From an optimization exercise on the open Yosys and OpenROAD flow, aimed at small area and a short achievable clock period; shortcuts taken in it are not production practice.
Where RTL was checked, it was by simulation tests only, not by an equivalence proof against the original.
The series may have gaps, and a smaller design here may also do less where the tests do not look.
No functional check of the RTL was part of runs 12 and 13.

--- flow/design.v: outline only ---
// module systolic_2x2: 73 lines
// module pe: 34 lines
// module mul32_pipe: 1626 lines
// module pfx_add64pg: 453 lines
// module pfx_sum65: 453 lines
// module pfx_car33: 196 lines
// module fa3: 4 lines
// module ha2: 4 lines
module systolic_2x2 #(parameter DATA_TYPE = 3'b011) (
    input clk,
    input rst,
    input load_in,
    input [31:0] row_in_row0, row_in_row1,
    input [31:0] col_in_col0, col_in_col1,
    output [63:0] result_row00, result_row01, result_row10, result_row11,
    output carry_00, carry_01, carry_10, carry_11,
    output reg done,
    output reg valid_op
);
  // ...
==> flow/flow/run.sh <==
#!/bin/bash
# Own layout flow: the standard flow, except in synthesis:
#  - the prefix adder modules (pfx_*) and the tree's full/half adder modules
#    (fa3, ha2) are kept apart until the design is flattened at the end;
#  - ABC maps the accumulator adder, the other prefix adders and the rest of the
#    design with the scripts named in MY_ABC_PLAN / MY_ABC_MAIN below.
#  - clock tree synthesis adds no dummy loads (CTS_ARGS below).
# Every register, and everything else, is the standard flow's.
set -euo pipefail
W=$(pwd)
F=$W/flow
KEEP="pfx_car33 pfx_add64pg pfx_sum65 fa3 ha2"
# CTS as the standard flow runs it (same clustering as config.mk), without the
# dummy loads it adds at the tree's leaves
CTS="-sink_clustering_enable -repair_clock_nets -sink_clustering_size 24 -sink_clustering_max_diameter 70 -dont_use_dummy_load"
# same make call as standard.sh, with our synthesis script in place of synth_recipe.tcl
sed -e "s#SYNTH_SCRIPT=[^ ]*synth_recipe.tcl#SYNTH_SCRIPT=$W/my_synth.tcl#" \
    -e "s#CLKGATE_MAP_FILE= #CLKGATE_MAP_FILE= 'SYNTH_KEEP_MODULES=$KEEP' 'CTS_ARGS=$CTS' #" standard.sh > my_standard.sh
grep -q "SYNTH_SCRIPT=$W/my_synth.tcl" my_standard.sh
grep -q "SYNTH_KEEP_MODULES=" my_standard.sh
grep -q "CTS_ARGS=" my_standard.sh
sed "s#@FLOW_SYNTH@#$W/synth_recipe.tcl#" $F/my_synth.tcl.in > $W/my_synth.tcl
export MY_FLOW=$F
export MY_ABC_PLAN="adder_fast.abc pfx_sum65 adder_fast.abc pfx_car33 adder.abc pfx_add64pg"
export MY_ABC_MAIN=main.abc
bash my_standard.sh synth > $W/synth.log 2>&1
bash my_standard.sh finish > $W/layout.log 2>&1
test -f out/final.def
==> flow/flow/adder.abc <==
strash
dch
map -D 1600
buffer -c
topo
upsize -c
dnsize -c
==> flow/flow/adder_fast.abc <==
strash
dch
map
buffer -c
topo
upsize -c
dnsize -c
==> flow/flow/main.abc <==
strash
dch
map -D 2000
buffer -c
topo
upsize -c
dnsize -c
==> flow/flow/my_synth.tcl.in <==
# synth_recipe.tcl, with other ABC scripts: the prefix adders first (the
# accumulator's with its own script), then the rest of the design
proc abc {args} {
  set i [lsearch -exact $args -script]
  foreach {script mods} $::env(MY_ABC_PLAN) {
    set a $args
    lset a [expr {$i + 1}] $::env(MY_FLOW)/$script
    puts "own flow: abc with $script on $mods"
    yosys abc {*}$a {*}$mods
  }
  set a $args
  lset a [expr {$i + 1}] $::env(MY_FLOW)/$::env(MY_ABC_MAIN)
  puts "own flow: abc with $::env(MY_ABC_MAIN) on the rest"
  yosys abc {*}$a
}
source @FLOW_SYNTH@
==> flow/standard.sh <==
#!/bin/bash
# synth_recipe.tcl (not shown) runs the flow's synth.tcl, then flattens the netlist and writes it again
# the make line also repeats each setting of config.mk as NAME=value (left out here)
make -C /OpenROAD-flow-scripts/flow DESIGN_CONFIG=/design/flow/config.mk WORK_HOME=/design/flow/orfs CLKGATE_MAP_FILE= SYNTH_SCRIPT=/design/flow/synth_recipe.tcl "${@:-finish}"
==> flow/config.mk <==
export PLATFORM = sky130hd
export DESIGN_NAME = systolic_2x2
export DESIGN_NICKNAME = systolic_2x2
export VERILOG_FILES = /design/flow/design.v
export SDC_FILE = /design/flow/constraint.sdc
export NUM_CORES = 8
export LEC_CHECK = 0
export CAP_MARGIN = 20
export CELL_PAD_IN_SITES_DETAIL_PLACEMENT = 1
export CORE_MARGIN = 2
export CORE_UTILIZATION = 35
export CTS_CLUSTER_DIAMETER = 70
export CTS_CLUSTER_SIZE = 24
export PLACE_DENSITY = 0.5
export SETUP_SLACK_MARGIN = 2.4
export SLEW_MARGIN = 60
==> flow/constraint.sdc <==
create_clock -name core_clock -period 5.0 [get_ports {clk}]
set_input_delay 1.0000 -clock core_clock [delete_from_list [all_inputs] [get_ports {clk}]]
set_output_delay 1.0000 -clock core_clock [all_outputs]
set_load 0.01 [all_outputs]
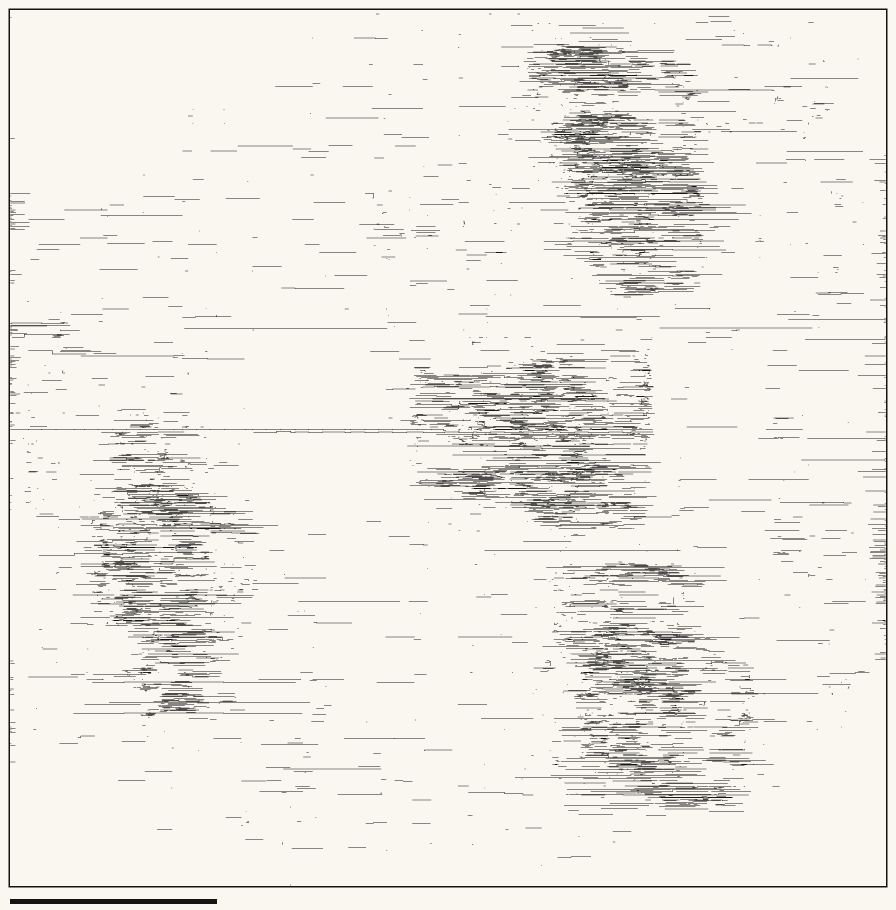
**Above:** run 1 (the metal 3 layer).
The bar under the picture is 200 um long.
The layer carries 67.5 mm of wire. 1,624 nets have wire on it.

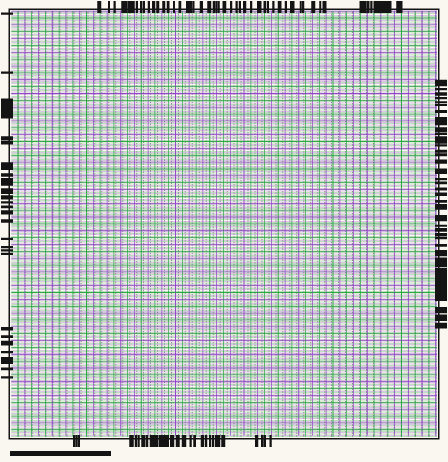
**Above:** run 1 (power grid).
The bar under the picture is 200 um long. Pins as bars on the die edge. Tap cells in gray.
Key: VSS = green; VDD = purple
The core has 310 rows. 9,516 tap cells. 62 straps on met4.

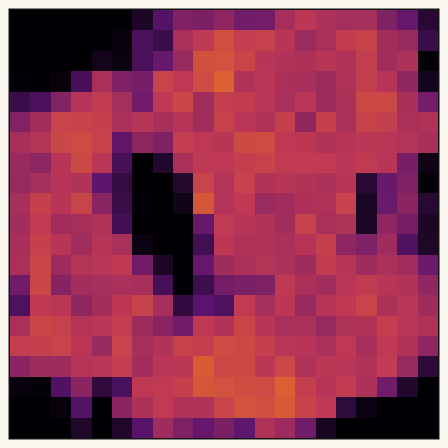
**Above:** run 1 (placement density heat map).
21 x 21 tiles, from black (low) to pale yellow (high), 0 to 100% covered.
The fullest tile reaches 62%. The mean over all tiles is 37%. 11% of the tiles are nearly empty.
core area: 711,000 um2
Starting Density: 0.351

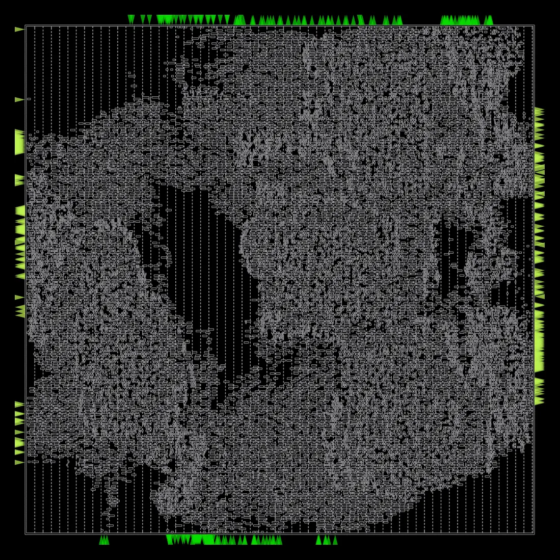
**Above:** run 1 (placed standard cells).
Tap Cells: 9,516
sequential share of cell area: 0.482
non-filler instance count after layout: 32,900
Seq Cell Count: 6,566

==> impl_metrics.json, run 1 <==
{
  "status": "timing/DRC/antenna clean",
  "syn_avg_cell_area_um2": 10.7,
  "final_area_um2": 280000,
  "yosys.area.top_type": "dfxtp_1",
  "antenna_found_initial": 46,
  "setup_viol": 0,
  "worstPathMaxFanout": 10,
  "multiInputGateArea_um2": 104000,
  "fmax_ghz": 0.373,
  "synthMostInstantiatedCell": "dfxtp_1",
  "synth-seq-cells": 6566,
  "yosysSeqAreaShare": 0.532,
  "muxShareOfSynthArea": 0,
  "rows": 310,
  "drt-initial-drc-count": 15500,
  "synth_top_family_by_area": "compound AO/OA/AOI/OAI gates",
  "ant_nets": 0,
  "slowest_delay_ps": 590,
  "grt_usage": 0.211,
  "worstPathCellList": "clkinv_4 > o221ai_1 > xor2_1 > fa_1 > fa_1",
  "critPathLaunchType": "flip-flop",
  "setup_tns_ps": 0,
  "synth_top_area_share": 0.517,
  "synthCells": 23300,
  "clock-sinks": 6566,
  "grt_pass1_wl_um": 1170000,
  "crit_arrival_ps": 3580,
  "fin_hold_ws_ps": 235,
  "wl_met2_um": 355000,
  "hp-class": "reg -> reg",
  "synth_fa_ha_area_frac": 0.112,
  "chipHeight_um": 848,
  "cp-end-kind": "flip-flop",
  "cts_max_path_buffers": 4,
  "die_x_um": 848,
  "critPathKind": "reg -> reg",
  "vias": 173000,
  "maxSlewHeadroom": 0.565,
  "critPathSlowestCell": "dfxtp_1",
  "synth_area_leaders": "dfxtp_1 (52%), fa_1 (9.0%), a22oi_1 (7.5%), xor2_1 (6.5%), nand2_1 (3.7%)",
  "post-route-min-period_ps": 2680,
  "synth_edf_count": 128,
  "clkTransAtPathRegs_ps": 90,
  "post-route-util": 0.393,
  "use_met1": 0.276,
  "synth_area_um2": 249000,
  "register_area_um2": 135000,
  "cts_hold_buffers": 0,
  "grt_pass1_vias": 180000,
  "synth-main-ff-cell": "dfxtp_1",
  "nFillCells": 77300,
  "gp_congestion": 0.896,
  "grt_use_met2": 0.337,
  "synthXorXnorAreaFrac": 0.0763,
  "syn2layout_area_growth_pct": 12.2,
  "first_pass_iters": 7,
  "synth-warning-count": 6,
  "io_buffers": 392,
  "grt_most_used_layer": "met2",
  "crit_top_cell": "fa_1",
  "place_area_um2": 261000,
  "ios": 393,
  "max_slew.worst_pin.slew_ps": 653,
  "grt_start_max_net_pins": 97,
  "wl_met1_um": 333000,
  "layout_common_cells": "dfxtp_1 (5,731), a22oi_1 (2,481), nand2_1 (2,478)",
  "synthTopCellsByCount": "dfxtp_1 (6,438), nand2_1 (2,488), a22oi_1 (2,486), xor2_1 (1,854), nor2_1 (1,727)",
  "grt_use_met3": 0.0457,
  "synth_compound_area_frac": 0.147,
  "layout_commonest_cell": "dfxtp_1",
  "drv_cap": 0,
  "drive_gt1_frac": 0.121
}
run 1: through the flow:
step	instances	setup WS, ps
floorplan	23400	2870
global placement	32000	1420
detailed placement	32000	1590
CTS	32700	2240
global route	32900	2260
finish	32900	2320
run 1: final cells by class:
type,count,area share
timing repair buffer,1127,0.0424
antenna,29,0.000259
sequential,6566,0.482
tap,9516,0.0426
inverter,1476,0.0202
clock buffer,440,0.0393
multi-input combinational,13800,0.373
run 1: critical path, delay by kind of cell (launching register included):
kind	cells	cell delay, ps
buffers and inverters	1	270
adder cells (fa/ha/maj)	2	1060
flip-flops	1	590
XOR/XNOR	1	270
AO/OA/AOI/OAI	1	270
run 1: repair_timing:
action	4_1_cts	5_1_grt
gates cloned	1	11
resized for setup	2169	337
setup endpoints to repair	748	501
pin swaps	30	100
buffers inserted	276	176
==> run 2, diff against run 1 <==
--- a/flow/config.mk
+++ b/flow/config.mk
@@ -13,4 +13,4 @@
 export CTS_CLUSTER_SIZE = 24
 export PLACE_DENSITY = 0.5
-export SETUP_SLACK_MARGIN = 2.4
+export SETUP_SLACK_MARGIN = 2.5
 export SLEW_MARGIN = 60
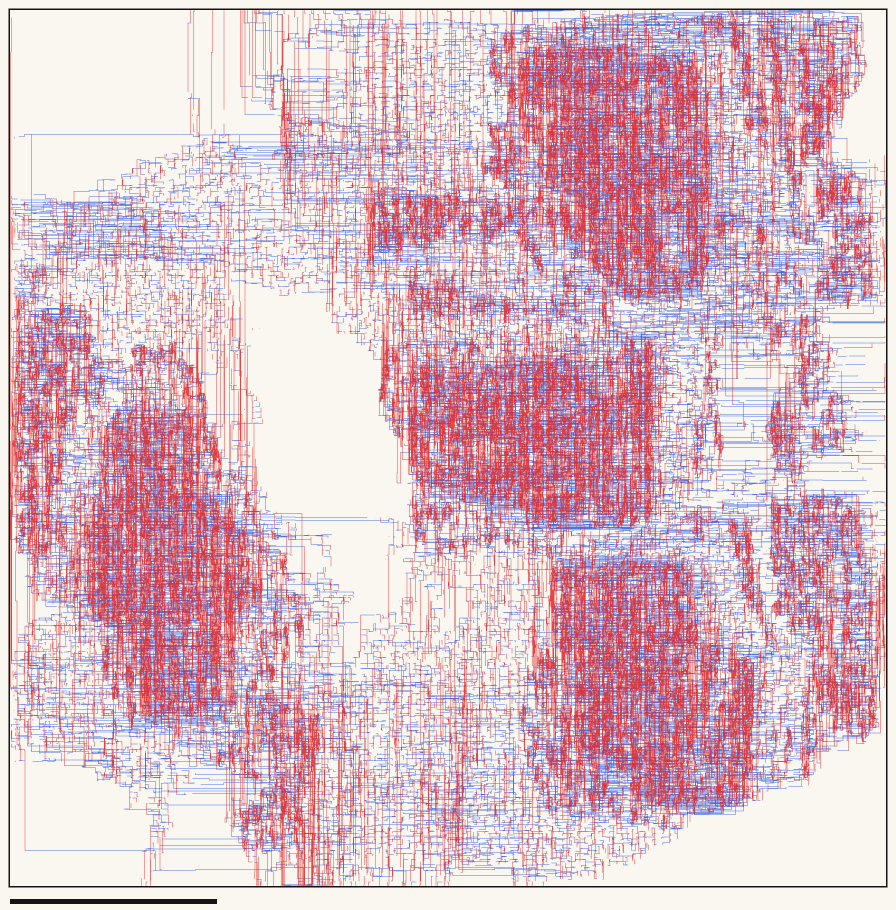
**Above:** run 2 (wiring by layer).
The bar under the picture is 200 um long. Only two layers are drawn.
Key: met1 = blue [wire length 340 mm]; met2 = red [wire length 365 mm]

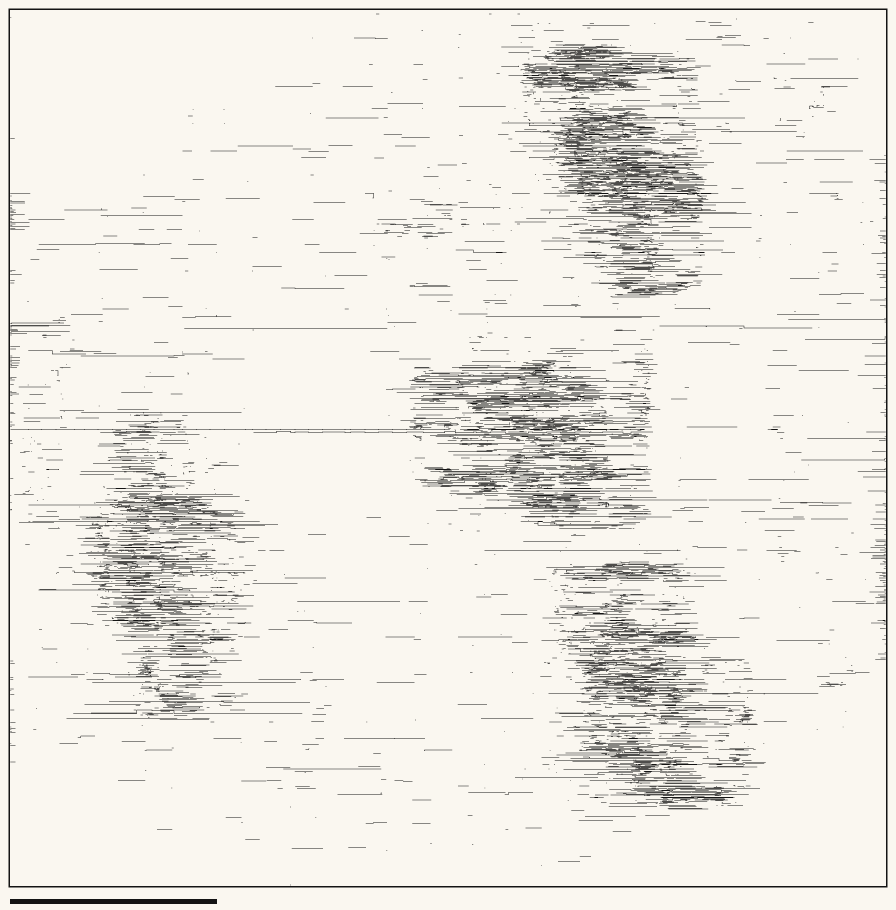
**Above:** run 2 (the metal 3 layer).
The bar under the picture is 200 um long.
The layer carries 74.9 mm of wire. The layer holds 9.1% of the routed length. 1,713 nets have wire on it.

==> run 2 against run 1 <==
  * Critical path type is now reg -> out
  * Core utilization is 0.91 points higher
  * Synthesized area stayed put
  * Worst setup slack worse by 11 ps
  * Still clean on timing, DRC and antenna
  * Design area is 2.3% higher
==> impl_metrics.json, run 2 <==
{
  "status": "timing/DRC/antenna clean",
  "place_inst": 32000,
  "fin_worst_skew_ps": 163,
  "final_area_um2": 286000,
  "wl_per_cell_um": 24.8,
  "fin_cells": 33300,
  "cp.required_ps": 4000,
  "rrSetupSlack_ps": 2420,
  "coreArea_um2": 711000,
  "whs_path_depth": 0,
  "synth_edf_count": 128,
  "path_depth": 2,
  "rsz0062_at_grt": "true",
  "grt_usage": 0.215,
  "fin_crit_sh": 0.539,
  "synth-warning-count": 6,
  "wl_met2_um": 365000,
  "path_buf_inv": 2,
  "ctsRootBufferMaster": "clkbuf_16",
  "totalWireLength_um": 826000,
  "grt_most_used_layer": "met2",
  "hp-class": "reg -> reg",
  "grt_use_met2": 0.340,
  "fp.dieArea_um2": 719000,
  "grt_overflow": 0,
  "fmax_ghz": 0.371,
  "synth-main-ff-cell": "dfxtp_1",
  "max_slew.worst_pin.slew_ps": 662,
  "final_max_slew_viol_count": 0,
  "fin_hold_ws_ps": 235,
  "syn2layout_area_growth_pct": 14.8,
  "synth_top_area_share": 0.517,
  "grt_use_met3": 0.0503,
  "gp_congestion": 0.896,
  "io_buffers": 392,
  "cts_buffers": 440,
  "cts_tree": "yes",
  "synthTopCellsByCount": "dfxtp_1 (6,438), nand2_1 (2,488), a22oi_1 (2,486), xor2_1 (1,854), nor2_1 (1,727)",
  "worstPathCellList": "buf_8 > buf_6",
  "cp-end-kind": "output pin",
  "ios": 393,
  "met3_wirelength_um": 74900,
  "ant_nets": 0,
  "chipHeight_um": 848,
  "synth_cell_types": 76,
  "yosysSeqAreaShare": 0.532,
  "synth-seq-cells": 6566,
  "wl_met1_um": 340000,
  "crit_family": "flip-flops",
  "post-route-util": 0.402,
  "first_pass_iters": 9,
  "critPathLaunchType": "flip-flop",
  "setup_tns_ps": 0,
  "multiInputGateArea_um2": 106000,
  "die_x_um": 848,
  "synth_area_leaders": "dfxtp_1 (52%), fa_1 (9.0%), a22oi_1 (7.5%), xor2_1 (6.5%), nand2_1 (3.7%)",
  "dp_hpwl_um": 529000,
  "cts_hold_buffers": 0,
  "rows": 310,
  "synthCells": 23300,
  "grt_pass1_vias": 181000,
  "use_met1": 0.279,
  "syn_avg_cell_area_um2": 10.7,
  "antenna_found_initial": 49,
  "viasPerCell": 5.27,
  "post-route-min-period_ps": 2690,
  "cts_max_path_buffers": 4,
  "crit_arrival_ps": 1690,
  "drv_cap": 0,
  "critPathSlowestCell": "dfxtp_2",
  "htreeDepth": 5,
  "worst_slack_ps": 2310,
  "start_util": 0.351,
  "async_flop_share": 0,
  "drive_gt1_frac": 0.144,
  "worst_r2r_path_depth": 14,
  "yosys.area.top_type": "dfxtp_1",
  "drt-initial-drc-count": 16300,
  "synth_area_um2": 249000,
  "maxSlewHeadroom": 0.559,
  "pre_cts_slack_ps": 1590,
  "layout_commonest_cell": "dfxtp_1",
  "synthMostInstantiatedCell": "dfxtp_1",
  "vias": 175000,
  "worstPathMaxFanout": 2,
  "highest_layer": "met5",
  "clkTransAtPathRegs_ps": 90,
  "worstSkewPairLatency_ps": 1160,
  "setup_viol": 0,
  "place_area_um2": 261000,
  "hold_violations": 0,
  "clock-sinks": 6566,
  "slowest_delay_ps": 340,
  "critPathKind": "reg -> out",
  "final_nets": 25400,
  "register_area_um2": 135000,
  "grt_start_max_net_pins": 97,
  "grt_pass1_wl_um": 1180000,
  "nFillCells": 76900,
  "layout_common_cells": "dfxtp_1 (5,693), a22oi_1 (2,472), nand2_1 (2,469)",
  "drc": 0
}
## run 2: changes by cell type in the layout (fill, tap and decap cells not counted), moves of 30 or more
cell,change
buf_4,+158
buf_6,+86
buf_12,+74
o21ai_0,-44
a21oi_1,-43
dfxtp_1,-38
buf_2,-31
nor2_1,-30
o21ai_1,+30
## run 2: final cells by class
class / instances / share of cell area
Antenna cell: 22 / 0.000192
Clock buffer: 440 / 0.0385
Inverter: 1476 / 0.0199
Multi-Input combinational cell: 13800 / 0.370
Sequential cell: 6566 / 0.472
Tap cell: 9516 / 0.0416
Timing Repair Buffer: 1467 / 0.0581
Timing Repair inverter: 2 / 0.0000787
## run 2: logic make-up (layout without fill, tap and decap cells)
family | count (synthesis) | in the layout | share of synthesized area
AOI/OAI and AO/OA | 5217 | 5217 | 0.147
and+or+nand+nor | 4768 | 4770 | 0.0769
DFF | 6566 | 6566 | 0.532
other | 1 | 98 | 0.0000150
buffers and inverters | 3049 | 3385 | 0.0559
adders and majority gates | 1558 | 1558 | 0.112
xor gates and xnor gates | 2172 | 2172 | 0.0763
## run 2: repair_timing
item                                     CTS  global route
endpoints found under the setup margin   942           750
setup buffers                            407           372
pin swaps                                 77           270
gates resized for setup                 2402           666
gates cloned                               7            21
==> run 3, diff against run 2 <==
--- a/flow/config.mk
+++ b/flow/config.mk
@@ -13,4 +13,4 @@
 export CTS_CLUSTER_SIZE = 24
 export PLACE_DENSITY = 0.5
-export SETUP_SLACK_MARGIN = 2.5
+export SETUP_SLACK_MARGIN = 2.3
 export SLEW_MARGIN = 60
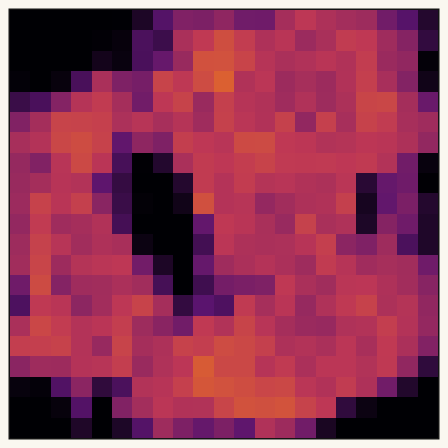
**Above:** run 3 (placement density heat map).
21 x 21 tiles, from black (low) to pale yellow (high), 0 to 100% covered.
The mean over all tiles is 37%. The emptiest ninth of the die: north-west. 11% of the tiles are nearly empty. The fullest tile reaches 62%.
post-layout util: 0.388

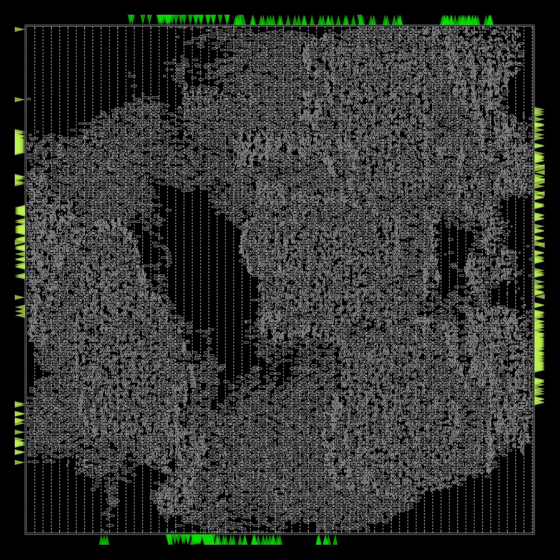
**Above:** run 3 (placed standard cells).
# rows: 310
non-filler instance count after layout: 32,700
filler cell count: 77,600

==> run 3 against run 2 <==
  * First-iteration DRC count shrank 9.2%
  * Count of clock-buffer cells in the layout is the same
  * Core utilization shrank 1.5 points
  * Wire length shrank 5.3%
  * Non-clock buffer count shrank 571
  * Die area is the same
  * Final cell count shrank 1.7%
  * Register-to-register slack lost 180 ps
  * Worst setup slack lost 62 ps
  * Critical path type is now reg -> reg
  * Largest cell class unchanged
  * Highest routed layer unchanged
==> impl_metrics.json, run 3 <==
{
  "tap_cells": 9516,
  "async_flop_share": 0,
  "layout_commonest_cell": "dfxtp_1",
  "fin_crit_sh": 0.551,
  "maxSlewHeadroom": 0.569,
  "ant_nets": 0,
  "buffer_area_frac": 0.0314,
  "synthTopCellsByCount": "dfxtp_1 (6,438), nand2_1 (2,488), a22oi_1 (2,486), xor2_1 (1,854), nor2_1 (1,727)",
  "dp_hpwl_um": 529000,
  "synth-warning-count": 6,
  "status": "timing/DRC/antenna clean",
  "crit_arrival_ps": 3640,
  "met3_wirelength_um": 64100,
  "multiInputGateArea_um2": 104000,
  "synth_edf_count": 128,
  "cts_max_path_buffers": 4,
  "post_cts_buffers": 113,
  "grt_start_max_net_pins": 97,
  "place_inst": 32000,
  "yosysSeqAreaShare": 0.532,
  "synth-main-ff-cell": "dfxtp_1",
  "clkTransAtPathRegs_ps": 90,
  "cts_buffers": 440,
  "rsz0062_at_grt": "true",
  "ios": 393,
  "muxShareOfSynthArea": 0,
  "yosys.area_share.simple": 0.0769,
  "first_pass_iters": 7,
  "hp-class": "reg -> reg",
  "multi_input_cells": 13800,
  "fp.dieArea_um2": 719000,
  "seq_share": 0.488,
  "critPathKind": "reg -> reg",
  "drc": 0,
  "signal_buffers": 896,
  "grt_pass1_vias": 178000,
  "grt_pass1_wl_um": 1160000,
  "worstPathMaxFanout": 10,
  "grt_overflow": 0,
  "synthMostInstantiatedCell": "dfxtp_1",
  "use_met1": 0.275,
  "synth_compound_area_frac": 0.147,
  "final_nets": 24900,
  "post-route-min-period_ps": 2760,
  "drt-initial-drc-count": 14800,
  "critPathSlowestCell": "dfxtp_1",
  "syn_avg_cell_area_um2": 10.7,
  "syn2layout_area_growth_pct": 10.6,
  "clock-sinks": 6566,
  "synth_fa_ha_area_frac": 0.112,
  "worstPathCellList": "clkinv_2 > o221ai_2 > xor2_1 > fa_1 > fa_1",
  "synth-seq-cells": 6566,
  "cp-end-kind": "flip-flop",
  "layout_common_cells": "dfxtp_1 (5,752), a22oi_1 (2,483), nand2_1 (2,483)",
  "n_antenna_cell": 29,
  "cts_hold_buffers": 0,
  "setup_viol": 0,
  "hold_violations": 0,
  "synthXorXnorAreaFrac": 0.0763,
  "setup_tns_ps": 0,
  "fmax_ghz": 0.363,
  "synth_area_leaders": "dfxtp_1 (52%), fa_1 (9.0%), a22oi_1 (7.5%), xor2_1 (6.5%), nand2_1 (3.7%)",
  "clk_share": 0.0399,
  "max_slew.worst_pin.slew_ps": 647,
  "viasPerCell": 5.22,
  "htreeDepth": 5,
  "wl_met1_um": 330000,
  "drv_cap": 0,
  "register_area_um2": 135000,
  "synth_area_um2": 249000,
  "slowest_delay_ps": 540,
  "worst_r2r_path_depth": 5,
  "wl_met2_um": 349000,
  "grt_use_met3": 0.0443,
  "yosys.area.top_type": "dfxtp_1",
  "worstSkewPairLatency_ps": 1110,
  "synth_top_family_by_area": "compound AO/OA/AOI/OAI gates",
  "final_max_slew_viol_count": 0,
  "ctsRootBufferMaster": "clkbuf_16",
  "clkbuf_count": 440,
  "inverters": 1476,
  "io_buffers": 392,
  "path_depth": 5,
  "grt_most_used_layer": "met2",
  "cts_tree": "yes",
  "crit_top_cell": "fa_1",
  "rrSetupSlack_ps": 2240,
  "wl_per_cell_um": 23.9,
  "highest_layer": "met5",
  "n_sequential_cell": 6566,
  "synthCells": 23300,
  "cts.repair.resized": 1700,
  "whs_path_depth": 0,
  "die_x_um": 848,
  "multi_input_area_share": 0.377,
  "grt_usage": 0.209,
  "path_buf_inv": 1,
  "critPathLaunchType": "flip-flop",
  "coreArea_um2": 711000,
  "start_util": 0.351,
  "antenna_found_initial": 45
}
==> run 3: cell types whose count changed in the layout (fill, tap and decap cells not counted), moves of 34 or more <==
cell	before	now
buf_4	704	399
buf_6	336	100
dfxtp_4	555	431
buf_2	1	114
buf_12	153	57
o21ai_0	638	717
dfxtp_2	190	255
o21ai_1	205	143
dfxtp_1	5693	5752
a21oi_1	561	617
clkdlybuf4s15_2	0	46
buf_16	64	20
nor2_1	1669	1707
buf_8	52	18
==> run 3: cell families (layout without fill, tap and decap cells) <==
logic type	after synthesis	in the layout
other	1	105
AND/OR/NAND/NOR	4768	4768
adder cells (fa/ha/maj)	1558	1558
AO/OA/AOI/OAI	5217	5217
buffers and inverters	3049	2812
XOR/XNOR	2172	2172
flip-flops	6566	6566
==> run 3: per-stage QoR <==
stage	setup slack [ps]	cell area [um2]	hold WS [ps]
2_1_floorplan	2870	250000	310
3_3_place_gp	1420	259000	310
3_5_place_dp	1590	261000	313
4_1_cts	1980	273000	229
5_1_grt	2270	276000	232
6_report	2240	276000	236
==> run 4, diff against run 3 <==
--- a/flow/flow/run.sh
+++ b/flow/flow/run.sh
@@ -13,5 +13,5 @@
 # CTS as the standard flow runs it (same clustering as config.mk), without the
 # dummy loads it adds at the tree's leaves
-CTS="-sink_clustering_enable -repair_clock_nets -sink_clustering_size 24 -sink_clustering_max_diameter 70 -dont_use_dummy_load"
+CTS="-sink_clustering_enable -repair_clock_nets -sink_clustering_size 28 -sink_clustering_max_diameter 80 -dont_use_dummy_load"
 # same make call as standard.sh, with our synthesis script in place of synth_recipe.tcl
 sed -e "s#SYNTH_SCRIPT=[^ ]*synth_recipe.tcl#SYNTH_SCRIPT=$W/my_synth.tcl#" \
--- a/flow/config.mk
+++ b/flow/config.mk
@@ -10,6 +10,6 @@
 export CORE_MARGIN = 2
 export CORE_UTILIZATION = 35
-export CTS_CLUSTER_DIAMETER = 70
-export CTS_CLUSTER_SIZE = 24
+export CTS_CLUSTER_DIAMETER = 80
+export CTS_CLUSTER_SIZE = 28
 export PLACE_DENSITY = 0.5
 export SETUP_SLACK_MARGIN = 2.3
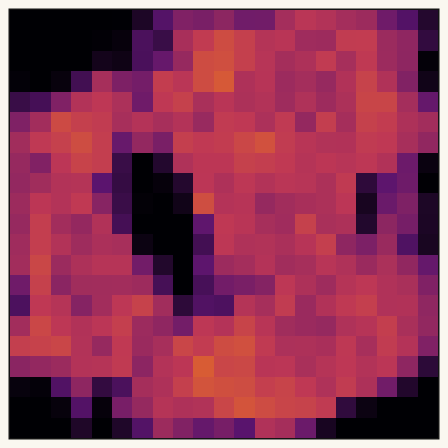
**Above:** run 4 (placement density heat map).
21 x 21 tiles, from black (low) to pale yellow (high), 0 to 100% covered.
The fullest tile reaches 61%. 11% of the tiles are nearly empty. The emptiest ninth of the die: north-west.

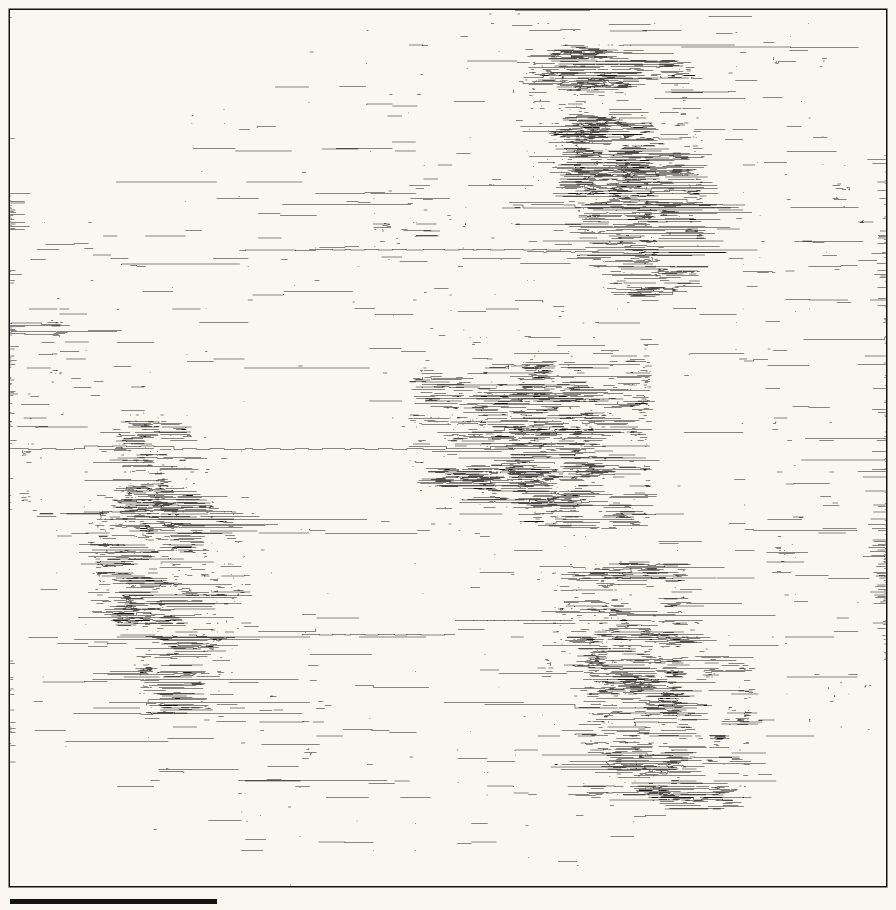
**Above:** run 4 (the metal 3 layer).
The bar under the picture is 200 um long.
The layer holds 8.5% of the routed length. The longest straight run is 255 um. 1,528 nets have wire on it. The wires run mostly horizontal. The layer carries 66.1 mm of wire.

==> run 4 against run 3 <==
  * Still clean
  * Fmax increased by 0.80%
  * Die area unchanged
  * Global-route usage about the same
  * Count of clock-buffer cells in the layout down 58
  * Critical path depth unchanged
  * Design area decreased by 0.75%
  * Via count decreased by 0.20%
  * Clock skew is 20 ps lower
  * Worst hold slack worse by 47 ps
  * Flip-flop and latch count unchanged
==> impl_metrics.json, run 4 <==
{
  "status": "timing/DRC/antenna clean",
  "grt_start_max_net_pins": 97,
  "rrSetupSlack_ps": 2270,
  "gp_congestion": 0.896,
  "setup_viol": 0,
  "grt_usage": 0.209,
  "synth-seq-cells": 6566,
  "final_max_slew_viol_count": 0,
  "clk_share": 0.0349,
  "synth_top_family_by_area": "compound AO/OA/AOI/OAI gates",
  "multi_input_area_share": 0.379,
  "hold_violations": 0,
  "cts_tree": "yes",
  "path_depth": 5,
  "whs_path_depth": 0,
  "seq_share": 0.492,
  "coreArea_um2": 711000,
  "pre_cts_slack_ps": 1590,
  "synth-warning-count": 6,
  "yosys.area.top_type": "dfxtp_1",
  "antenna_found_initial": 46,
  "post-route-min-period_ps": 2730,
  "yosysSeqAreaShare": 0.532,
  "crit_top_cell": "fa_1",
  "synth_area_leaders": "dfxtp_1 (52%), fa_1 (9.0%), a22oi_1 (7.5%), xor2_1 (6.5%), nand2_1 (3.7%)",
  "fmax_ghz": 0.366,
  "yosys.area_share.simple": 0.0769,
  "totalWireLength_um": 781000,
  "synth_compound_area_frac": 0.147,
  "fin_cells": 32600,
  "maxSlewHeadroom": 0.563,
  "multi_input_cells": 13800,
  "slowest_delay_ps": 550,
  "drt-initial-drc-count": 15000,
  "hp-class": "reg -> reg",
  "syn_avg_cell_area_um2": 10.7,
  "drive_gt1_frac": 0.103,
  "fp.dieArea_um2": 719000,
  "post-route-util": 0.385,
  "fin_crit_sh": 0.547,
  "nFillCells": 77800,
  "drv_cap": 0,
  "dp_hpwl_um": 529000,
  "place_inst": 32000,
  "cts_buffers": 382,
  "critPathSlowestCell": "dfxtp_1",
  "worst_r2r_path_depth": 5,
  "worstPathMaxFanout": 10,
  "crit_family": "adder cells",
  "n_antenna_cell": 24,
  "grt_pass1_vias": 178000,
  "synth_fa_ha_area_frac": 0.112,
  "place_area_um2": 261000,
  "synth_top_area_share": 0.517,
  "htreeDepth": 5,
  "final_area_um2": 274000,
  "syn2layout_area_growth_pct": 9.74,
  "clock-sinks": 6566,
  "viasPerCell": 5.22,
  "crit_arrival_ps": 3610,
  "tap_cells": 9516,
  "buffer_area_frac": 0.0297,
  "max_slew.worst_pin.slew_ps": 655,
  "io_buffers": 392,
  "register_area_um2": 135000,
  "cp.required_ps": 5880,
  "path_buf_inv": 1,
  "n_sequential_cell": 6566,
  "rows": 310,
  "fin_worst_skew_ps": 143,
  "synth_cell_types": 76,
  "grt_pass1_wl_um": 1150000,
  "synth-main-ff-cell": "dfxtp_1",
  "final_nets": 24800,
  "first_pass_iters": 9,
  "ant_nets": 0,
  "cts_max_path_buffers": 4,
  "fin_hold_ws_ps": 189,
  "critPathLaunchType": "flip-flop",
  "layout_common_cells": "dfxtp_1 (5,760), a22oi_1 (2,485), nand2_1 (2,484)",
  "worstPathCellList": "clkinv_2 > o221ai_1 > xor2_1 > fa_1 > fa_1",
  "synthCells": 23300,
  "chipHeight_um": 848,
  "vias": 170000,
  "async_flop_share": 0,
  "wl_per_cell_um": 23.9,
  "clkbuf_count": 382,
  "rsz0062_at_grt": "true",
  "worstSkewPairLatency_ps": 1080,
  "worst_slack_ps": 2270,
  "synth_area_um2": 249000,
  "cts_hold_buffers": 0,
  "muxShareOfSynthArea": 0,
  "start_util": 0.351,
  "setup_tns_ps": 0,
  "grt_overflow": 0,
  "cp-end-kind": "flip-flop",
  "drc": 0,
  "die_x_um": 848,
  "multiInputGateArea_um2": 104000,
  "ctsRootBufferMaster": "clkbuf_16",
  "ios": 393,
  "synthMostInstantiatedCell": "dfxtp_1",
  "critPathKind": "reg -> reg",
  "largest_class": "flip-flops and latches",
  "synthTopCellsByCount": "dfxtp_1 (6,438), nand2_1 (2,488), a22oi_1 (2,486), xor2_1 (1,854), nor2_1 (1,727)",
  "signal_buffers": 870,
  "layout_commonest_cell": "dfxtp_1",
  "inverters": 1476,
  "synth_edf_count": 128,
  "clkTransAtPathRegs_ps": 90
}
run 4: metal layers:
metal  GRT usage  wire [um]  vias to the layer above
li1            -          -                    76700
met1       0.275     331000                    84100
met2       0.332     347000                     7409
met3      0.0463      66100                     2079
met4      0.0833      37200                       20
met5           0        175                        -
run 4: what timing repair did:
| action | in CTS | in global routing |
|---|---|---|
| setup endpoints to repair | 498 | 298 |
| gates resized for setup | 1749 | 158 |
| hold endpoints to repair | 0 | 0 |
| buffers inserted | 110 | 88 |
| pin swaps | 16 | 59 |
| gates cloned | 0 | 5 |
run 4: kinds of logic (layout without fill, tap and decap cells):
group / after synthesis / in the layout
flops: 6566 / 6566
xor+xnor: 2172 / 2172
other cells: 1 / 100
fa+ha+maj: 1558 / 1558
compound gates: 5217 / 5218
buf+inv: 3049 / 2728
simple gates: 4768 / 4769
==> run 5, diff against run 4 <==
--- a/flow/config.mk
+++ b/flow/config.mk
@@ -12,5 +12,6 @@
 export CTS_CLUSTER_DIAMETER = 80
 export CTS_CLUSTER_SIZE = 28
+export GPL_ROUTABILITY_DRIVEN = 0
 export PLACE_DENSITY = 0.5
-export SETUP_SLACK_MARGIN = 2.3
+export SETUP_SLACK_MARGIN = 2.4
 export SLEW_MARGIN = 60
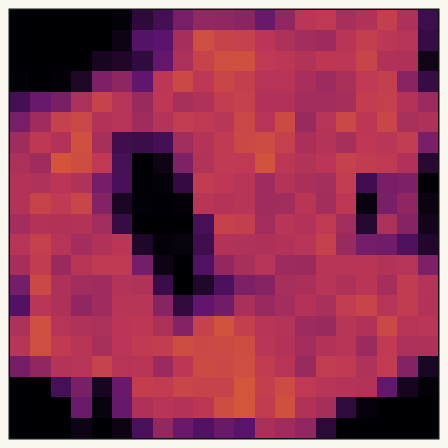
**Above:** run 5 (placement density heat map).
21 x 21 tiles, from black (low) to pale yellow (high), 0 to 100% covered.
The emptiest ninth of the die: north-west. The fullest tile reaches 59%. 12% of the tiles are nearly empty.

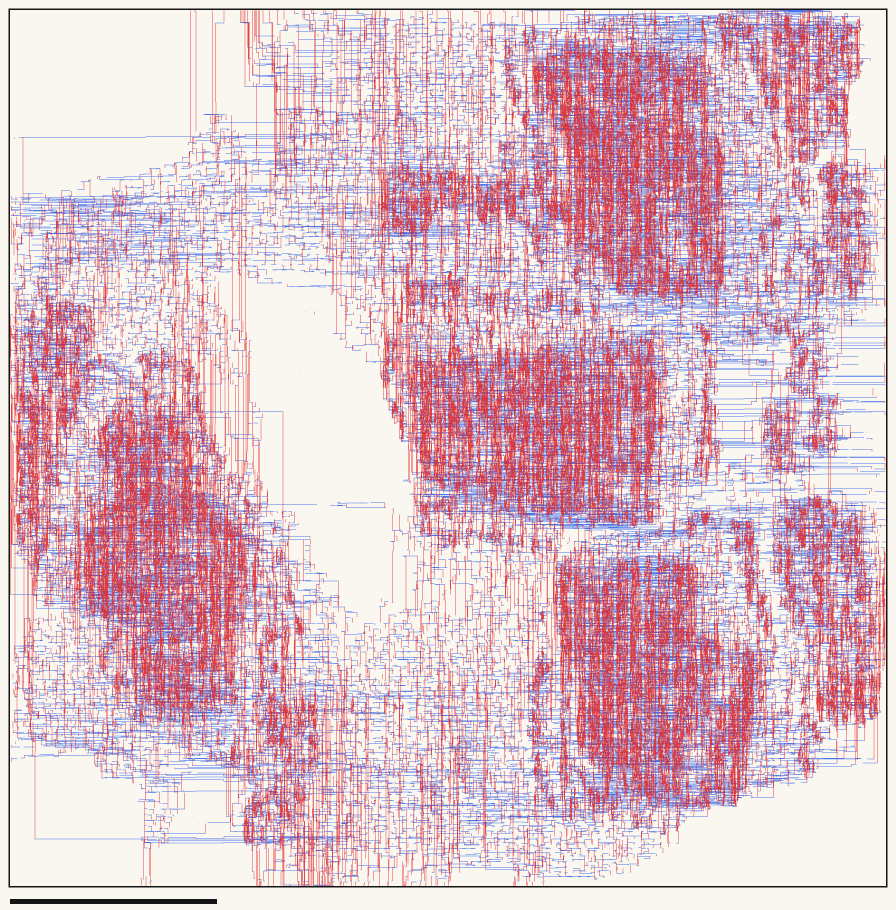
**Above:** run 5 (wiring by layer).
The bar under the picture is 200 um long. Only two layers are drawn.
Key: met2 = red [wire length 352 mm]; met1 = blue [wire length 333 mm]
drt wl/cell: 24.2 um
Global Route Usage Sum: 0.210
Via Count: 173,000
Total Wirelength: 797,000 um

==> run 5 against run 4 <==
  * Worst setup slack better by 69 ps
  * Design area is 1.9% higher
  * Clock skew is 4.5 ps higher
  * Die area stayed put
  * Non-clock buffer count is 329 higher
  * Critical path type unchanged
  * Largest cell class unchanged
  * Highest routed layer unchanged
==> impl_metrics.json, run 5 <==
{
  "signal_buffers": 1199,
  "post-route-util": 0.392,
  "cts_tree": "yes",
  "hold_violations": 0,
  "synth-warning-count": 6,
  "cp.required_ps": 5890,
  "path_depth": 6,
  "syn_avg_cell_area_um2": 10.7,
  "clkbuf_count": 380,
  "synth_top_area_share": 0.517,
  "ctsRootBufferMaster": "clkbuf_16",
  "multiInputGateArea_um2": 104000,
  "synth_edf_count": 128,
  "antenna_found_initial": 38,
  "multi_input_area_share": 0.374,
  "n_antenna_cell": 14,
  "syn2layout_area_growth_pct": 11.8,
  "clkTransAtPathRegs_ps": 90,
  "maxSlewHeadroom": 0.539,
  "grt_overflow": 0,
  "path_buf_inv": 1,
  "coreArea_um2": 711000,
  "first_pass_iters": 9,
  "n_sequential_cell": 6566,
  "final_max_slew_viol_count": 0,
  "final_nets": 25100,
  "fp.dieArea_um2": 719000,
  "layout_commonest_cell": "dfxtp_1",
  "synthCells": 23300,
  "fmax_ghz": 0.375,
  "grt_use_met3": 0.0474,
  "synth-main-ff-cell": "dfxtp_1",
  "io_buffers": 392,
  "critPathSlowestCell": "fa_1",
  "use_met1": 0.275,
  "largest_class": "flip-flops and latches",
  "setup_viol": 0,
  "cts_buffers": 380,
  "chipHeight_um": 848,
  "fin_cells": 32900,
  "register_area_um2": 135000,
  "worstSkewPairLatency_ps": 1090,
  "clk_share": 0.0341,
  "grt_use_met2": 0.333,
  "ios": 393,
  "start_util": 0.351,
  "grt_most_used_layer": "met2",
  "yosys.area.top_type": "dfxtp_1",
  "rows": 310,
  "rsz0062_at_grt": "true",
  "grt_pass1_wl_um": 1160000,
  "synthTopCellsByCount": "dfxtp_1 (6,438), nand2_1 (2,488), a22oi_1 (2,486), xor2_1 (1,854), nor2_1 (1,727)",
  "grt_start_max_net_pins": 101,
  "crit_arrival_ps": 3560,
  "htreeDepth": 5,
  "synth_cell_types": 76,
  "critPathLaunchType": "flip-flop",
  "tap_cells": 9516,
  "synth_area_leaders": "dfxtp_1 (52%), fa_1 (9.0%), a22oi_1 (7.5%), xor2_1 (6.5%), nand2_1 (3.7%)",
  "setup_tns_ps": 0,
  "drv_cap": 0,
  "fin_worst_skew_ps": 147,
  "grt_pass1_vias": 180000,
  "seq_share": 0.484,
  "rrSetupSlack_ps": 2330,
  "viasPerCell": 5.24,
  "max_slew.worst_pin.slew_ps": 691,
  "slowest_delay_ps": 700,
  "worst_slack_ps": 2330,
  "critPathKind": "reg -> reg",
  "yosysSeqAreaShare": 0.532,
  "post-route-min-period_ps": 2670,
  "synth_area_um2": 249000,
  "worst_r2r_path_depth": 6,
  "hp-class": "reg -> reg",
  "status": "timing/DRC/antenna clean",
  "final_area_um2": 279000,
  "multi_input_cells": 13800,
  "layout_common_cells": "dfxtp_1 (5,745), a22oi_1 (2,482), nand2_1 (2,480)",
  "clock-sinks": 6566,
  "cp-end-kind": "flip-flop",
  "drt-initial-drc-count": 15800,
  "crit_top_cell": "fa_1",
  "crit_family": "adder cells",
  "nFillCells": 77400,
  "buffer_area_frac": 0.0452,
  "drc": 0,
  "worstPathCellList": "buf_6 > a22oi_1 > nand2_1 > xor2_1 > fa_1 > fa_1",
  "place_inst": 32000,
  "fin_crit_sh": 0.533,
  "drive_gt1_frac": 0.121,
  "fin_hold_ws_ps": 234,
  "async_flop_share": 0,
  "inverters": 1476,
  "ant_nets": 0,
  "worstPathMaxFanout": 18,
  "synth-seq-cells": 6566,
  "pre_cts_slack_ps": 1860,
  "dp_hpwl_um": 530000,
  "die_x_um": 848,
  "whs_path_depth": 0,
  "place_area_um2": 261000
}
## run 5: cell types whose count changed in the layout (fill, tap and decap cells not counted), sizes merged
cell / delta
a21oi: -1
clkdlybuf4s15: -17
diode: -10
clkinvlp: +4
buf: +333
clkinv: -2
o21ai: +1
nor2: -1
inv: -2
clkbuf: +11
## run 5: metal layers
layer | wire length, um | share of wire
met1 | 333000 | 0.42
met2 | 352000 | 0.44
met3 | 69500 | 0.087
met4 | 42400 | 0.053
met5 | 295 | 0.00037
## run 5: cell families (layout without fill, tap and decap cells)
kind of cell | count (synthesis) | in the layout | share of synthesized area
DFF | 6566 | 6566 | 0.532
AOI/OAI and AO/OA | 5217 | 5218 | 0.147
and+or+nand+nor | 4768 | 4768 | 0.0769
buffers and inverters | 3049 | 3055 | 0.0559
xor gates and xnor gates | 2172 | 2172 | 0.0763
adders and majority gates | 1558 | 1558 | 0.112
other | 1 | 90 | 0.0000150
## run 5: timing repair
item,4_1_cts,5_1_grt
endpoints found under the setup margin,698,515
cloned,1,19
hold buffers,0,0
gates resized for setup,2161,352
setup buffers,297,214
pin swaps,21,120
==> run 6, diff against run 5 <==
--- a/flow/config.mk
+++ b/flow/config.mk
@@ -12,5 +12,4 @@
 export CTS_CLUSTER_DIAMETER = 80
 export CTS_CLUSTER_SIZE = 28
-export GPL_ROUTABILITY_DRIVEN = 0
 export PLACE_DENSITY = 0.5
 export SETUP_SLACK_MARGIN = 2.4
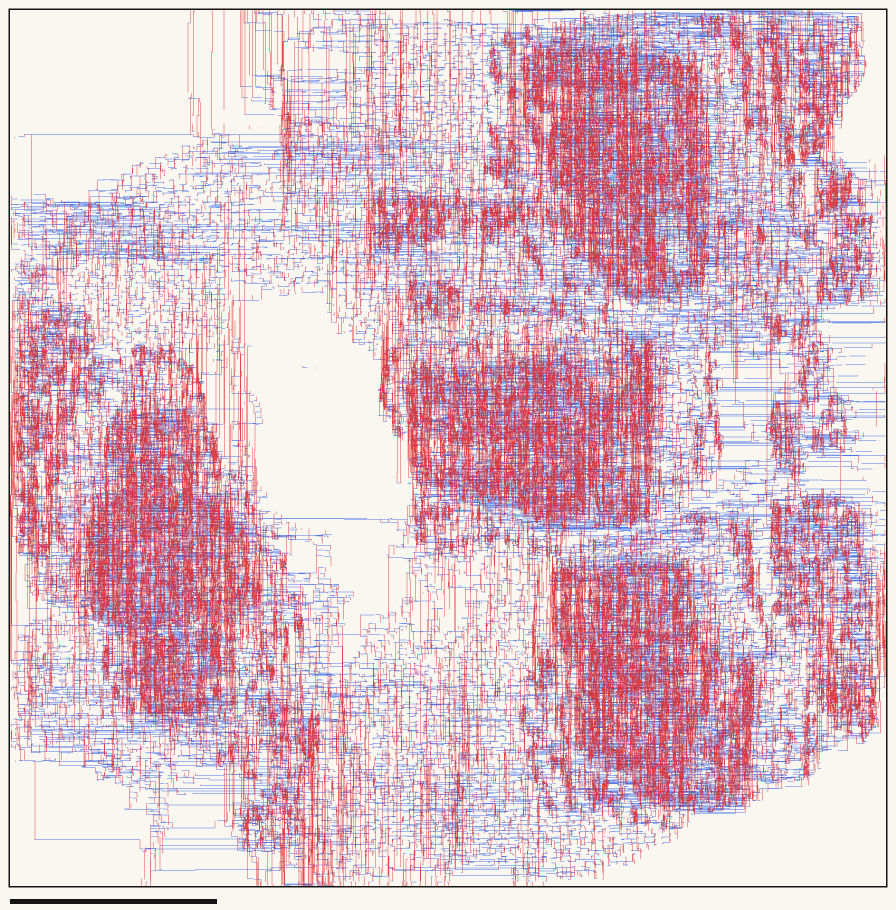
**Above:** run 6 (wiring by layer).
The bar under the picture is 200 um long. Only two layers are drawn.
Key: met2 = red [wire length 354 mm]; met1 = blue [wire length 334 mm]

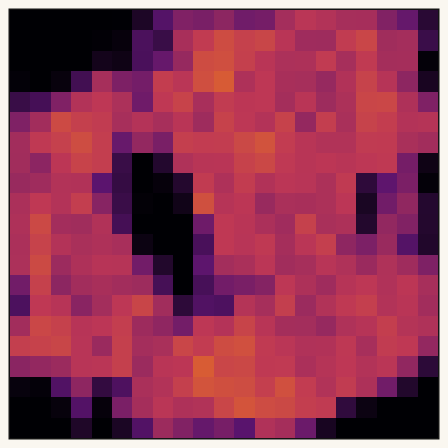
**Above:** run 6 (placement density heat map).
21 x 21 tiles, from black (low) to pale yellow (high), 0 to 100% covered.
The emptiest ninth of the die: north-west. The mean over all tiles is 37%. 11% of the tiles are nearly empty.
post-layout util: 0.392

==> run 6 against run 5 <==
  * Still clean
  * Synthesized area did not move
  * Count of clock-buffer cells in the layout grew 2
  * Largest cell class unchanged
==> impl_metrics.json, run 6 <==
{
  "ant_nets": 0,
  "layout_commonest_cell": "dfxtp_1",
  "first_pass_iters": 9,
  "drv_cap": 0,
  "wl_met2_um": 354000,
  "ctsRootBufferMaster": "clkbuf_16",
  "ios": 393,
  "grt_overflow": 0,
  "status": "timing/DRC/antenna clean",
  "antenna_found_initial": 43,
  "nFillCells": 77400,
  "whs_path_depth": 0,
  "async_flop_share": 0,
  "syn_avg_cell_area_um2": 10.7,
  "fin_crit_sh": 0.525,
  "synth_area_leaders": "dfxtp_1 (52%), fa_1 (9.0%), a22oi_1 (7.5%), xor2_1 (6.5%), nand2_1 (3.7%)",
  "cts.repair.resized": 2170,
  "clock-sinks": 6566,
  "max_slew.worst_pin.slew_ps": 671,
  "fmax_ghz": 0.381,
  "totalWireLength_um": 798000,
  "worstPathMaxFanout": 2,
  "post_cts_buffers": 286,
  "layout_common_cells": "dfxtp_1 (5,731), a22oi_1 (2,482), nand2_1 (2,476)",
  "maxSlewHeadroom": 0.553,
  "yosys.area_share.simple": 0.0769,
  "rrSetupSlack_ps": 2380,
  "grt_pass1_vias": 179000,
  "grt_start_max_net_pins": 97,
  "fp.dieArea_um2": 719000,
  "synth_area_um2": 249000,
  "setup_viol": 0,
  "cp-end-kind": "output pin",
  "final_nets": 25000,
  "worst_r2r_path_depth": 5,
  "start_util": 0.351,
  "met3_wirelength_um": 69200,
  "synthXorXnorAreaFrac": 0.0763,
  "critPathSlowestCell": "dfxtp_2",
  "drive_gt1_frac": 0.120,
  "crit_arrival_ps": 1630,
  "htreeDepth": 5,
  "grt_use_met2": 0.336,
  "path_depth": 2,
  "rsz0062_at_grt": "true",
  "place_area_um2": 261000,
  "setup_tns_ps": 0,
  "highest_layer": "met5",
  "fin_worst_skew_ps": 143,
  "synth_cell_types": 76,
  "io_buffers": 392,
  "crit_family": "flip-flops",
  "synth_compound_area_frac": 0.147,
  "cts_max_path_buffers": 4,
  "cp.required_ps": 4000,
  "grt_usage": 0.211,
  "grt_most_used_layer": "met2"
}
==> run 6: cell count changes in the layout (fill, tap and decap cells not counted), sizes merged <==
cell / delta
o21ai: -1
clkinv: +2
bufbuf: +1
clkbuf: -2
clkinvlp: -1
diode: +1
buf: -55
==> run 6: cell families after synthesis <==
kind of cell | count (synthesis)
AOI/OAI and AO/OA | 5217
xor gates and xnor gates | 2172
adders and majority gates | 1558
buffers and inverters | 3049
DFF | 6566
other | 1
and+or+nand+nor | 4768
==> run 6: final cells by class <==
cell class	instances	area share
Clock buffer	382	0.0343
Inverter	1476	0.0203
Timing Repair inverter	1	0.0000314
Tap cell	9516	0.0427
Timing Repair Buffer	1141	0.0439
Multi-Input combinational cell	13800	0.374
Antenna cell	15	0.000135
Sequential cell	6566	0.484
==> run 6: metrics by stage <==
stage | setup WS (ps) | hold WS [ps]
final | 2370 | 188
after global routing | 2250 | 212
after CTS | 2220 | 189
after detailed placement | 1590 | 313
after global placement | 1420 | 310
after floorplan | 2870 | 310
==> run 7, diff against run 6 <==
--- a/flow/config.mk
+++ b/flow/config.mk
@@ -14,3 +14,3 @@
 export PLACE_DENSITY = 0.5
 export SETUP_SLACK_MARGIN = 2.4
-export SLEW_MARGIN = 60
+export SLEW_MARGIN = 45
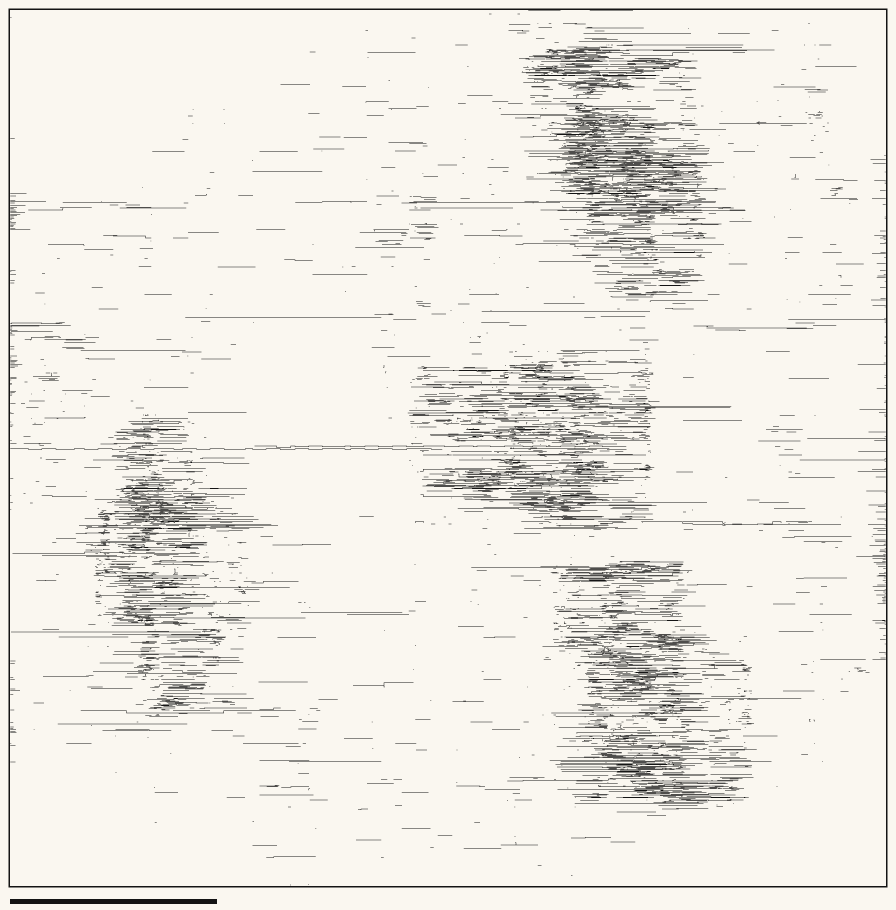
**Above:** run 7 (the metal 3 layer).
The bar under the picture is 200 um long.
The longest straight run is 190 um. The layer carries 69.4 mm of wire. The layer holds 8.6% of the routed length. 1,614 nets have wire on it. The wires run mostly horizontal.

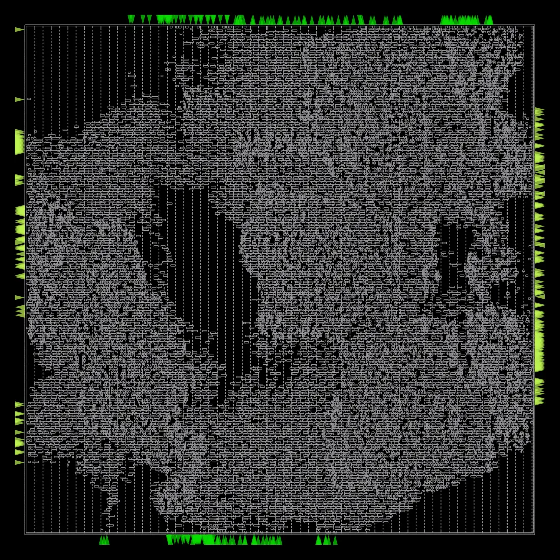
**Above:** run 7 (placed standard cells).
post-layout util: 0.392
filler cell count: 77,500
sequential share of cell area: 0.483
non-filler instance count after layout: 33,000

==> run 7 against run 6 <==
  * Still clean
  * Sequential share of layout area shrank 0.073 points
  * Clock skew shrank 16 ps
  * First-iteration DRC count grew 0.78%
  * Design area grew 0.14%
  * Register-to-register slack is essentially flat
  * Final cell count grew 0.19%
  * Die area is the same
  * Synthesized cell count is the same
  * Via count grew 0.30%
  * Critical endpoint unchanged
==> impl_metrics.json, run 7 <==
{
  "crit_arrival_ps": 1630,
  "final_max_slew_viol_count": 0,
  "gp_congestion": 0.896,
  "n_sequential_cell": 6566,
  "hold_violations": 0,
  "rows": 310,
  "final_nets": 25100,
  "viasPerCell": 5.24,
  "start_util": 0.351,
  "antenna_found_initial": 49,
  "cp-end-kind": "output pin",
  "first_pass_iters": 7,
  "synth_edf_count": 128,
  "ios": 393,
  "drive_gt1_frac": 0.122,
  "clk_share": 0.0332,
  "whs_path_depth": 0,
  "multi_input_area_share": 0.375,
  "fmax_ghz": 0.380,
  "dp_hpwl_um": 527000,
  "ant_nets": 0,
  "totalWireLength_um": 807000,
  "worstSkewPairLatency_ps": 1050,
  "synth_area_leaders": "dfxtp_1 (52%), fa_1 (9.0%), a22oi_1 (7.5%), xor2_1 (6.5%), nand2_1 (3.7%)",
  "multiInputGateArea_um2": 105000,
  "synth_top_area_share": 0.517,
  "pre_cts_slack_ps": 1350,
  "clkTransAtPathRegs_ps": 100,
  "synthMostInstantiatedCell": "dfxtp_1",
  "fp.dieArea_um2": 719000,
  "largest_class": "flip-flops and latches",
  "synthTopCellsByCount": "dfxtp_1 (6,438), nand2_1 (2,488), a22oi_1 (2,486), xor2_1 (1,854), nor2_1 (1,727)",
  "clkbuf_count": 370,
  "signal_buffers": 1196,
  "setup_viol": 0,
  "grt_pass1_wl_um": 1170000,
  "synth-main-ff-cell": "dfxtp_1",
  "cp.required_ps": 4000,
  "cts_hold_buffers": 0,
  "synthCells": 23300,
  "cts_max_path_buffers": 4,
  "wl_met1_um": 337000,
  "die_x_um": 848,
  "max_slew.worst_pin.slew_ps": 871,
  "critPathLaunchType": "flip-flop",
  "worstPathMaxFanout": 2,
  "highest_layer": "met5",
  "status": "timing/DRC/antenna clean",
  "inverters": 1480,
  "htreeDepth": 5,
  "drc": 0,
  "synth_area_um2": 249000,
  "grt_use_met2": 0.335,
  "rsz0062_at_grt": "true",
  "syn2layout_area_growth_pct": 11.9,
  "wl_met2_um": 356000,
  "buffer_area_frac": 0.0451,
  "chipHeight_um": 848,
  "hp-class": "reg -> reg",
  "fin_worst_skew_ps": 126,
  "synth-warning-count": 6,
  "rrSetupSlack_ps": 2380,
  "vias": 173000,
  "tap_cells": 9516,
  "grt_use_met3": 0.0449,
  "coreArea_um2": 711000,
  "maxSlewHeadroom": 0.419,
  "synth-seq-cells": 6566,
  "drt-initial-drc-count": 15900,
  "multi_input_cells": 13800,
  "worst_r2r_path_depth": 5,
  "place_inst": 32000,
  "use_met1": 0.277,
  "grt_overflow": 0,
  "final_area_um2": 279000,
  "ctsRootBufferMaster": "clkbuf_16",
  "met3_wirelength_um": 69400,
  "layout_commonest_cell": "dfxtp_1",
  "cts_buffers": 370,
  "yosysSeqAreaShare": 0.532,
  "syn_avg_cell_area_um2": 10.7,
  "drv_cap": 0,
  "async_flop_share": 0,
  "io_buffers": 392,
  "worst_slack_ps": 2370,
  "wl_per_cell_um": 24.5,
  "fin_hold_ws_ps": 238,
  "grt_usage": 0.211,
  "setup_tns_ps": 0,
  "layout_common_cells": "dfxtp_1 (5,743), a22oi_1 (2,484), nand2_1 (2,474)",
  "place_area_um2": 260000,
  "grt_start_max_net_pins": 126,
  "post-route-min-period_ps": 2630,
  "fin_crit_sh": 0.526,
  "grt_pass1_vias": 179000,
  "grt_most_used_layer": "met2",
  "register_area_um2": 135000,
  "cts_tree": "yes",
  "yosys.area.top_type": "dfxtp_1",
  "critPathKind": "reg -> out",
  "clock-sinks": 6566,
  "synth_cell_types": 76,
  "n_antenna_cell": 24
}
-- run 7: cell counts after synthesis --
No cell type changed its count.
-- run 7: repair_timing --
| item | 4_1_cts | 5_1_grt |
|---|---|---|
| gates cloned | 6 | 22 |
| endpoints found under the setup margin | 936 | 553 |
| resized for setup | 2298 | 410 |
| pin swaps | 29 | 109 |
| setup buffers | 292 | 251 |
-- run 7: logic make-up (layout without fill, tap and decap cells) --
| group | count (synthesis) | in the layout | synth area share |
|---|---|---|---|
| compound gates | 5217 | 5222 | 0.147 |
| xor+xnor | 2172 | 2172 | 0.0763 |
| fa+ha+maj | 1558 | 1558 | 0.112 |
| buf+inv | 3049 | 3046 | 0.0559 |
| flops | 6566 | 6566 | 0.532 |
| other cells | 1 | 100 | 0.0000150 |
| simple gates | 4768 | 4771 | 0.0769 |
-- run 7: critical path, cell delays in order (launching register included) --
cell	delay, ps
dfxtp_2	340
buf_12	140
buf_6	120
==> run 8, diff against run 7 <==
--- a/flow/config.mk
+++ b/flow/config.mk
@@ -9,8 +9,8 @@
 export CELL_PAD_IN_SITES_DETAIL_PLACEMENT = 1
 export CORE_MARGIN = 2
-export CORE_UTILIZATION = 35
+export CORE_UTILIZATION = 52
 export CTS_CLUSTER_DIAMETER = 80
 export CTS_CLUSTER_SIZE = 28
-export PLACE_DENSITY = 0.5
+export PLACE_DENSITY = 0.62
 export SETUP_SLACK_MARGIN = 2.4
 export SLEW_MARGIN = 45
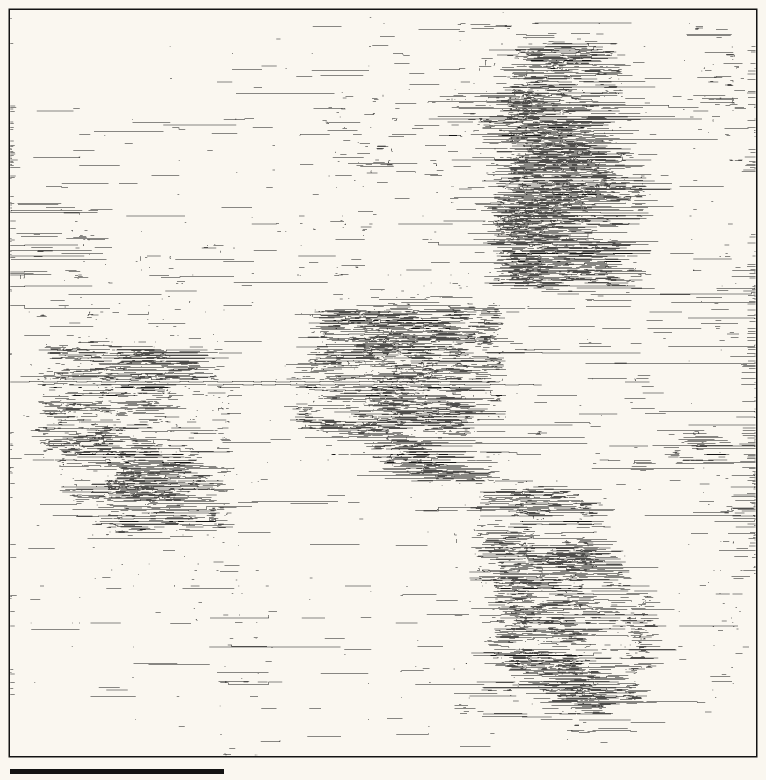
**Above:** run 8 (the metal 3 layer).
The bar under the picture is 200 um long.
The layer holds 11% of the routed length. The layer carries 81.5 mm of wire. 2,032 nets have wire on it.

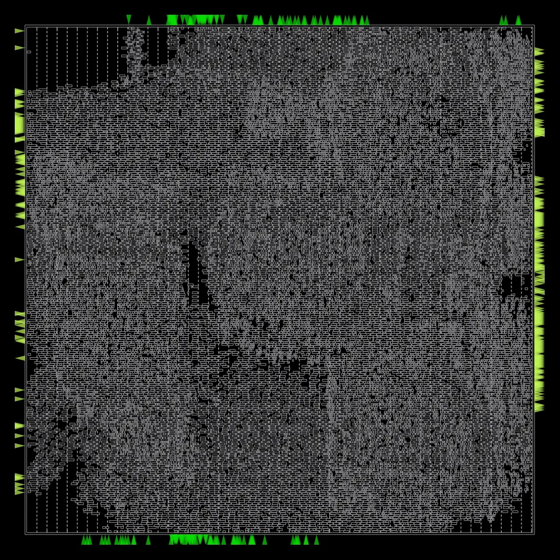
**Above:** run 8 (placed standard cells).
# rows: 254
post-layout util: 0.566
core area: 478,000 um2
filler cell count: 50,100
sequential share of cell area: 0.498

==> run 8 against run 7 <==
  * Still clean on timing, DRC and antenna
  * Global-route usage increased by 9.1 points
  * Critical path depth grew 3
  * Sequential share of layout area rose by 1.4 points
  * Core utilization grew 17 points
  * Final cell count is 10% lower
  * Die area is 33% lower
  * Worst setup slack worse by 82 ps
  * Count of clock-buffer cells in the layout shrank 52
  * Clock skew rose by 13 ps
  * Non-clock buffer count decreased by 151
  * Synthesized cell count did not move
  * Critical path type is now reg -> reg
  * Critical endpoint is now pe01.mul.r2_fs287
  * Largest cell class unchanged
==> impl_metrics.json, run 8 <==
{
  "status": "timing/DRC/antenna clean",
  "io_buffers": 392,
  "chipHeight_um": 697,
  "synth_area_leaders": "dfxtp_1 (52%), fa_1 (9.0%), a22oi_1 (7.5%), xor2_1 (6.5%), nand2_1 (3.7%)",
  "first_pass_iters": 12,
  "whs_path_depth": 0,
  "synthCells": 23300,
  "hold_violations": 0,
  "cp.required_ps": 5910,
  "grt_pass1_wl_um": 1130000,
  "synth-main-ff-cell": "dfxtp_1",
  "post-route-min-period_ps": 2710,
  "synth-seq-cells": 6566,
  "drc": 0,
  "async_flop_share": 0,
  "max_slew.worst_pin.slew_ps": 918,
  "worstPathCellList": "a22oi_1 > nand2_1 > xor2_1 > fa_1 > fa_1",
  "ios": 393,
  "worstPathMaxFanout": 31,
  "grt_start_max_net_pins": 148,
  "gp_congestion": 0.968,
  "synth-warning-count": 6,
  "grt_overflow": 0,
  "highest_layer": "met5",
  "final_max_slew_viol_count": 0,
  "fp.dieArea_um2": 485000,
  "ant_nets": 0,
  "pre_cts_slack_ps": 1710,
  "place_area_um2": 256000,
  "fin_crit_sh": 0.543,
  "cp-end-kind": "flip-flop",
  "drive_gt1_frac": 0.110,
  "cts_tree": "yes",
  "slowest_delay_ps": 750,
  "rsz0062_at_grt": "true",
  "htreeDepth": 5,
  "worstSkewPairLatency_ps": 1060,
  "grt_use_met3": 0.0810,
  "crit_arrival_ps": 3620,
  "synth_top_area_share": 0.517,
  "layout_commonest_cell": "dfxtp_1",
  "critPathLaunchType": "flip-flop",
  "drt-initial-drc-count": 21100,
  "critPathKind": "reg -> reg",
  "cts_max_path_buffers": 4,
  "layout_common_cells": "dfxtp_1 (5,770), a22oi_1 (2,483), nand2_1 (2,483)",
  "totalWireLength_um": 774000,
  "fin_worst_skew_ps": 139,
  "clkTransAtPathRegs_ps": 110,
  "dp_hpwl_um": 506000,
  "antenna_found_initial": 45,
  "setup_tns_ps": 0,
  "yosys.area.top_type": "dfxtp_1",
  "synth_edf_count": 128,
  "synth_cell_types": 76,
  "fin_cells": 29600,
  "maxSlewHeadroom": 0.387,
  "crit_family": "adder cells",
  "wl_met2_um": 347000,
  "setup_viol": 0,
  "fin_hold_ws_ps": 260,
  "ctsRootBufferMaster": "clkbuf_16",
  "rrSetupSlack_ps": 2290,
  "path_buf_inv": 0,
  "cts_buffers": 318,
  "grt_use_met2": 0.485,
  "vias": 176000,
  "fmax_ghz": 0.368,
  "syn_avg_cell_area_um2": 10.7,
  "hp-class": "reg -> reg",
  "cts_hold_buffers": 0,
  "use_met1": 0.376,
  "yosysSeqAreaShare": 0.532,
  "start_util": 0.522,
  "grt_usage": 0.303,
  "synthMostInstantiatedCell": "dfxtp_1",
  "met3_wirelength_um": 81500,
  "grt_pass1_vias": 183000,
  "drv_cap": 0,
  "die_x_um": 697
}
run 8: final cells by class:
cell class / count / area, um2 / share of cell area
flip-flops and latches: 6566 / 135000 / 0.498
multi-input cells: 13800 / 104000 / 0.385
repair buffers: 1045 / 10100 / 0.0374
well taps: 6400 / 8010 / 0.0296
clock buffers: 318 / 7960 / 0.0294
inverters: 1476 / 5680 / 0.0210
diodes: 14 / 35.0 / 0.000129
repair inverters: 1 / 5.00 / 0.0000185
run 8: worst register-to-register path, stage by stage (launching register included):
cell     delay, ps
dfxtp_4        750
a22oi_1        260
nand2_1        150
xor2_1         230
fa_1           480
fa_1           710
run 8: timing repair:
action,4_1_cts,5_1_grt
gates resized for setup,2060,316
pin swaps,23,68
buffers inserted,244,153
setup endpoints to repair,882,480
gates cloned,5,8
run 8: logic make-up (layout without fill, tap and decap cells):
group / after synthesis / in the layout / synth area share
AO/OA/AOI/OAI: 5217 / 5221 / 0.147
adder cells (fa/ha/maj): 1558 / 1558 / 0.112
flip-flops: 6566 / 6566 / 0.532
other: 1 / 90 / 0.0000150
XOR/XNOR: 2172 / 2172 / 0.0763
buffers and inverters: 3049 / 2840 / 0.0559
AND/OR/NAND/NOR: 4768 / 4769 / 0.0769
==> run 9, diff against run 8 <==
--- a/flow/config.mk
+++ b/flow/config.mk
@@ -9,8 +9,8 @@
 export CELL_PAD_IN_SITES_DETAIL_PLACEMENT = 1
 export CORE_MARGIN = 2
-export CORE_UTILIZATION = 52
+export CORE_UTILIZATION = 45
 export CTS_CLUSTER_DIAMETER = 80
 export CTS_CLUSTER_SIZE = 28
-export PLACE_DENSITY = 0.62
+export PLACE_DENSITY = 0.55
 export SETUP_SLACK_MARGIN = 2.4
 export SLEW_MARGIN = 45
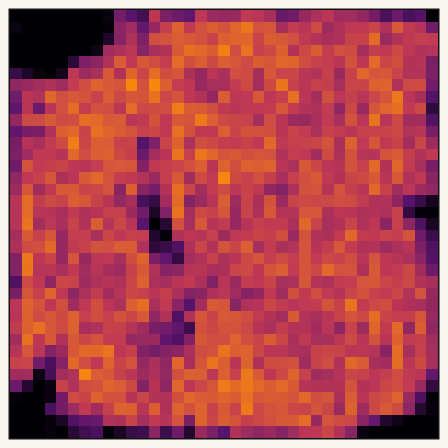
**Above:** run 9 (placement density heat map).
37 x 37 tiles, from black (low) to pale yellow (high), 0 to 100% covered.
5.0% of the tiles are nearly empty. The mean over all tiles is 47%. The fullest tile reaches 74%. The emptiest ninth of the die: north-west.
post-layout util: 0.494
Starting Density: 0.452

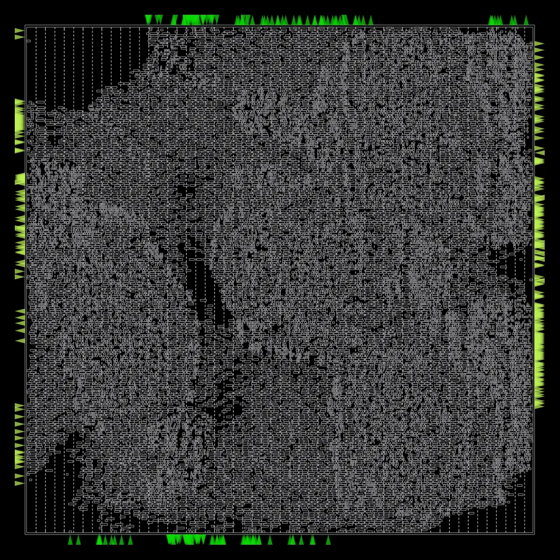
**Above:** run 9 (placed standard cells).
core area: 552,000 um2
Tap Cells: 7,287
filler cell count: 58,800
non-filler instance count after layout: 30,500
sequential share of cell area: 0.494

==> run 9 against run 8 <==
  * Still clean
  * Flip-flop and latch count unchanged
  * Critical path depth increased by 10
  * Wire length decreased by 0.27%
  * Non-clock buffer count did not move
  * Global-route usage is 4.1 points lower
  * First-iteration DRC count fell by 15%
  * Highest routed layer unchanged
==> impl_metrics.json, run 9 <==
{
  "status": "timing/DRC/antenna clean",
  "async_flop_share": 0,
  "synth_area_leaders": "dfxtp_1 (52%), fa_1 (9.0%), a22oi_1 (7.5%), xor2_1 (6.5%), nand2_1 (3.7%)",
  "crit_arrival_ps": 3520,
  "grt_pass1_vias": 179000,
  "max_slew.worst_pin.slew_ps": 889,
  "viasPerCell": 5.67,
  "chipHeight_um": 748,
  "cts_tree": "yes",
  "synth_top_area_share": 0.517,
  "die_x_um": 748,
  "clkbuf_count": 346,
  "synth-warning-count": 6,
  "synth-main-ff-cell": "dfxtp_1",
  "synthTopCellsByCount": "dfxtp_1 (6,438), nand2_1 (2,488), a22oi_1 (2,486), xor2_1 (1,854), nor2_1 (1,727)",
  "ant_nets": 0,
  "multiInputGateArea_um2": 104000,
  "largest_class": "flip-flops and latches",
  "setup_tns_ps": 0,
  "path_depth": 15,
  "io_buffers": 392,
  "fp.dieArea_um2": 560000,
  "drt-initial-drc-count": 18000,
  "multi_input_cells": 13800,
  "synth-seq-cells": 6566,
  "register_area_um2": 135000,
  "multi_input_area_share": 0.382,
  "antenna_found_initial": 30,
  "wl_per_cell_um": 25.3,
  "fin_worst_skew_ps": 121,
  "htreeDepth": 5,
  "drv_cap": 0,
  "layout_commonest_cell": "dfxtp_1",
  "synth_fa_ha_area_frac": 0.112,
  "vias": 173000,
  "synth_cell_types": 76,
  "rsz0062_at_grt": "true",
  "fin_hold_ws_ps": 244,
  "post-route-min-period_ps": 2640,
  "synth_area_um2": 249000,
  "clock-sinks": 6566,
  "path_buf_inv": 4,
  "n_antenna_cell": 10,
  "worstSkewPairLatency_ps": 1060,
  "syn2layout_area_growth_pct": 9.43,
  "clkTransAtPathRegs_ps": 100,
  "cts_max_path_buffers": 4,
  "yosys.area.top_type": "dfxtp_1",
  "cp-end-kind": "flip-flop",
  "crit_family": "simple AND/OR/NAND/NOR gates",
  "fmax_ghz": 0.379,
  "cts_buffers": 346,
  "synthCells": 23300,
  "grt_usage": 0.262,
  "grt_start_max_net_pins": 103,
  "totalWireLength_um": 772000,
  "syn_avg_cell_area_um2": 10.7,
  "ios": 393,
  "final_area_um2": 273000,
  "ctsRootBufferMaster": "clkbuf_16",
  "synth_edf_count": 128,
  "fin_crit_sh": 0.527,
  "yosysSeqAreaShare": 0.532,
  "whs_path_depth": 0,
  "n_sequential_cell": 6566,
  "drive_gt1_frac": 0.112,
  "clk_share": 0.0317,
  "place_inst": 29800,
  "drc": 0,
  "dp_hpwl_um": 508000,
  "place_area_um2": 257000,
  "synthMostInstantiatedCell": "dfxtp_1",
  "grt_overflow": 0,
  "rrSetupSlack_ps": 2360,
  "inverters": 1477,
  "hp-class": "reg -> reg",
  "critPathLaunchType": "flip-flop",
  "cp.required_ps": 5890,
  "worstPathCellList": "ha_2 > or2_1 > nand3_2 > a21oi_2 > nor2_2 > nor3_2 > nor2_4 > buf_6 > nor3_4 > nor2_4 > buf_12 > buf_12 > buf_4 > o31ai_4 > xor2_2",
  "slowest_delay_ps": 330,
  "synth_compound_area_frac": 0.147,
  "first_pass_iters": 12,
  "worstPathMaxFanout": 7,
  "buffer_area_frac": 0.0378,
  "muxShareOfSynthArea": 0,
  "synth_top_family_by_area": "compound AO/OA/AOI/OAI gates",
  "final_nets": 24900,
  "maxSlewHeadroom": 0.407,
  "synthXorXnorAreaFrac": 0.0763,
  "final_max_slew_viol_count": 0,
  "layout_common_cells": "dfxtp_1 (5,750), a22oi_1 (2,484), nand2_1 (2,482)",
  "critPathSlowestCell": "dfxtp_2",
  "signal_buffers": 1045,
  "rows": 273,
  "pre_cts_slack_ps": 1630,
  "grt_pass1_wl_um": 1130000,
  "worst_r2r_path_depth": 15,
  "worst_slack_ps": 2360,
  "hold_violations": 0,
  "critPathKind": "reg -> reg",
  "gp_congestion": 0.924,
  "setup_viol": 0,
  "yosys.area_share.simple": 0.0769
}
run 9: cell counts after synthesis:
Identical to the previous run, type by type.
run 9: per-layer routing:
metal | part of all wire | GRT usage | vias to the layer above
li1 | - | - | 77000
met1 | 0.40 | 0.339 | 84900
met2 | 0.44 | 0.416 | 8566
met3 | 0.096 | 0.0629 | 2650
met4 | 0.060 | 0.119 | 10
met5 | 0.00020 | 0.000765 | -
run 9: kinds of logic (layout without fill, tap and decap cells):
group                      after synthesis  in the layout
DFF                                   6566           6566
AOI/OAI and AO/OA                     5217           5223
and+or+nand+nor                       4768           4768
buffers and inverters                 3049           2868
xor gates and xnor gates              2172           2172
adders and majority gates             1558           1558
other                                    1             86
run 9: what timing repair did:
action,CTS,global route
hold buffers,0,0
setup endpoints to repair,874,438
gates cloned,5,12
resized for setup,2110,312
pin swaps,26,71
buffers inserted,215,184
==> run 10, diff against run 9 <==
--- a/flow/config.mk
+++ b/flow/config.mk
@@ -14,3 +14,3 @@
 export PLACE_DENSITY = 0.55
 export SETUP_SLACK_MARGIN = 2.4
-export SLEW_MARGIN = 45
+export SLEW_MARGIN = 60
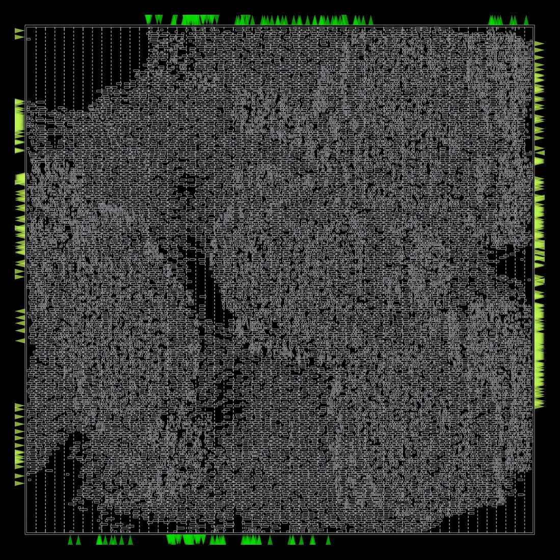
**Above:** run 10 (placed standard cells).
non-filler instance count after layout: 30,500
# rows: 273
filler cell count: 58,700

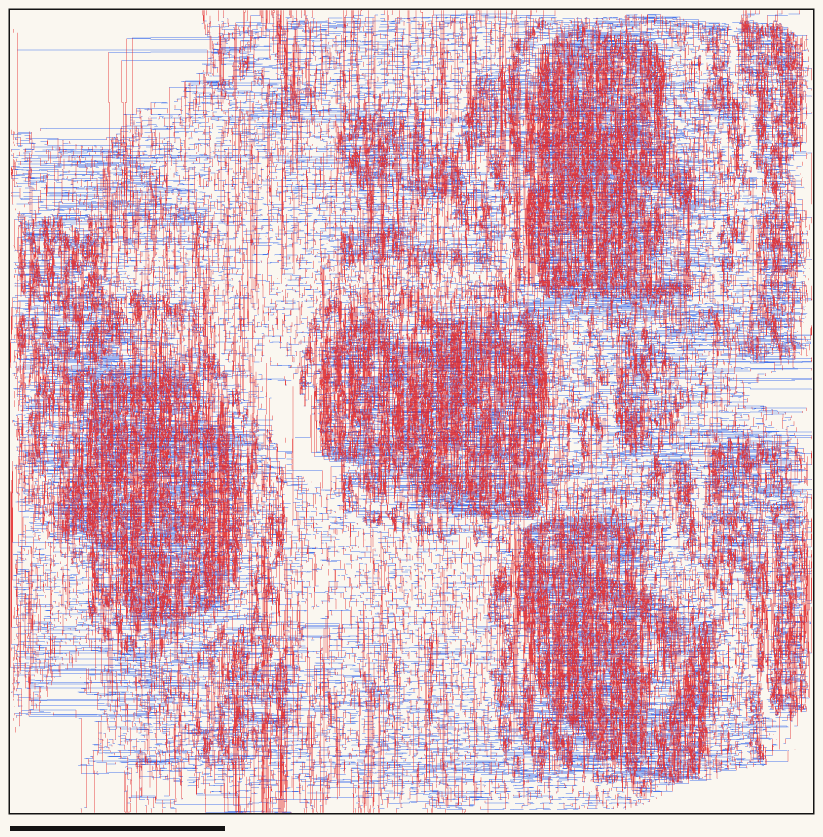
**Above:** run 10 (wiring by layer).
The bar under the picture is 200 um long. Only two layers are drawn.
Key: met2 = red [wire length 337 mm]; met1 = blue [wire length 311 mm]

==> run 10 against run 9 <==
  * Still clean
  * Wire length is 0.48% lower
  * First-iteration DRC count down 1.2%
  * Fmax is 1.5% lower
  * Flip-flop and latch count is the same
  * Non-clock buffer count is 27 lower
  * Synthesized area did not move
  * Register-to-register slack worse by 40 ps
  * Final cell count fell by 0.12%
  * Die area unchanged
  * Global-route usage about the same
  * Critical endpoint is now pe01.mul.r2_fs303
==> impl_metrics.json, run 10 <==
{
  "status": "timing/DRC/antenna clean",
  "syn_avg_cell_area_um2": 10.7,
  "cts_hold_buffers": 0,
  "synth_edf_count": 128,
  "post-route-min-period_ps": 2680,
  "clk_share": 0.0313,
  "layout_common_cells": "dfxtp_1 (5,735), nand2_1 (2,483), a22oi_1 (2,482)",
  "dp_hpwl_um": 509000,
  "crit_arrival_ps": 3530,
  "antenna_found_initial": 31,
  "synth_area_um2": 249000,
  "cp.required_ps": 5850,
  "n_antenna_cell": 12,
  "multiInputGateArea_um2": 104000,
  "grt_usage": 0.262,
  "start_util": 0.452,
  "io_buffers": 392,
  "worstPathMaxFanout": 22,
  "crit_top_cell": "fa_1",
  "coreArea_um2": 552000,
  "ctsRootBufferMaster": "clkbuf_16",
  "critPathSlowestCell": "fa_1",
  "synth_compound_area_frac": 0.147,
  "grt_most_used_layer": "met2",
  "tap_cells": 7287,
  "grt_use_met3": 0.0653,
  "multi_input_area_share": 0.383,
  "cts_tree": "yes",
  "synthTopCellsByCount": "dfxtp_1 (6,438), nand2_1 (2,488), a22oi_1 (2,486), xor2_1 (1,854), nor2_1 (1,727)",
  "totalWireLength_um": 768000,
  "n_sequential_cell": 6566,
  "grt_overflow": 0,
  "pre_cts_slack_ps": 1600,
  "yosysSeqAreaShare": 0.532,
  "die_x_um": 748,
  "final_nets": 24900,
  "yosys.area.top_type": "dfxtp_1",
  "synth-warning-count": 6,
  "grt_pass1_vias": 179000,
  "post-route-util": 0.493,
  "muxShareOfSynthArea": 0,
  "cts_buffers": 341,
  "fp.dieArea_um2": 560000,
  "cp-end-kind": "flip-flop",
  "grt_start_max_net_pins": 103,
  "final_area_um2": 273000,
  "drt-initial-drc-count": 17800,
  "async_flop_share": 0,
  "gp_congestion": 0.924,
  "syn2layout_area_growth_pct": 9.27,
  "seq_share": 0.495,
  "worst_r2r_path_depth": 4,
  "htreeDepth": 5,
  "synthXorXnorAreaFrac": 0.0763,
  "hp-class": "reg -> reg",
  "ios": 393,
  "grt_pass1_wl_um": 1130000,
  "synth_top_family_by_area": "compound AO/OA/AOI/OAI gates",
  "synth_cell_types": 76,
  "worstSkewPairLatency_ps": 1020,
  "synth_top_area_share": 0.517,
  "rsz0062_at_grt": "true",
  "final_max_slew_viol_count": 0,
  "critPathLaunchType": "flip-flop",
  "crit_family": "adder cells",
  "synth-main-ff-cell": "dfxtp_1",
  "rrSetupSlack_ps": 2320,
  "hold_violations": 0,
  "slowest_delay_ps": 720,
  "first_pass_iters": 7,
  "use_met1": 0.337,
  "fin_worst_skew_ps": 113,
  "largest_class": "flip-flops and latches",
  "clkTransAtPathRegs_ps": 100,
  "clock-sinks": 6566,
  "yosys.area_share.simple": 0.0769,
  "synthMostInstantiatedCell": "dfxtp_1",
  "viasPerCell": 5.66,
  "cts_max_path_buffers": 4,
  "path_depth": 4,
  "worst_slack_ps": 2320,
  "setup_viol": 0,
  "vias": 173000,
  "drv_cap": 0,
  "synth-seq-cells": 6566,
  "buffer_area_frac": 0.0369,
  "grt_use_met2": 0.414,
  "clkbuf_count": 341,
  "synth_fa_ha_area_frac": 0.112,
  "drive_gt1_frac": 0.112,
  "place_area_um2": 258000,
  "ant_nets": 0,
  "maxSlewHeadroom": 0.553,
  "fin_crit_sh": 0.535,
  "multi_input_cells": 13800,
  "path_buf_inv": 1,
  "max_slew.worst_pin.slew_ps": 670,
  "inverters": 1476,
  "signal_buffers": 1018,
  "register_area_um2": 135000,
  "worstPathCellList": "buf_4 > xor2_1 > fa_1 > fa_1",
  "setup_tns_ps": 0,
  "drc": 0,
  "chipHeight_um": 748,
  "wl_per_cell_um": 25.2,
  "whs_path_depth": 0,
  "layout_commonest_cell": "dfxtp_1",
  "synthCells": 23300
}
==> run 10: metal layers <==
metal / part of all wire / up-vias
li1: - / 76900
met1: 0.40 / 84800
met2: 0.44 / 8458
met3: 0.097 / 2515
met4: 0.059 / 10
met5: 0.00030 / -
==> run 10: repair_timing <==
action                     in CTS  in global routing
resized for setup            1957                291
buffers inserted              186                162
pin swaps                      25                 60
gates cloned                    2                  7
setup endpoints to repair     709                434
==> run 10: logic make-up after synthesis <==
group / count (synthesis)
buf+inv: 3049
xor+xnor: 2172
compound gates: 5217
other cells: 1
flops: 6566
simple gates: 4768
fa+ha+maj: 1558
==> run 10: through the flow <==
| step | hold WS (ps) | std cells |
|---|---|---|
| after global routing | 259 | 30500 |
| after detailed placement | 313 | 29800 |
| final | 262 | 30500 |
| after floorplan | 310 | 23400 |
| after CTS | 265 | 30300 |
| after global placement | 310 | 29700 |
==> run 11, diff against run 10 <==
--- a/flow/config.mk
+++ b/flow/config.mk
@@ -13,4 +13,4 @@
 export CTS_CLUSTER_SIZE = 28
 export PLACE_DENSITY = 0.55
-export SETUP_SLACK_MARGIN = 2.4
-export SLEW_MARGIN = 60
+export SETUP_SLACK_MARGIN = 2.45
+export SLEW_MARGIN = 45
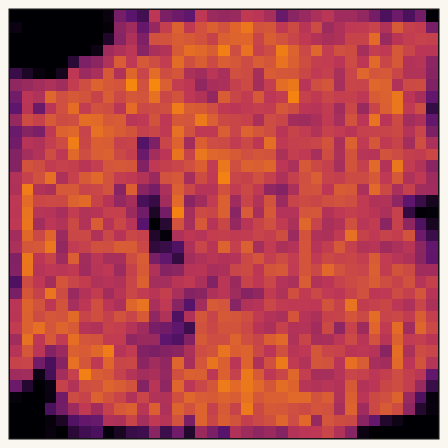
**Above:** run 11 (placement density heat map).
37 x 37 tiles, from black (low) to pale yellow (high), 0 to 100% covered.
The mean over all tiles is 48%. The fullest tile reaches 74%. 5.0% of the tiles are nearly empty.

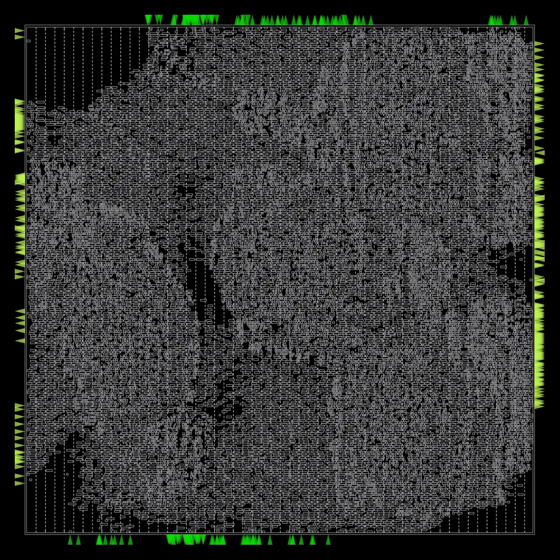
**Above:** run 11 (placed standard cells).
filler cell count: 58,500
sequential share of cell area: 0.488

==> run 11 against run 10 <==
  * Critical path depth rose by 3
  * Global-route usage rose by 0.30 points
  * Core utilization grew 0.73 points
  * Largest cell class unchanged
==> impl_metrics.json, run 11 <==
{
  "grt_use_met2": 0.419,
  "met3_wirelength_um": 78900,
  "drv_cap": 0,
  "start_util": 0.452,
  "grt_pass1_wl_um": 1140000,
  "synth_area_um2": 249000,
  "post-route-min-period_ps": 2680,
  "grt_most_used_layer": "met2",
  "fin_crit_sh": 0.536,
  "die_x_um": 748,
  "maxSlewHeadroom": 0.391,
  "worstSkewPairLatency_ps": 1040,
  "muxShareOfSynthArea": 0,
  "crit_arrival_ps": 3500,
  "wl_met2_um": 346000,
  "synth-seq-cells": 6566,
  "antenna_found_initial": 30,
  "synth_top_family_by_area": "compound AO/OA/AOI/OAI gates",
  "yosys.area.top_type": "dfxtp_1",
  "chipHeight_um": 748,
  "highest_layer": "met5",
  "drc": 0,
  "grt_pass1_vias": 179000,
  "syn2layout_area_growth_pct": 10.9,
  "hold_violations": 0,
  "cts.repair.resized": 2336,
  "worstPathCellList": "buf_12 > clkinvlp_4 > buf_4 > o221ai_2 > xor2_1 > fa_1 > fa_1",
  "setup_viol": 0,
  "synth_top_area_share": 0.517,
  "yosys.area_share.simple": 0.0769,
  "cts_hold_buffers": 0,
  "max_slew.worst_pin.slew_ps": 913,
  "hp-class": "reg -> reg",
  "synth-main-ff-cell": "dfxtp_1",
  "wl_per_cell_um": 25.7,
  "ctsRootBufferMaster": "clkbuf_16",
  "synth_area_leaders": "dfxtp_1 (52%), fa_1 (9.0%), a22oi_1 (7.5%), xor2_1 (6.5%), nand2_1 (3.7%)",
  "path_buf_inv": 3,
  "critPathKind": "reg -> reg",
  "whs_path_depth": 0,
  "status": "timing/DRC/antenna clean",
  "synth_cell_types": 76,
  "critPathLaunchType": "flip-flop",
  "clock-sinks": 6566,
  "cts_tree": "yes",
  "layout_commonest_cell": "dfxtp_1",
  "dp_hpwl_um": 508000,
  "synthXorXnorAreaFrac": 0.0763,
  "use_met1": 0.341,
  "synth-warning-count": 6,
  "fp.dieArea_um2": 560000,
  "synth_fa_ha_area_frac": 0.112,
  "crit_top_cell": "fa_1",
  "rsz0062_at_grt": "true",
  "rrSetupSlack_ps": 2320,
  "grt_start_max_net_pins": 103,
  "grt_overflow": 0,
  "synthCells": 23300,
  "ant_nets": 0,
  "synthTopCellsByCount": "dfxtp_1 (6,438), nand2_1 (2,488), a22oi_1 (2,486), xor2_1 (1,854), nor2_1 (1,727)",
  "worst_r2r_path_depth": 7,
  "crit_family": "adder cells",
  "path_depth": 7,
  "syn_avg_cell_area_um2": 10.7,
  "cts_buffers": 346,
  "first_pass_iters": 13,
  "rows": 273,
  "io_buffers": 392,
  "synth_edf_count": 128,
  "htreeDepth": 5,
  "async_flop_share": 0,
  "setup_tns_ps": 0,
  "drive_gt1_frac": 0.124,
  "final_max_slew_viol_count": 0,
  "drt-initial-drc-count": 18600,
  "grt_use_met3": 0.0656,
  "final_nets": 25100,
  "vias": 175000,
  "totalWireLength_um": 789000
}
==> run 11: final cells by class <==
cell class                      count  area (um2)  share of cell area
Inverter                         1476        5720              0.0207
Timing Repair Buffer             1230       13200              0.0477
Sequential cell                  6566      135000               0.488
Tap cell                         7287        9120              0.0330
Antenna cell                       14        35.0            0.000127
Clock buffer                      346        8660              0.0313
Timing Repair inverter              5        47.5            0.000172
Multi-Input combinational cell  13800      105000               0.379
==> run 11: cells by family after synthesis <==
family / Yosys count
adders and majority gates: 1558
other: 1
and+or+nand+nor: 4768
xor gates and xnor gates: 2172
DFF: 6566
AOI/OAI and AO/OA: 5217
buffers and inverters: 3049
==> run 11: through the flow <==
step	area, um2	setup WS [ps]	cells	hold WS, ps	utilization
after global routing	277000	2230	30700	244	0.501
after floorplan	250000	2870	23400	310	-
after CTS	271000	2130	30400	239	0.491
final	277000	2320	30700	243	0.501
after global placement	256000	1770	29700	310	0.464
after detailed placement	257000	1630	29800	313	0.466
## Run 12: large edit since run 11, in outline
flow/design.v: 2845 -> 2868 lines; modules unchanged: 7
  mul32_pipe: edited, 1626 -> 1649 lines
--- a/flow/config.mk
+++ b/flow/config.mk
@@ -9,8 +9,8 @@
 export CELL_PAD_IN_SITES_DETAIL_PLACEMENT = 1
 export CORE_MARGIN = 2
-export CORE_UTILIZATION = 45
+export CORE_UTILIZATION = 35
 export CTS_CLUSTER_DIAMETER = 80
 export CTS_CLUSTER_SIZE = 28
-export PLACE_DENSITY = 0.55
-export SETUP_SLACK_MARGIN = 2.45
-export SLEW_MARGIN = 45
+export PLACE_DENSITY = 0.5
+export SETUP_SLACK_MARGIN = 2.4
+export SLEW_MARGIN = 60
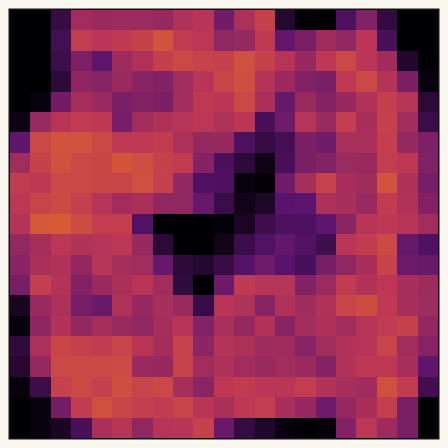
**Above:** run 12 (placement density heat map).
21 x 21 tiles, from black (low) to pale yellow (high), 0 to 100% covered.
The emptiest ninth of the die: center. 7.3% of the tiles are nearly empty. The densest ninth of the die: west. The mean over all tiles is 37%. The fullest tile reaches 60%.

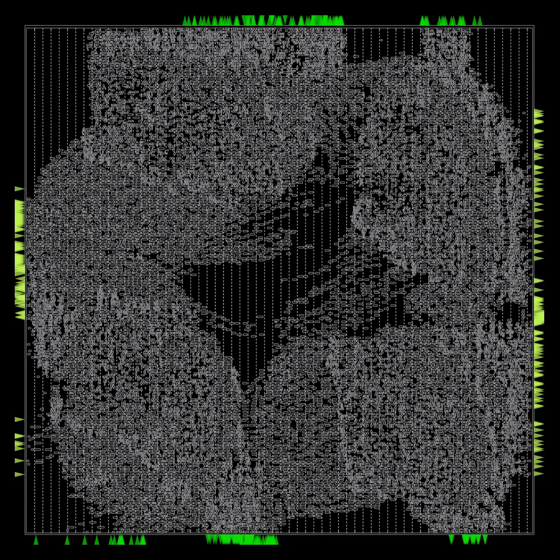
**Above:** run 12 (placed standard cells).
# rows: 312
post-layout util: 0.396

==> run 12 against run 11 <==
  * Sequential share of layout area down 0.23 points
  * Non-clock buffer count up 73
  * Worst hold slack worse by 22 ps
  * Worst setup slack better by 69 ps
==> impl_metrics.json, run 12 <==
{
  "critPathKind": "reg -> reg",
  "layout_common_cells": "dfxtp_1 (5,862), nand2_1 (2,157), a22oi_1 (2,101)",
  "synth_area_leaders": "dfxtp_1 (52%), fa_1 (8.9%), xor2_1 (6.5%), a22oi_1 (6.3%), nand2_1 (3.2%)",
  "highest_layer": "met5",
  "path_buf_inv": 1,
  "critPathLaunchType": "flip-flop",
  "nFillCells": 78100,
  "place_inst": 32300,
  "coreArea_um2": 722000,
  "synth-main-ff-cell": "dfxtp_1",
  "grt_overflow": 0,
  "synth_compound_area_frac": 0.145,
  "synthCells": 23500,
  "muxShareOfSynthArea": 0,
  "maxSlewHeadroom": 0.535,
  "totalWireLength_um": 781000,
  "max_slew.worst_pin.slew_ps": 696,
  "wl_met1_um": 347000,
  "fin_crit_sh": 0.522,
  "status": "timing/DRC/antenna clean",
  "hold_violations": 0,
  "synthXorXnorAreaFrac": 0.0762,
  "fp.dieArea_um2": 732000,
  "rrSetupSlack_ps": 2390,
  "fin_worst_skew_ps": 124,
  "grt_most_used_layer": "met2",
  "first_pass_iters": 6,
  "crit_arrival_ps": 3540,
  "setup_tns_ps": 0,
  "post-route-min-period_ps": 2610,
  "synth_top_family_by_area": "compound AO/OA/AOI/OAI gates",
  "slowest_delay_ps": 710,
  "ios": 393,
  "wl_per_cell_um": 23.4,
  "syn_avg_cell_area_um2": 10.8,
  "setup_viol": 0,
  "clkTransAtPathRegs_ps": 100,
  "fin_cells": 33300,
  "grt_use_met3": 0.0307,
  "antenna_found_initial": 41,
  "synth_cell_types": 75,
  "ant_nets": 0,
  "fmax_ghz": 0.383,
  "drt-initial-drc-count": 13500,
  "grt_pass1_wl_um": 1160000,
  "ctsRootBufferMaster": "clkbuf_16",
  "dp_hpwl_um": 555000,
  "synthTopCellsByCount": "dfxtp_1 (6,654), nand2_1 (2,177), a22oi_1 (2,116), xor2_1 (1,888), inv_1 (1,763)",
  "drv_cap": 0,
  "drc": 0,
  "worstPathCellList": "inv_4 > a22oi_1 > o221ai_1 > xor2_1 > fa_1 > fa_1",
  "worstSkewPairLatency_ps": 1080,
  "grt_usage": 0.204,
  "cts_max_path_buffers": 4,
  "grt_start_max_net_pins": 81,
  "whs_path_depth": 0,
  "worst_r2r_path_depth": 6,
  "final_nets": 25400,
  "synth-seq-cells": 6782,
  "grt_pass1_vias": 178000,
  "htreeDepth": 5,
  "cts_buffers": 391,
  "path_depth": 6,
  "clock-sinks": 6782,
  "place_area_um2": 265000,
  "yosys.area_share.simple": 0.0696,
  "fin_hold_ws_ps": 221,
  "crit_top_cell": "fa_1",
  "cp.required_ps": 5930,
  "wl_met2_um": 353000,
  "final_max_slew_viol_count": 0,
  "cts_tree": "yes",
  "drive_gt1_frac": 0.144,
  "synth_edf_count": 128,
  "vias": 171000,
  "chipHeight_um": 856,
  "worstPathMaxFanout": 15,
  "cts_hold_buffers": 0,
  "io_buffers": 392,
  "rsz0062_at_grt": "true",
  "cp-end-kind": "flip-flop",
  "synth_top_area_share": 0.525,
  "syn2layout_area_growth_pct": 12.7,
  "synth_area_um2": 254000,
  "start_util": 0.352,
  "final_area_um2": 286000
}
-- run 12: per-stage QoR --
step	worst slack, ps	util
6_report	2390	0.396
5_1_grt	2280	0.396
4_1_cts	2280	0.389
3_3_place_gp	1520	0.365
3_5_place_dp	1410	0.367
2_1_floorplan	2870	-
-- run 12: cell type report --
class,instances,area [um2],area share
tap,9577,12000,0.0419
antenna,23,57.6,0.000201
sequential,6782,139000,0.486
clock buffer,391,9780,0.0342
timing repair buffer,1303,12900,0.0450
multi-input combinational,13400,105000,0.367
timing repair inverter,7,63.8,0.000223
inverter,1855,7400,0.0259
-- run 12: repair_timing --
| action | CTS | global route |
|---|---|---|
| setup endpoints to repair | 829 | 640 |
| hold endpoints to repair | 0 | 0 |
| setup buffers | 396 | 223 |
| resized for setup | 2242 | 695 |
| cloned | 2 | 20 |
| pin swaps | 45 | 194 |
## Run 13: large edit since run 12, in outline
flow/design.v: 2868 -> 2871 lines; modules unchanged: 7
  mul32_pipe: edited, 1649 -> 1652 lines
==> flow/flow/run.sh (replaced) <==
#!/bin/bash
# Own layout flow: the standard flow, except in synthesis:
#  - the prefix adder modules (pfx_*) and the tree's full/half adder modules
#    (fa3, ha2) are kept apart until the design is flattened at the end;
#  - ABC maps the accumulator adder, the other prefix adders and the rest of the
#    design with the scripts named in MY_ABC_PLAN / MY_ABC_MAIN below.
# Every register, and everything after synthesis, is the standard flow's.
set -euo pipefail
W=$(pwd)
F=$W/flow
KEEP="pfx_car33 pfx_add64pg pfx_sum65 fa3 ha2"
# same make call as standard.sh, with our synthesis script in place of synth_recipe.tcl
sed -e "s#SYNTH_SCRIPT=[^ ]*synth_recipe.tcl#SYNTH_SCRIPT=$W/my_synth.tcl#" \
    -e "s#CLKGATE_MAP_FILE= #CLKGATE_MAP_FILE= 'SYNTH_KEEP_MODULES=$KEEP' #" standard.sh > my_standard.sh
grep -q "SYNTH_SCRIPT=$W/my_synth.tcl" my_standard.sh
grep -q "SYNTH_KEEP_MODULES=" my_standard.sh
sed "s#@FLOW_SYNTH@#$W/synth_recipe.tcl#" $F/my_synth.tcl.in > $W/my_synth.tcl
export MY_FLOW=$F
export MY_ABC_PLAN="adder_fast.abc pfx_sum65 adder_fast.abc pfx_car33 adder.abc pfx_add64pg"
export MY_ABC_MAIN=main.abc
bash my_standard.sh synth > $W/synth.log 2>&1
bash standard.sh finish > $W/layout.log 2>&1
test -f out/final.def
--- a/flow/config.mk
+++ b/flow/config.mk
@@ -10,7 +10,7 @@
 export CORE_MARGIN = 2
 export CORE_UTILIZATION = 35
-export CTS_CLUSTER_DIAMETER = 80
-export CTS_CLUSTER_SIZE = 28
+export CTS_CLUSTER_DIAMETER = 70
+export CTS_CLUSTER_SIZE = 24
 export PLACE_DENSITY = 0.5
-export SETUP_SLACK_MARGIN = 2.4
+export SETUP_SLACK_MARGIN = 2.3
 export SLEW_MARGIN = 60
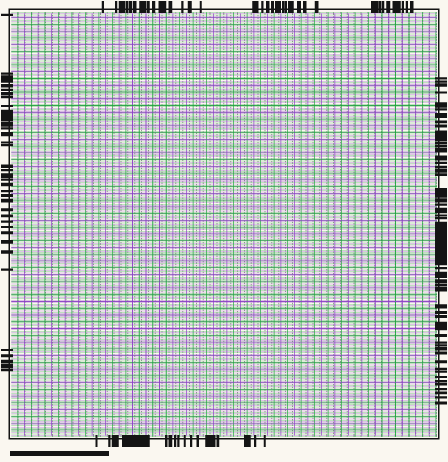
**Above:** run 13 (power grid).
The bar under the picture is 200 um long. Pins as bars on the die edge. Tap cells in gray.
Key: VDD = purple; VSS = green
9,796 tap cells. 393 signal pins sit on the boundary. 315 met1 rails follow the rows.
Die W: 861 um
die height: 861 um
core area: 732,000 um2

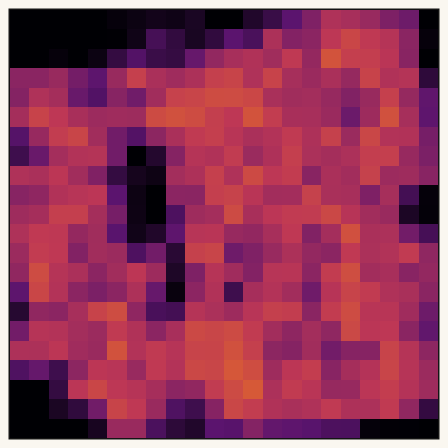
**Above:** run 13 (placement density heat map).
22 x 22 tiles, from black (low) to pale yellow (high), 0 to 100% covered.
7.9% of the tiles are nearly empty. The emptiest ninth of the die: north-west. The mean over all tiles is 37%. The fullest tile reaches 60%.
post-layout util: 0.395
Starting Density: 0.351

==> run 13 against run 12 <==
  * Highest routed layer unchanged
  * Via count decreased by 0.22%
  * Synthesized area increased by 1.3%
  * Flip-flop and latch count increased by 128
  * Clock skew decreased by 39 ps
  * Wire length decreased by 0.75%
  * Synthesized cell count increased by 1.9%
==> impl_metrics.json, run 13 <==
{
  "cts.repair.resized": 1977,
  "synth_top_area_share": 0.528,
  "layout_commonest_cell": "dfxtp_1",
  "hold_violations": 0,
  "fin_cells": 34000,
  "drive_gt1_frac": 0.128,
  "dp_hpwl_um": 571000,
  "antenna_found_initial": 54,
  "crit_family": "adder cells",
  "grt_most_used_layer": "met2",
  "pre_cts_slack_ps": 1480,
  "clkTransAtPathRegs_ps": 90,
  "fp.dieArea_um2": 742000,
  "layout_common_cells": "dfxtp_1 (5,953), nand2_1 (2,061), xor2_1 (1,994)",
  "rows": 314,
  "yosysSeqAreaShare": 0.543,
  "synthXorXnorAreaFrac": 0.0752,
  "maxSlewHeadroom": 0.538,
  "cts_tree": "yes",
  "setup_viol": 0,
  "ant_nets": 0,
  "htreeDepth": 5,
  "use_met1": 0.277,
  "syn_avg_cell_area_um2": 10.8,
  "synth_compound_area_frac": 0.144,
  "wl_per_cell_um": 22.8,
  "post-route-min-period_ps": 2710,
  "rsz0062_at_grt": "true",
  "cp-end-kind": "flip-flop",
  "ctsRootBufferMaster": "clkbuf_16",
  "synth-main-ff-cell": "dfxtp_1",
  "async_flop_share": 0,
  "cts_max_path_buffers": 4,
  "critPathKind": "reg -> reg",
  "final_nets": 25600,
  "synth_top_family_by_area": "compound AO/OA/AOI/OAI gates",
  "grt_pass1_vias": 176000,
  "synth-seq-cells": 6910,
  "synth-warning-count": 6,
  "grt_pass1_wl_um": 1150000,
  "worst_slack_ps": 2290,
  "worstPathMaxFanout": 14,
  "place_inst": 32800,
  "fin_worst_skew_ps": 84.9,
  "crit_arrival_ps": 3640,
  "ios": 393,
  "drt-initial-drc-count": 13700,
  "grt_overflow": 0,
  "status": "timing/DRC/antenna clean",
  "max_slew.worst_pin.slew_ps": 689,
  "yosys.area_share.simple": 0.0677,
  "clock-sinks": 6910,
  "synth_edf_count": 128,
  "final_area_um2": 289000,
  "grt_use_met2": 0.317,
  "critPathLaunchType": "flip-flop",
  "grt_use_met3": 0.0322,
  "place_area_um2": 268000,
  "synth_cell_types": 73,
  "cts_buffers": 461,
  "first_pass_iters": 6,
  "grt_start_max_net_pins": 82,
  "io_buffers": 392,
  "syn2layout_area_growth_pct": 12.2,
  "nFillCells": 79100,
  "slowest_delay_ps": 550,
  "crit_top_cell": "fa_1",
  "setup_tns_ps": 0,
  "drc": 0,
  "post_cts_buffers": 253,
  "worstPathCellList": "clkinvlp_4 > buf_12 > a22oi_1 > nand2_1 > xor2_1 > fa_1 > fa_1",
  "cp.required_ps": 5930,
  "cts_hold_buffers": 0,
  "gp_congestion": 0.911,
  "worst_r2r_path_depth": 7,
  "drv_cap": 0,
  "synthMostInstantiatedCell": "dfxtp_1",
  "path_buf_inv": 2,
  "worstSkewPairLatency_ps": 1100,
  "vias": 170000,
  "fmax_ghz": 0.369,
  "totalWireLength_um": 775000,
  "synthTopCellsByCount": "dfxtp_1 (6,782), nand2_1 (2,062), xor2_1 (2,008), inv_1 (1,920), a22oi_1 (1,801)",
  "critPathSlowestCell": "fa_1",
  "synthCells": 23900,
  "rrSetupSlack_ps": 2290,
  "synth_area_leaders": "dfxtp_1 (53%), fa_1 (8.7%), xor2_1 (6.8%), a22oi_1 (5.3%), nand2_1 (3.0%)",
  "grt_usage": 0.201,
  "whs_path_depth": 0,
  "path_depth": 7,
  "fin_hold_ws_ps": 272,
  "synth_fa_ha_area_frac": 0.109,
  "fin_crit_sh": 0.542,
  "final_max_slew_viol_count": 0,
  "yosys.area.top_type": "dfxtp_1",
  "viasPerCell": 5.01,
  "hp-class": "reg -> reg",
  "muxShareOfSynthArea": 0,
  "synth_area_um2": 257000
}
-- run 13: layout make-up --
class / count / area (um2) / area share
repair inverters: 1 / 7.51 / 0.0000260
inverters: 2008 / 7750 / 0.0268
repair buffers: 892 / 8600 / 0.0298
multi-input cells: 13600 / 103000 / 0.356
diodes: 36 / 90.1 / 0.000312
well taps: 9796 / 12300 / 0.0424
flip-flops and latches: 6910 / 141000 / 0.489
clock buffers: 514 / 12000 / 0.0417
clock inverters: 268 / 3860 / 0.0134
-- run 13: cells by family after synthesis --
logic type,count (synthesis)
flip-flops,6910
AO/OA/AOI/OAI,5433
AND/OR/NAND/NOR,4323
buffers and inverters,3458
XOR/XNOR,2208
adder cells (fa/ha/maj),1558
other,1
-- run 13: metal layers --
| layer | wire length, um | vias to the layer above |
|---|---|---|
| li1 | - | 79000 |
| met2 | 343000 | 5627 |
| met3 | 47900 | 1452 |
| met4 | 35500 | 6 |
| met1 | 348000 | 84300 |
| met5 | 68 | - |

[static timing again, ports no longer ideal]
How much do the figures lean on ideal ports? The routed layouts below were timed once more, with nothing changed but the port constraints.
Step 1 sets driving cells, clkbuf_16 on the clock port and buf_2 on the other inputs (assumed; they add their load-dependent delay and slew).
Step 2 times the ports against the registers' clock, not the clock port: input delays grow and output delays shrink by t, the midpoint of the rising clock arrivals with the driver on.
a / b / c = ideal ports / drivers / drivers and shift; a / b = the first two.
run | shift t [ns] | setup WS [ns] | latest minus earliest clock arrival (ns) | worst slew at a driven data input, ns | cell pins on the clock port's net
run 1 | 1.163 | 2.316 / 2.218 / 1.653 | 0.229 / 0.229 | 0.08 | 1
run 2 | 1.170 | 2.306 / 2.204 / 1.619 | 0.220 / 0.220 | 0.08 | 1
run 3 | 1.154 | 2.243 / 2.236 / 1.672 | 0.223 / 0.222 | 0.08 | 1
run 4 | 1.126 | 2.265 / 2.235 / 1.613 | 0.198 / 0.198 | 0.08 | 1
run 5 | 1.121 | 2.334 / 2.223 / 1.797 | 0.225 / 0.225 | 0.13 | 1
run 6 | 1.128 | 2.374 / 2.238 / 1.588 | 0.203 / 0.202 | 0.08 | 1
run 7 | 1.160 | 2.368 / 2.231 / 1.534 | 0.208 / 0.209 | 0.08 | 1
run 8 | 1.123 | 2.285 / 2.259 / 1.755 | 0.149 / 0.149 | 0.09 | 1
run 9 | 1.112 | 2.363 / 2.268 / 1.646 | 0.131 / 0.131 | 0.08 | 1
run 10 | 1.115 | 2.323 / 2.304 / 1.662 | 0.143 / 0.143 | 0.08 | 1
run 11 | 1.119 | 2.321 / 2.264 / 1.712 | 0.133 / 0.133 | 0.08 | 1
run 12 | 1.146 | 2.390 / 2.275 / 1.609 | 0.140 / 0.140 | 0.19 | 1
run 13 | 1.181 | 2.292 / 2.199 / 1.490 | 0.105 / 0.105 | 0.10 | 1
After both steps every run listed still meets setup and hold. For run 7, which loses most, drivers alone change the setup slack by -0.137 ns; drivers and shift together by -0.834 ns.
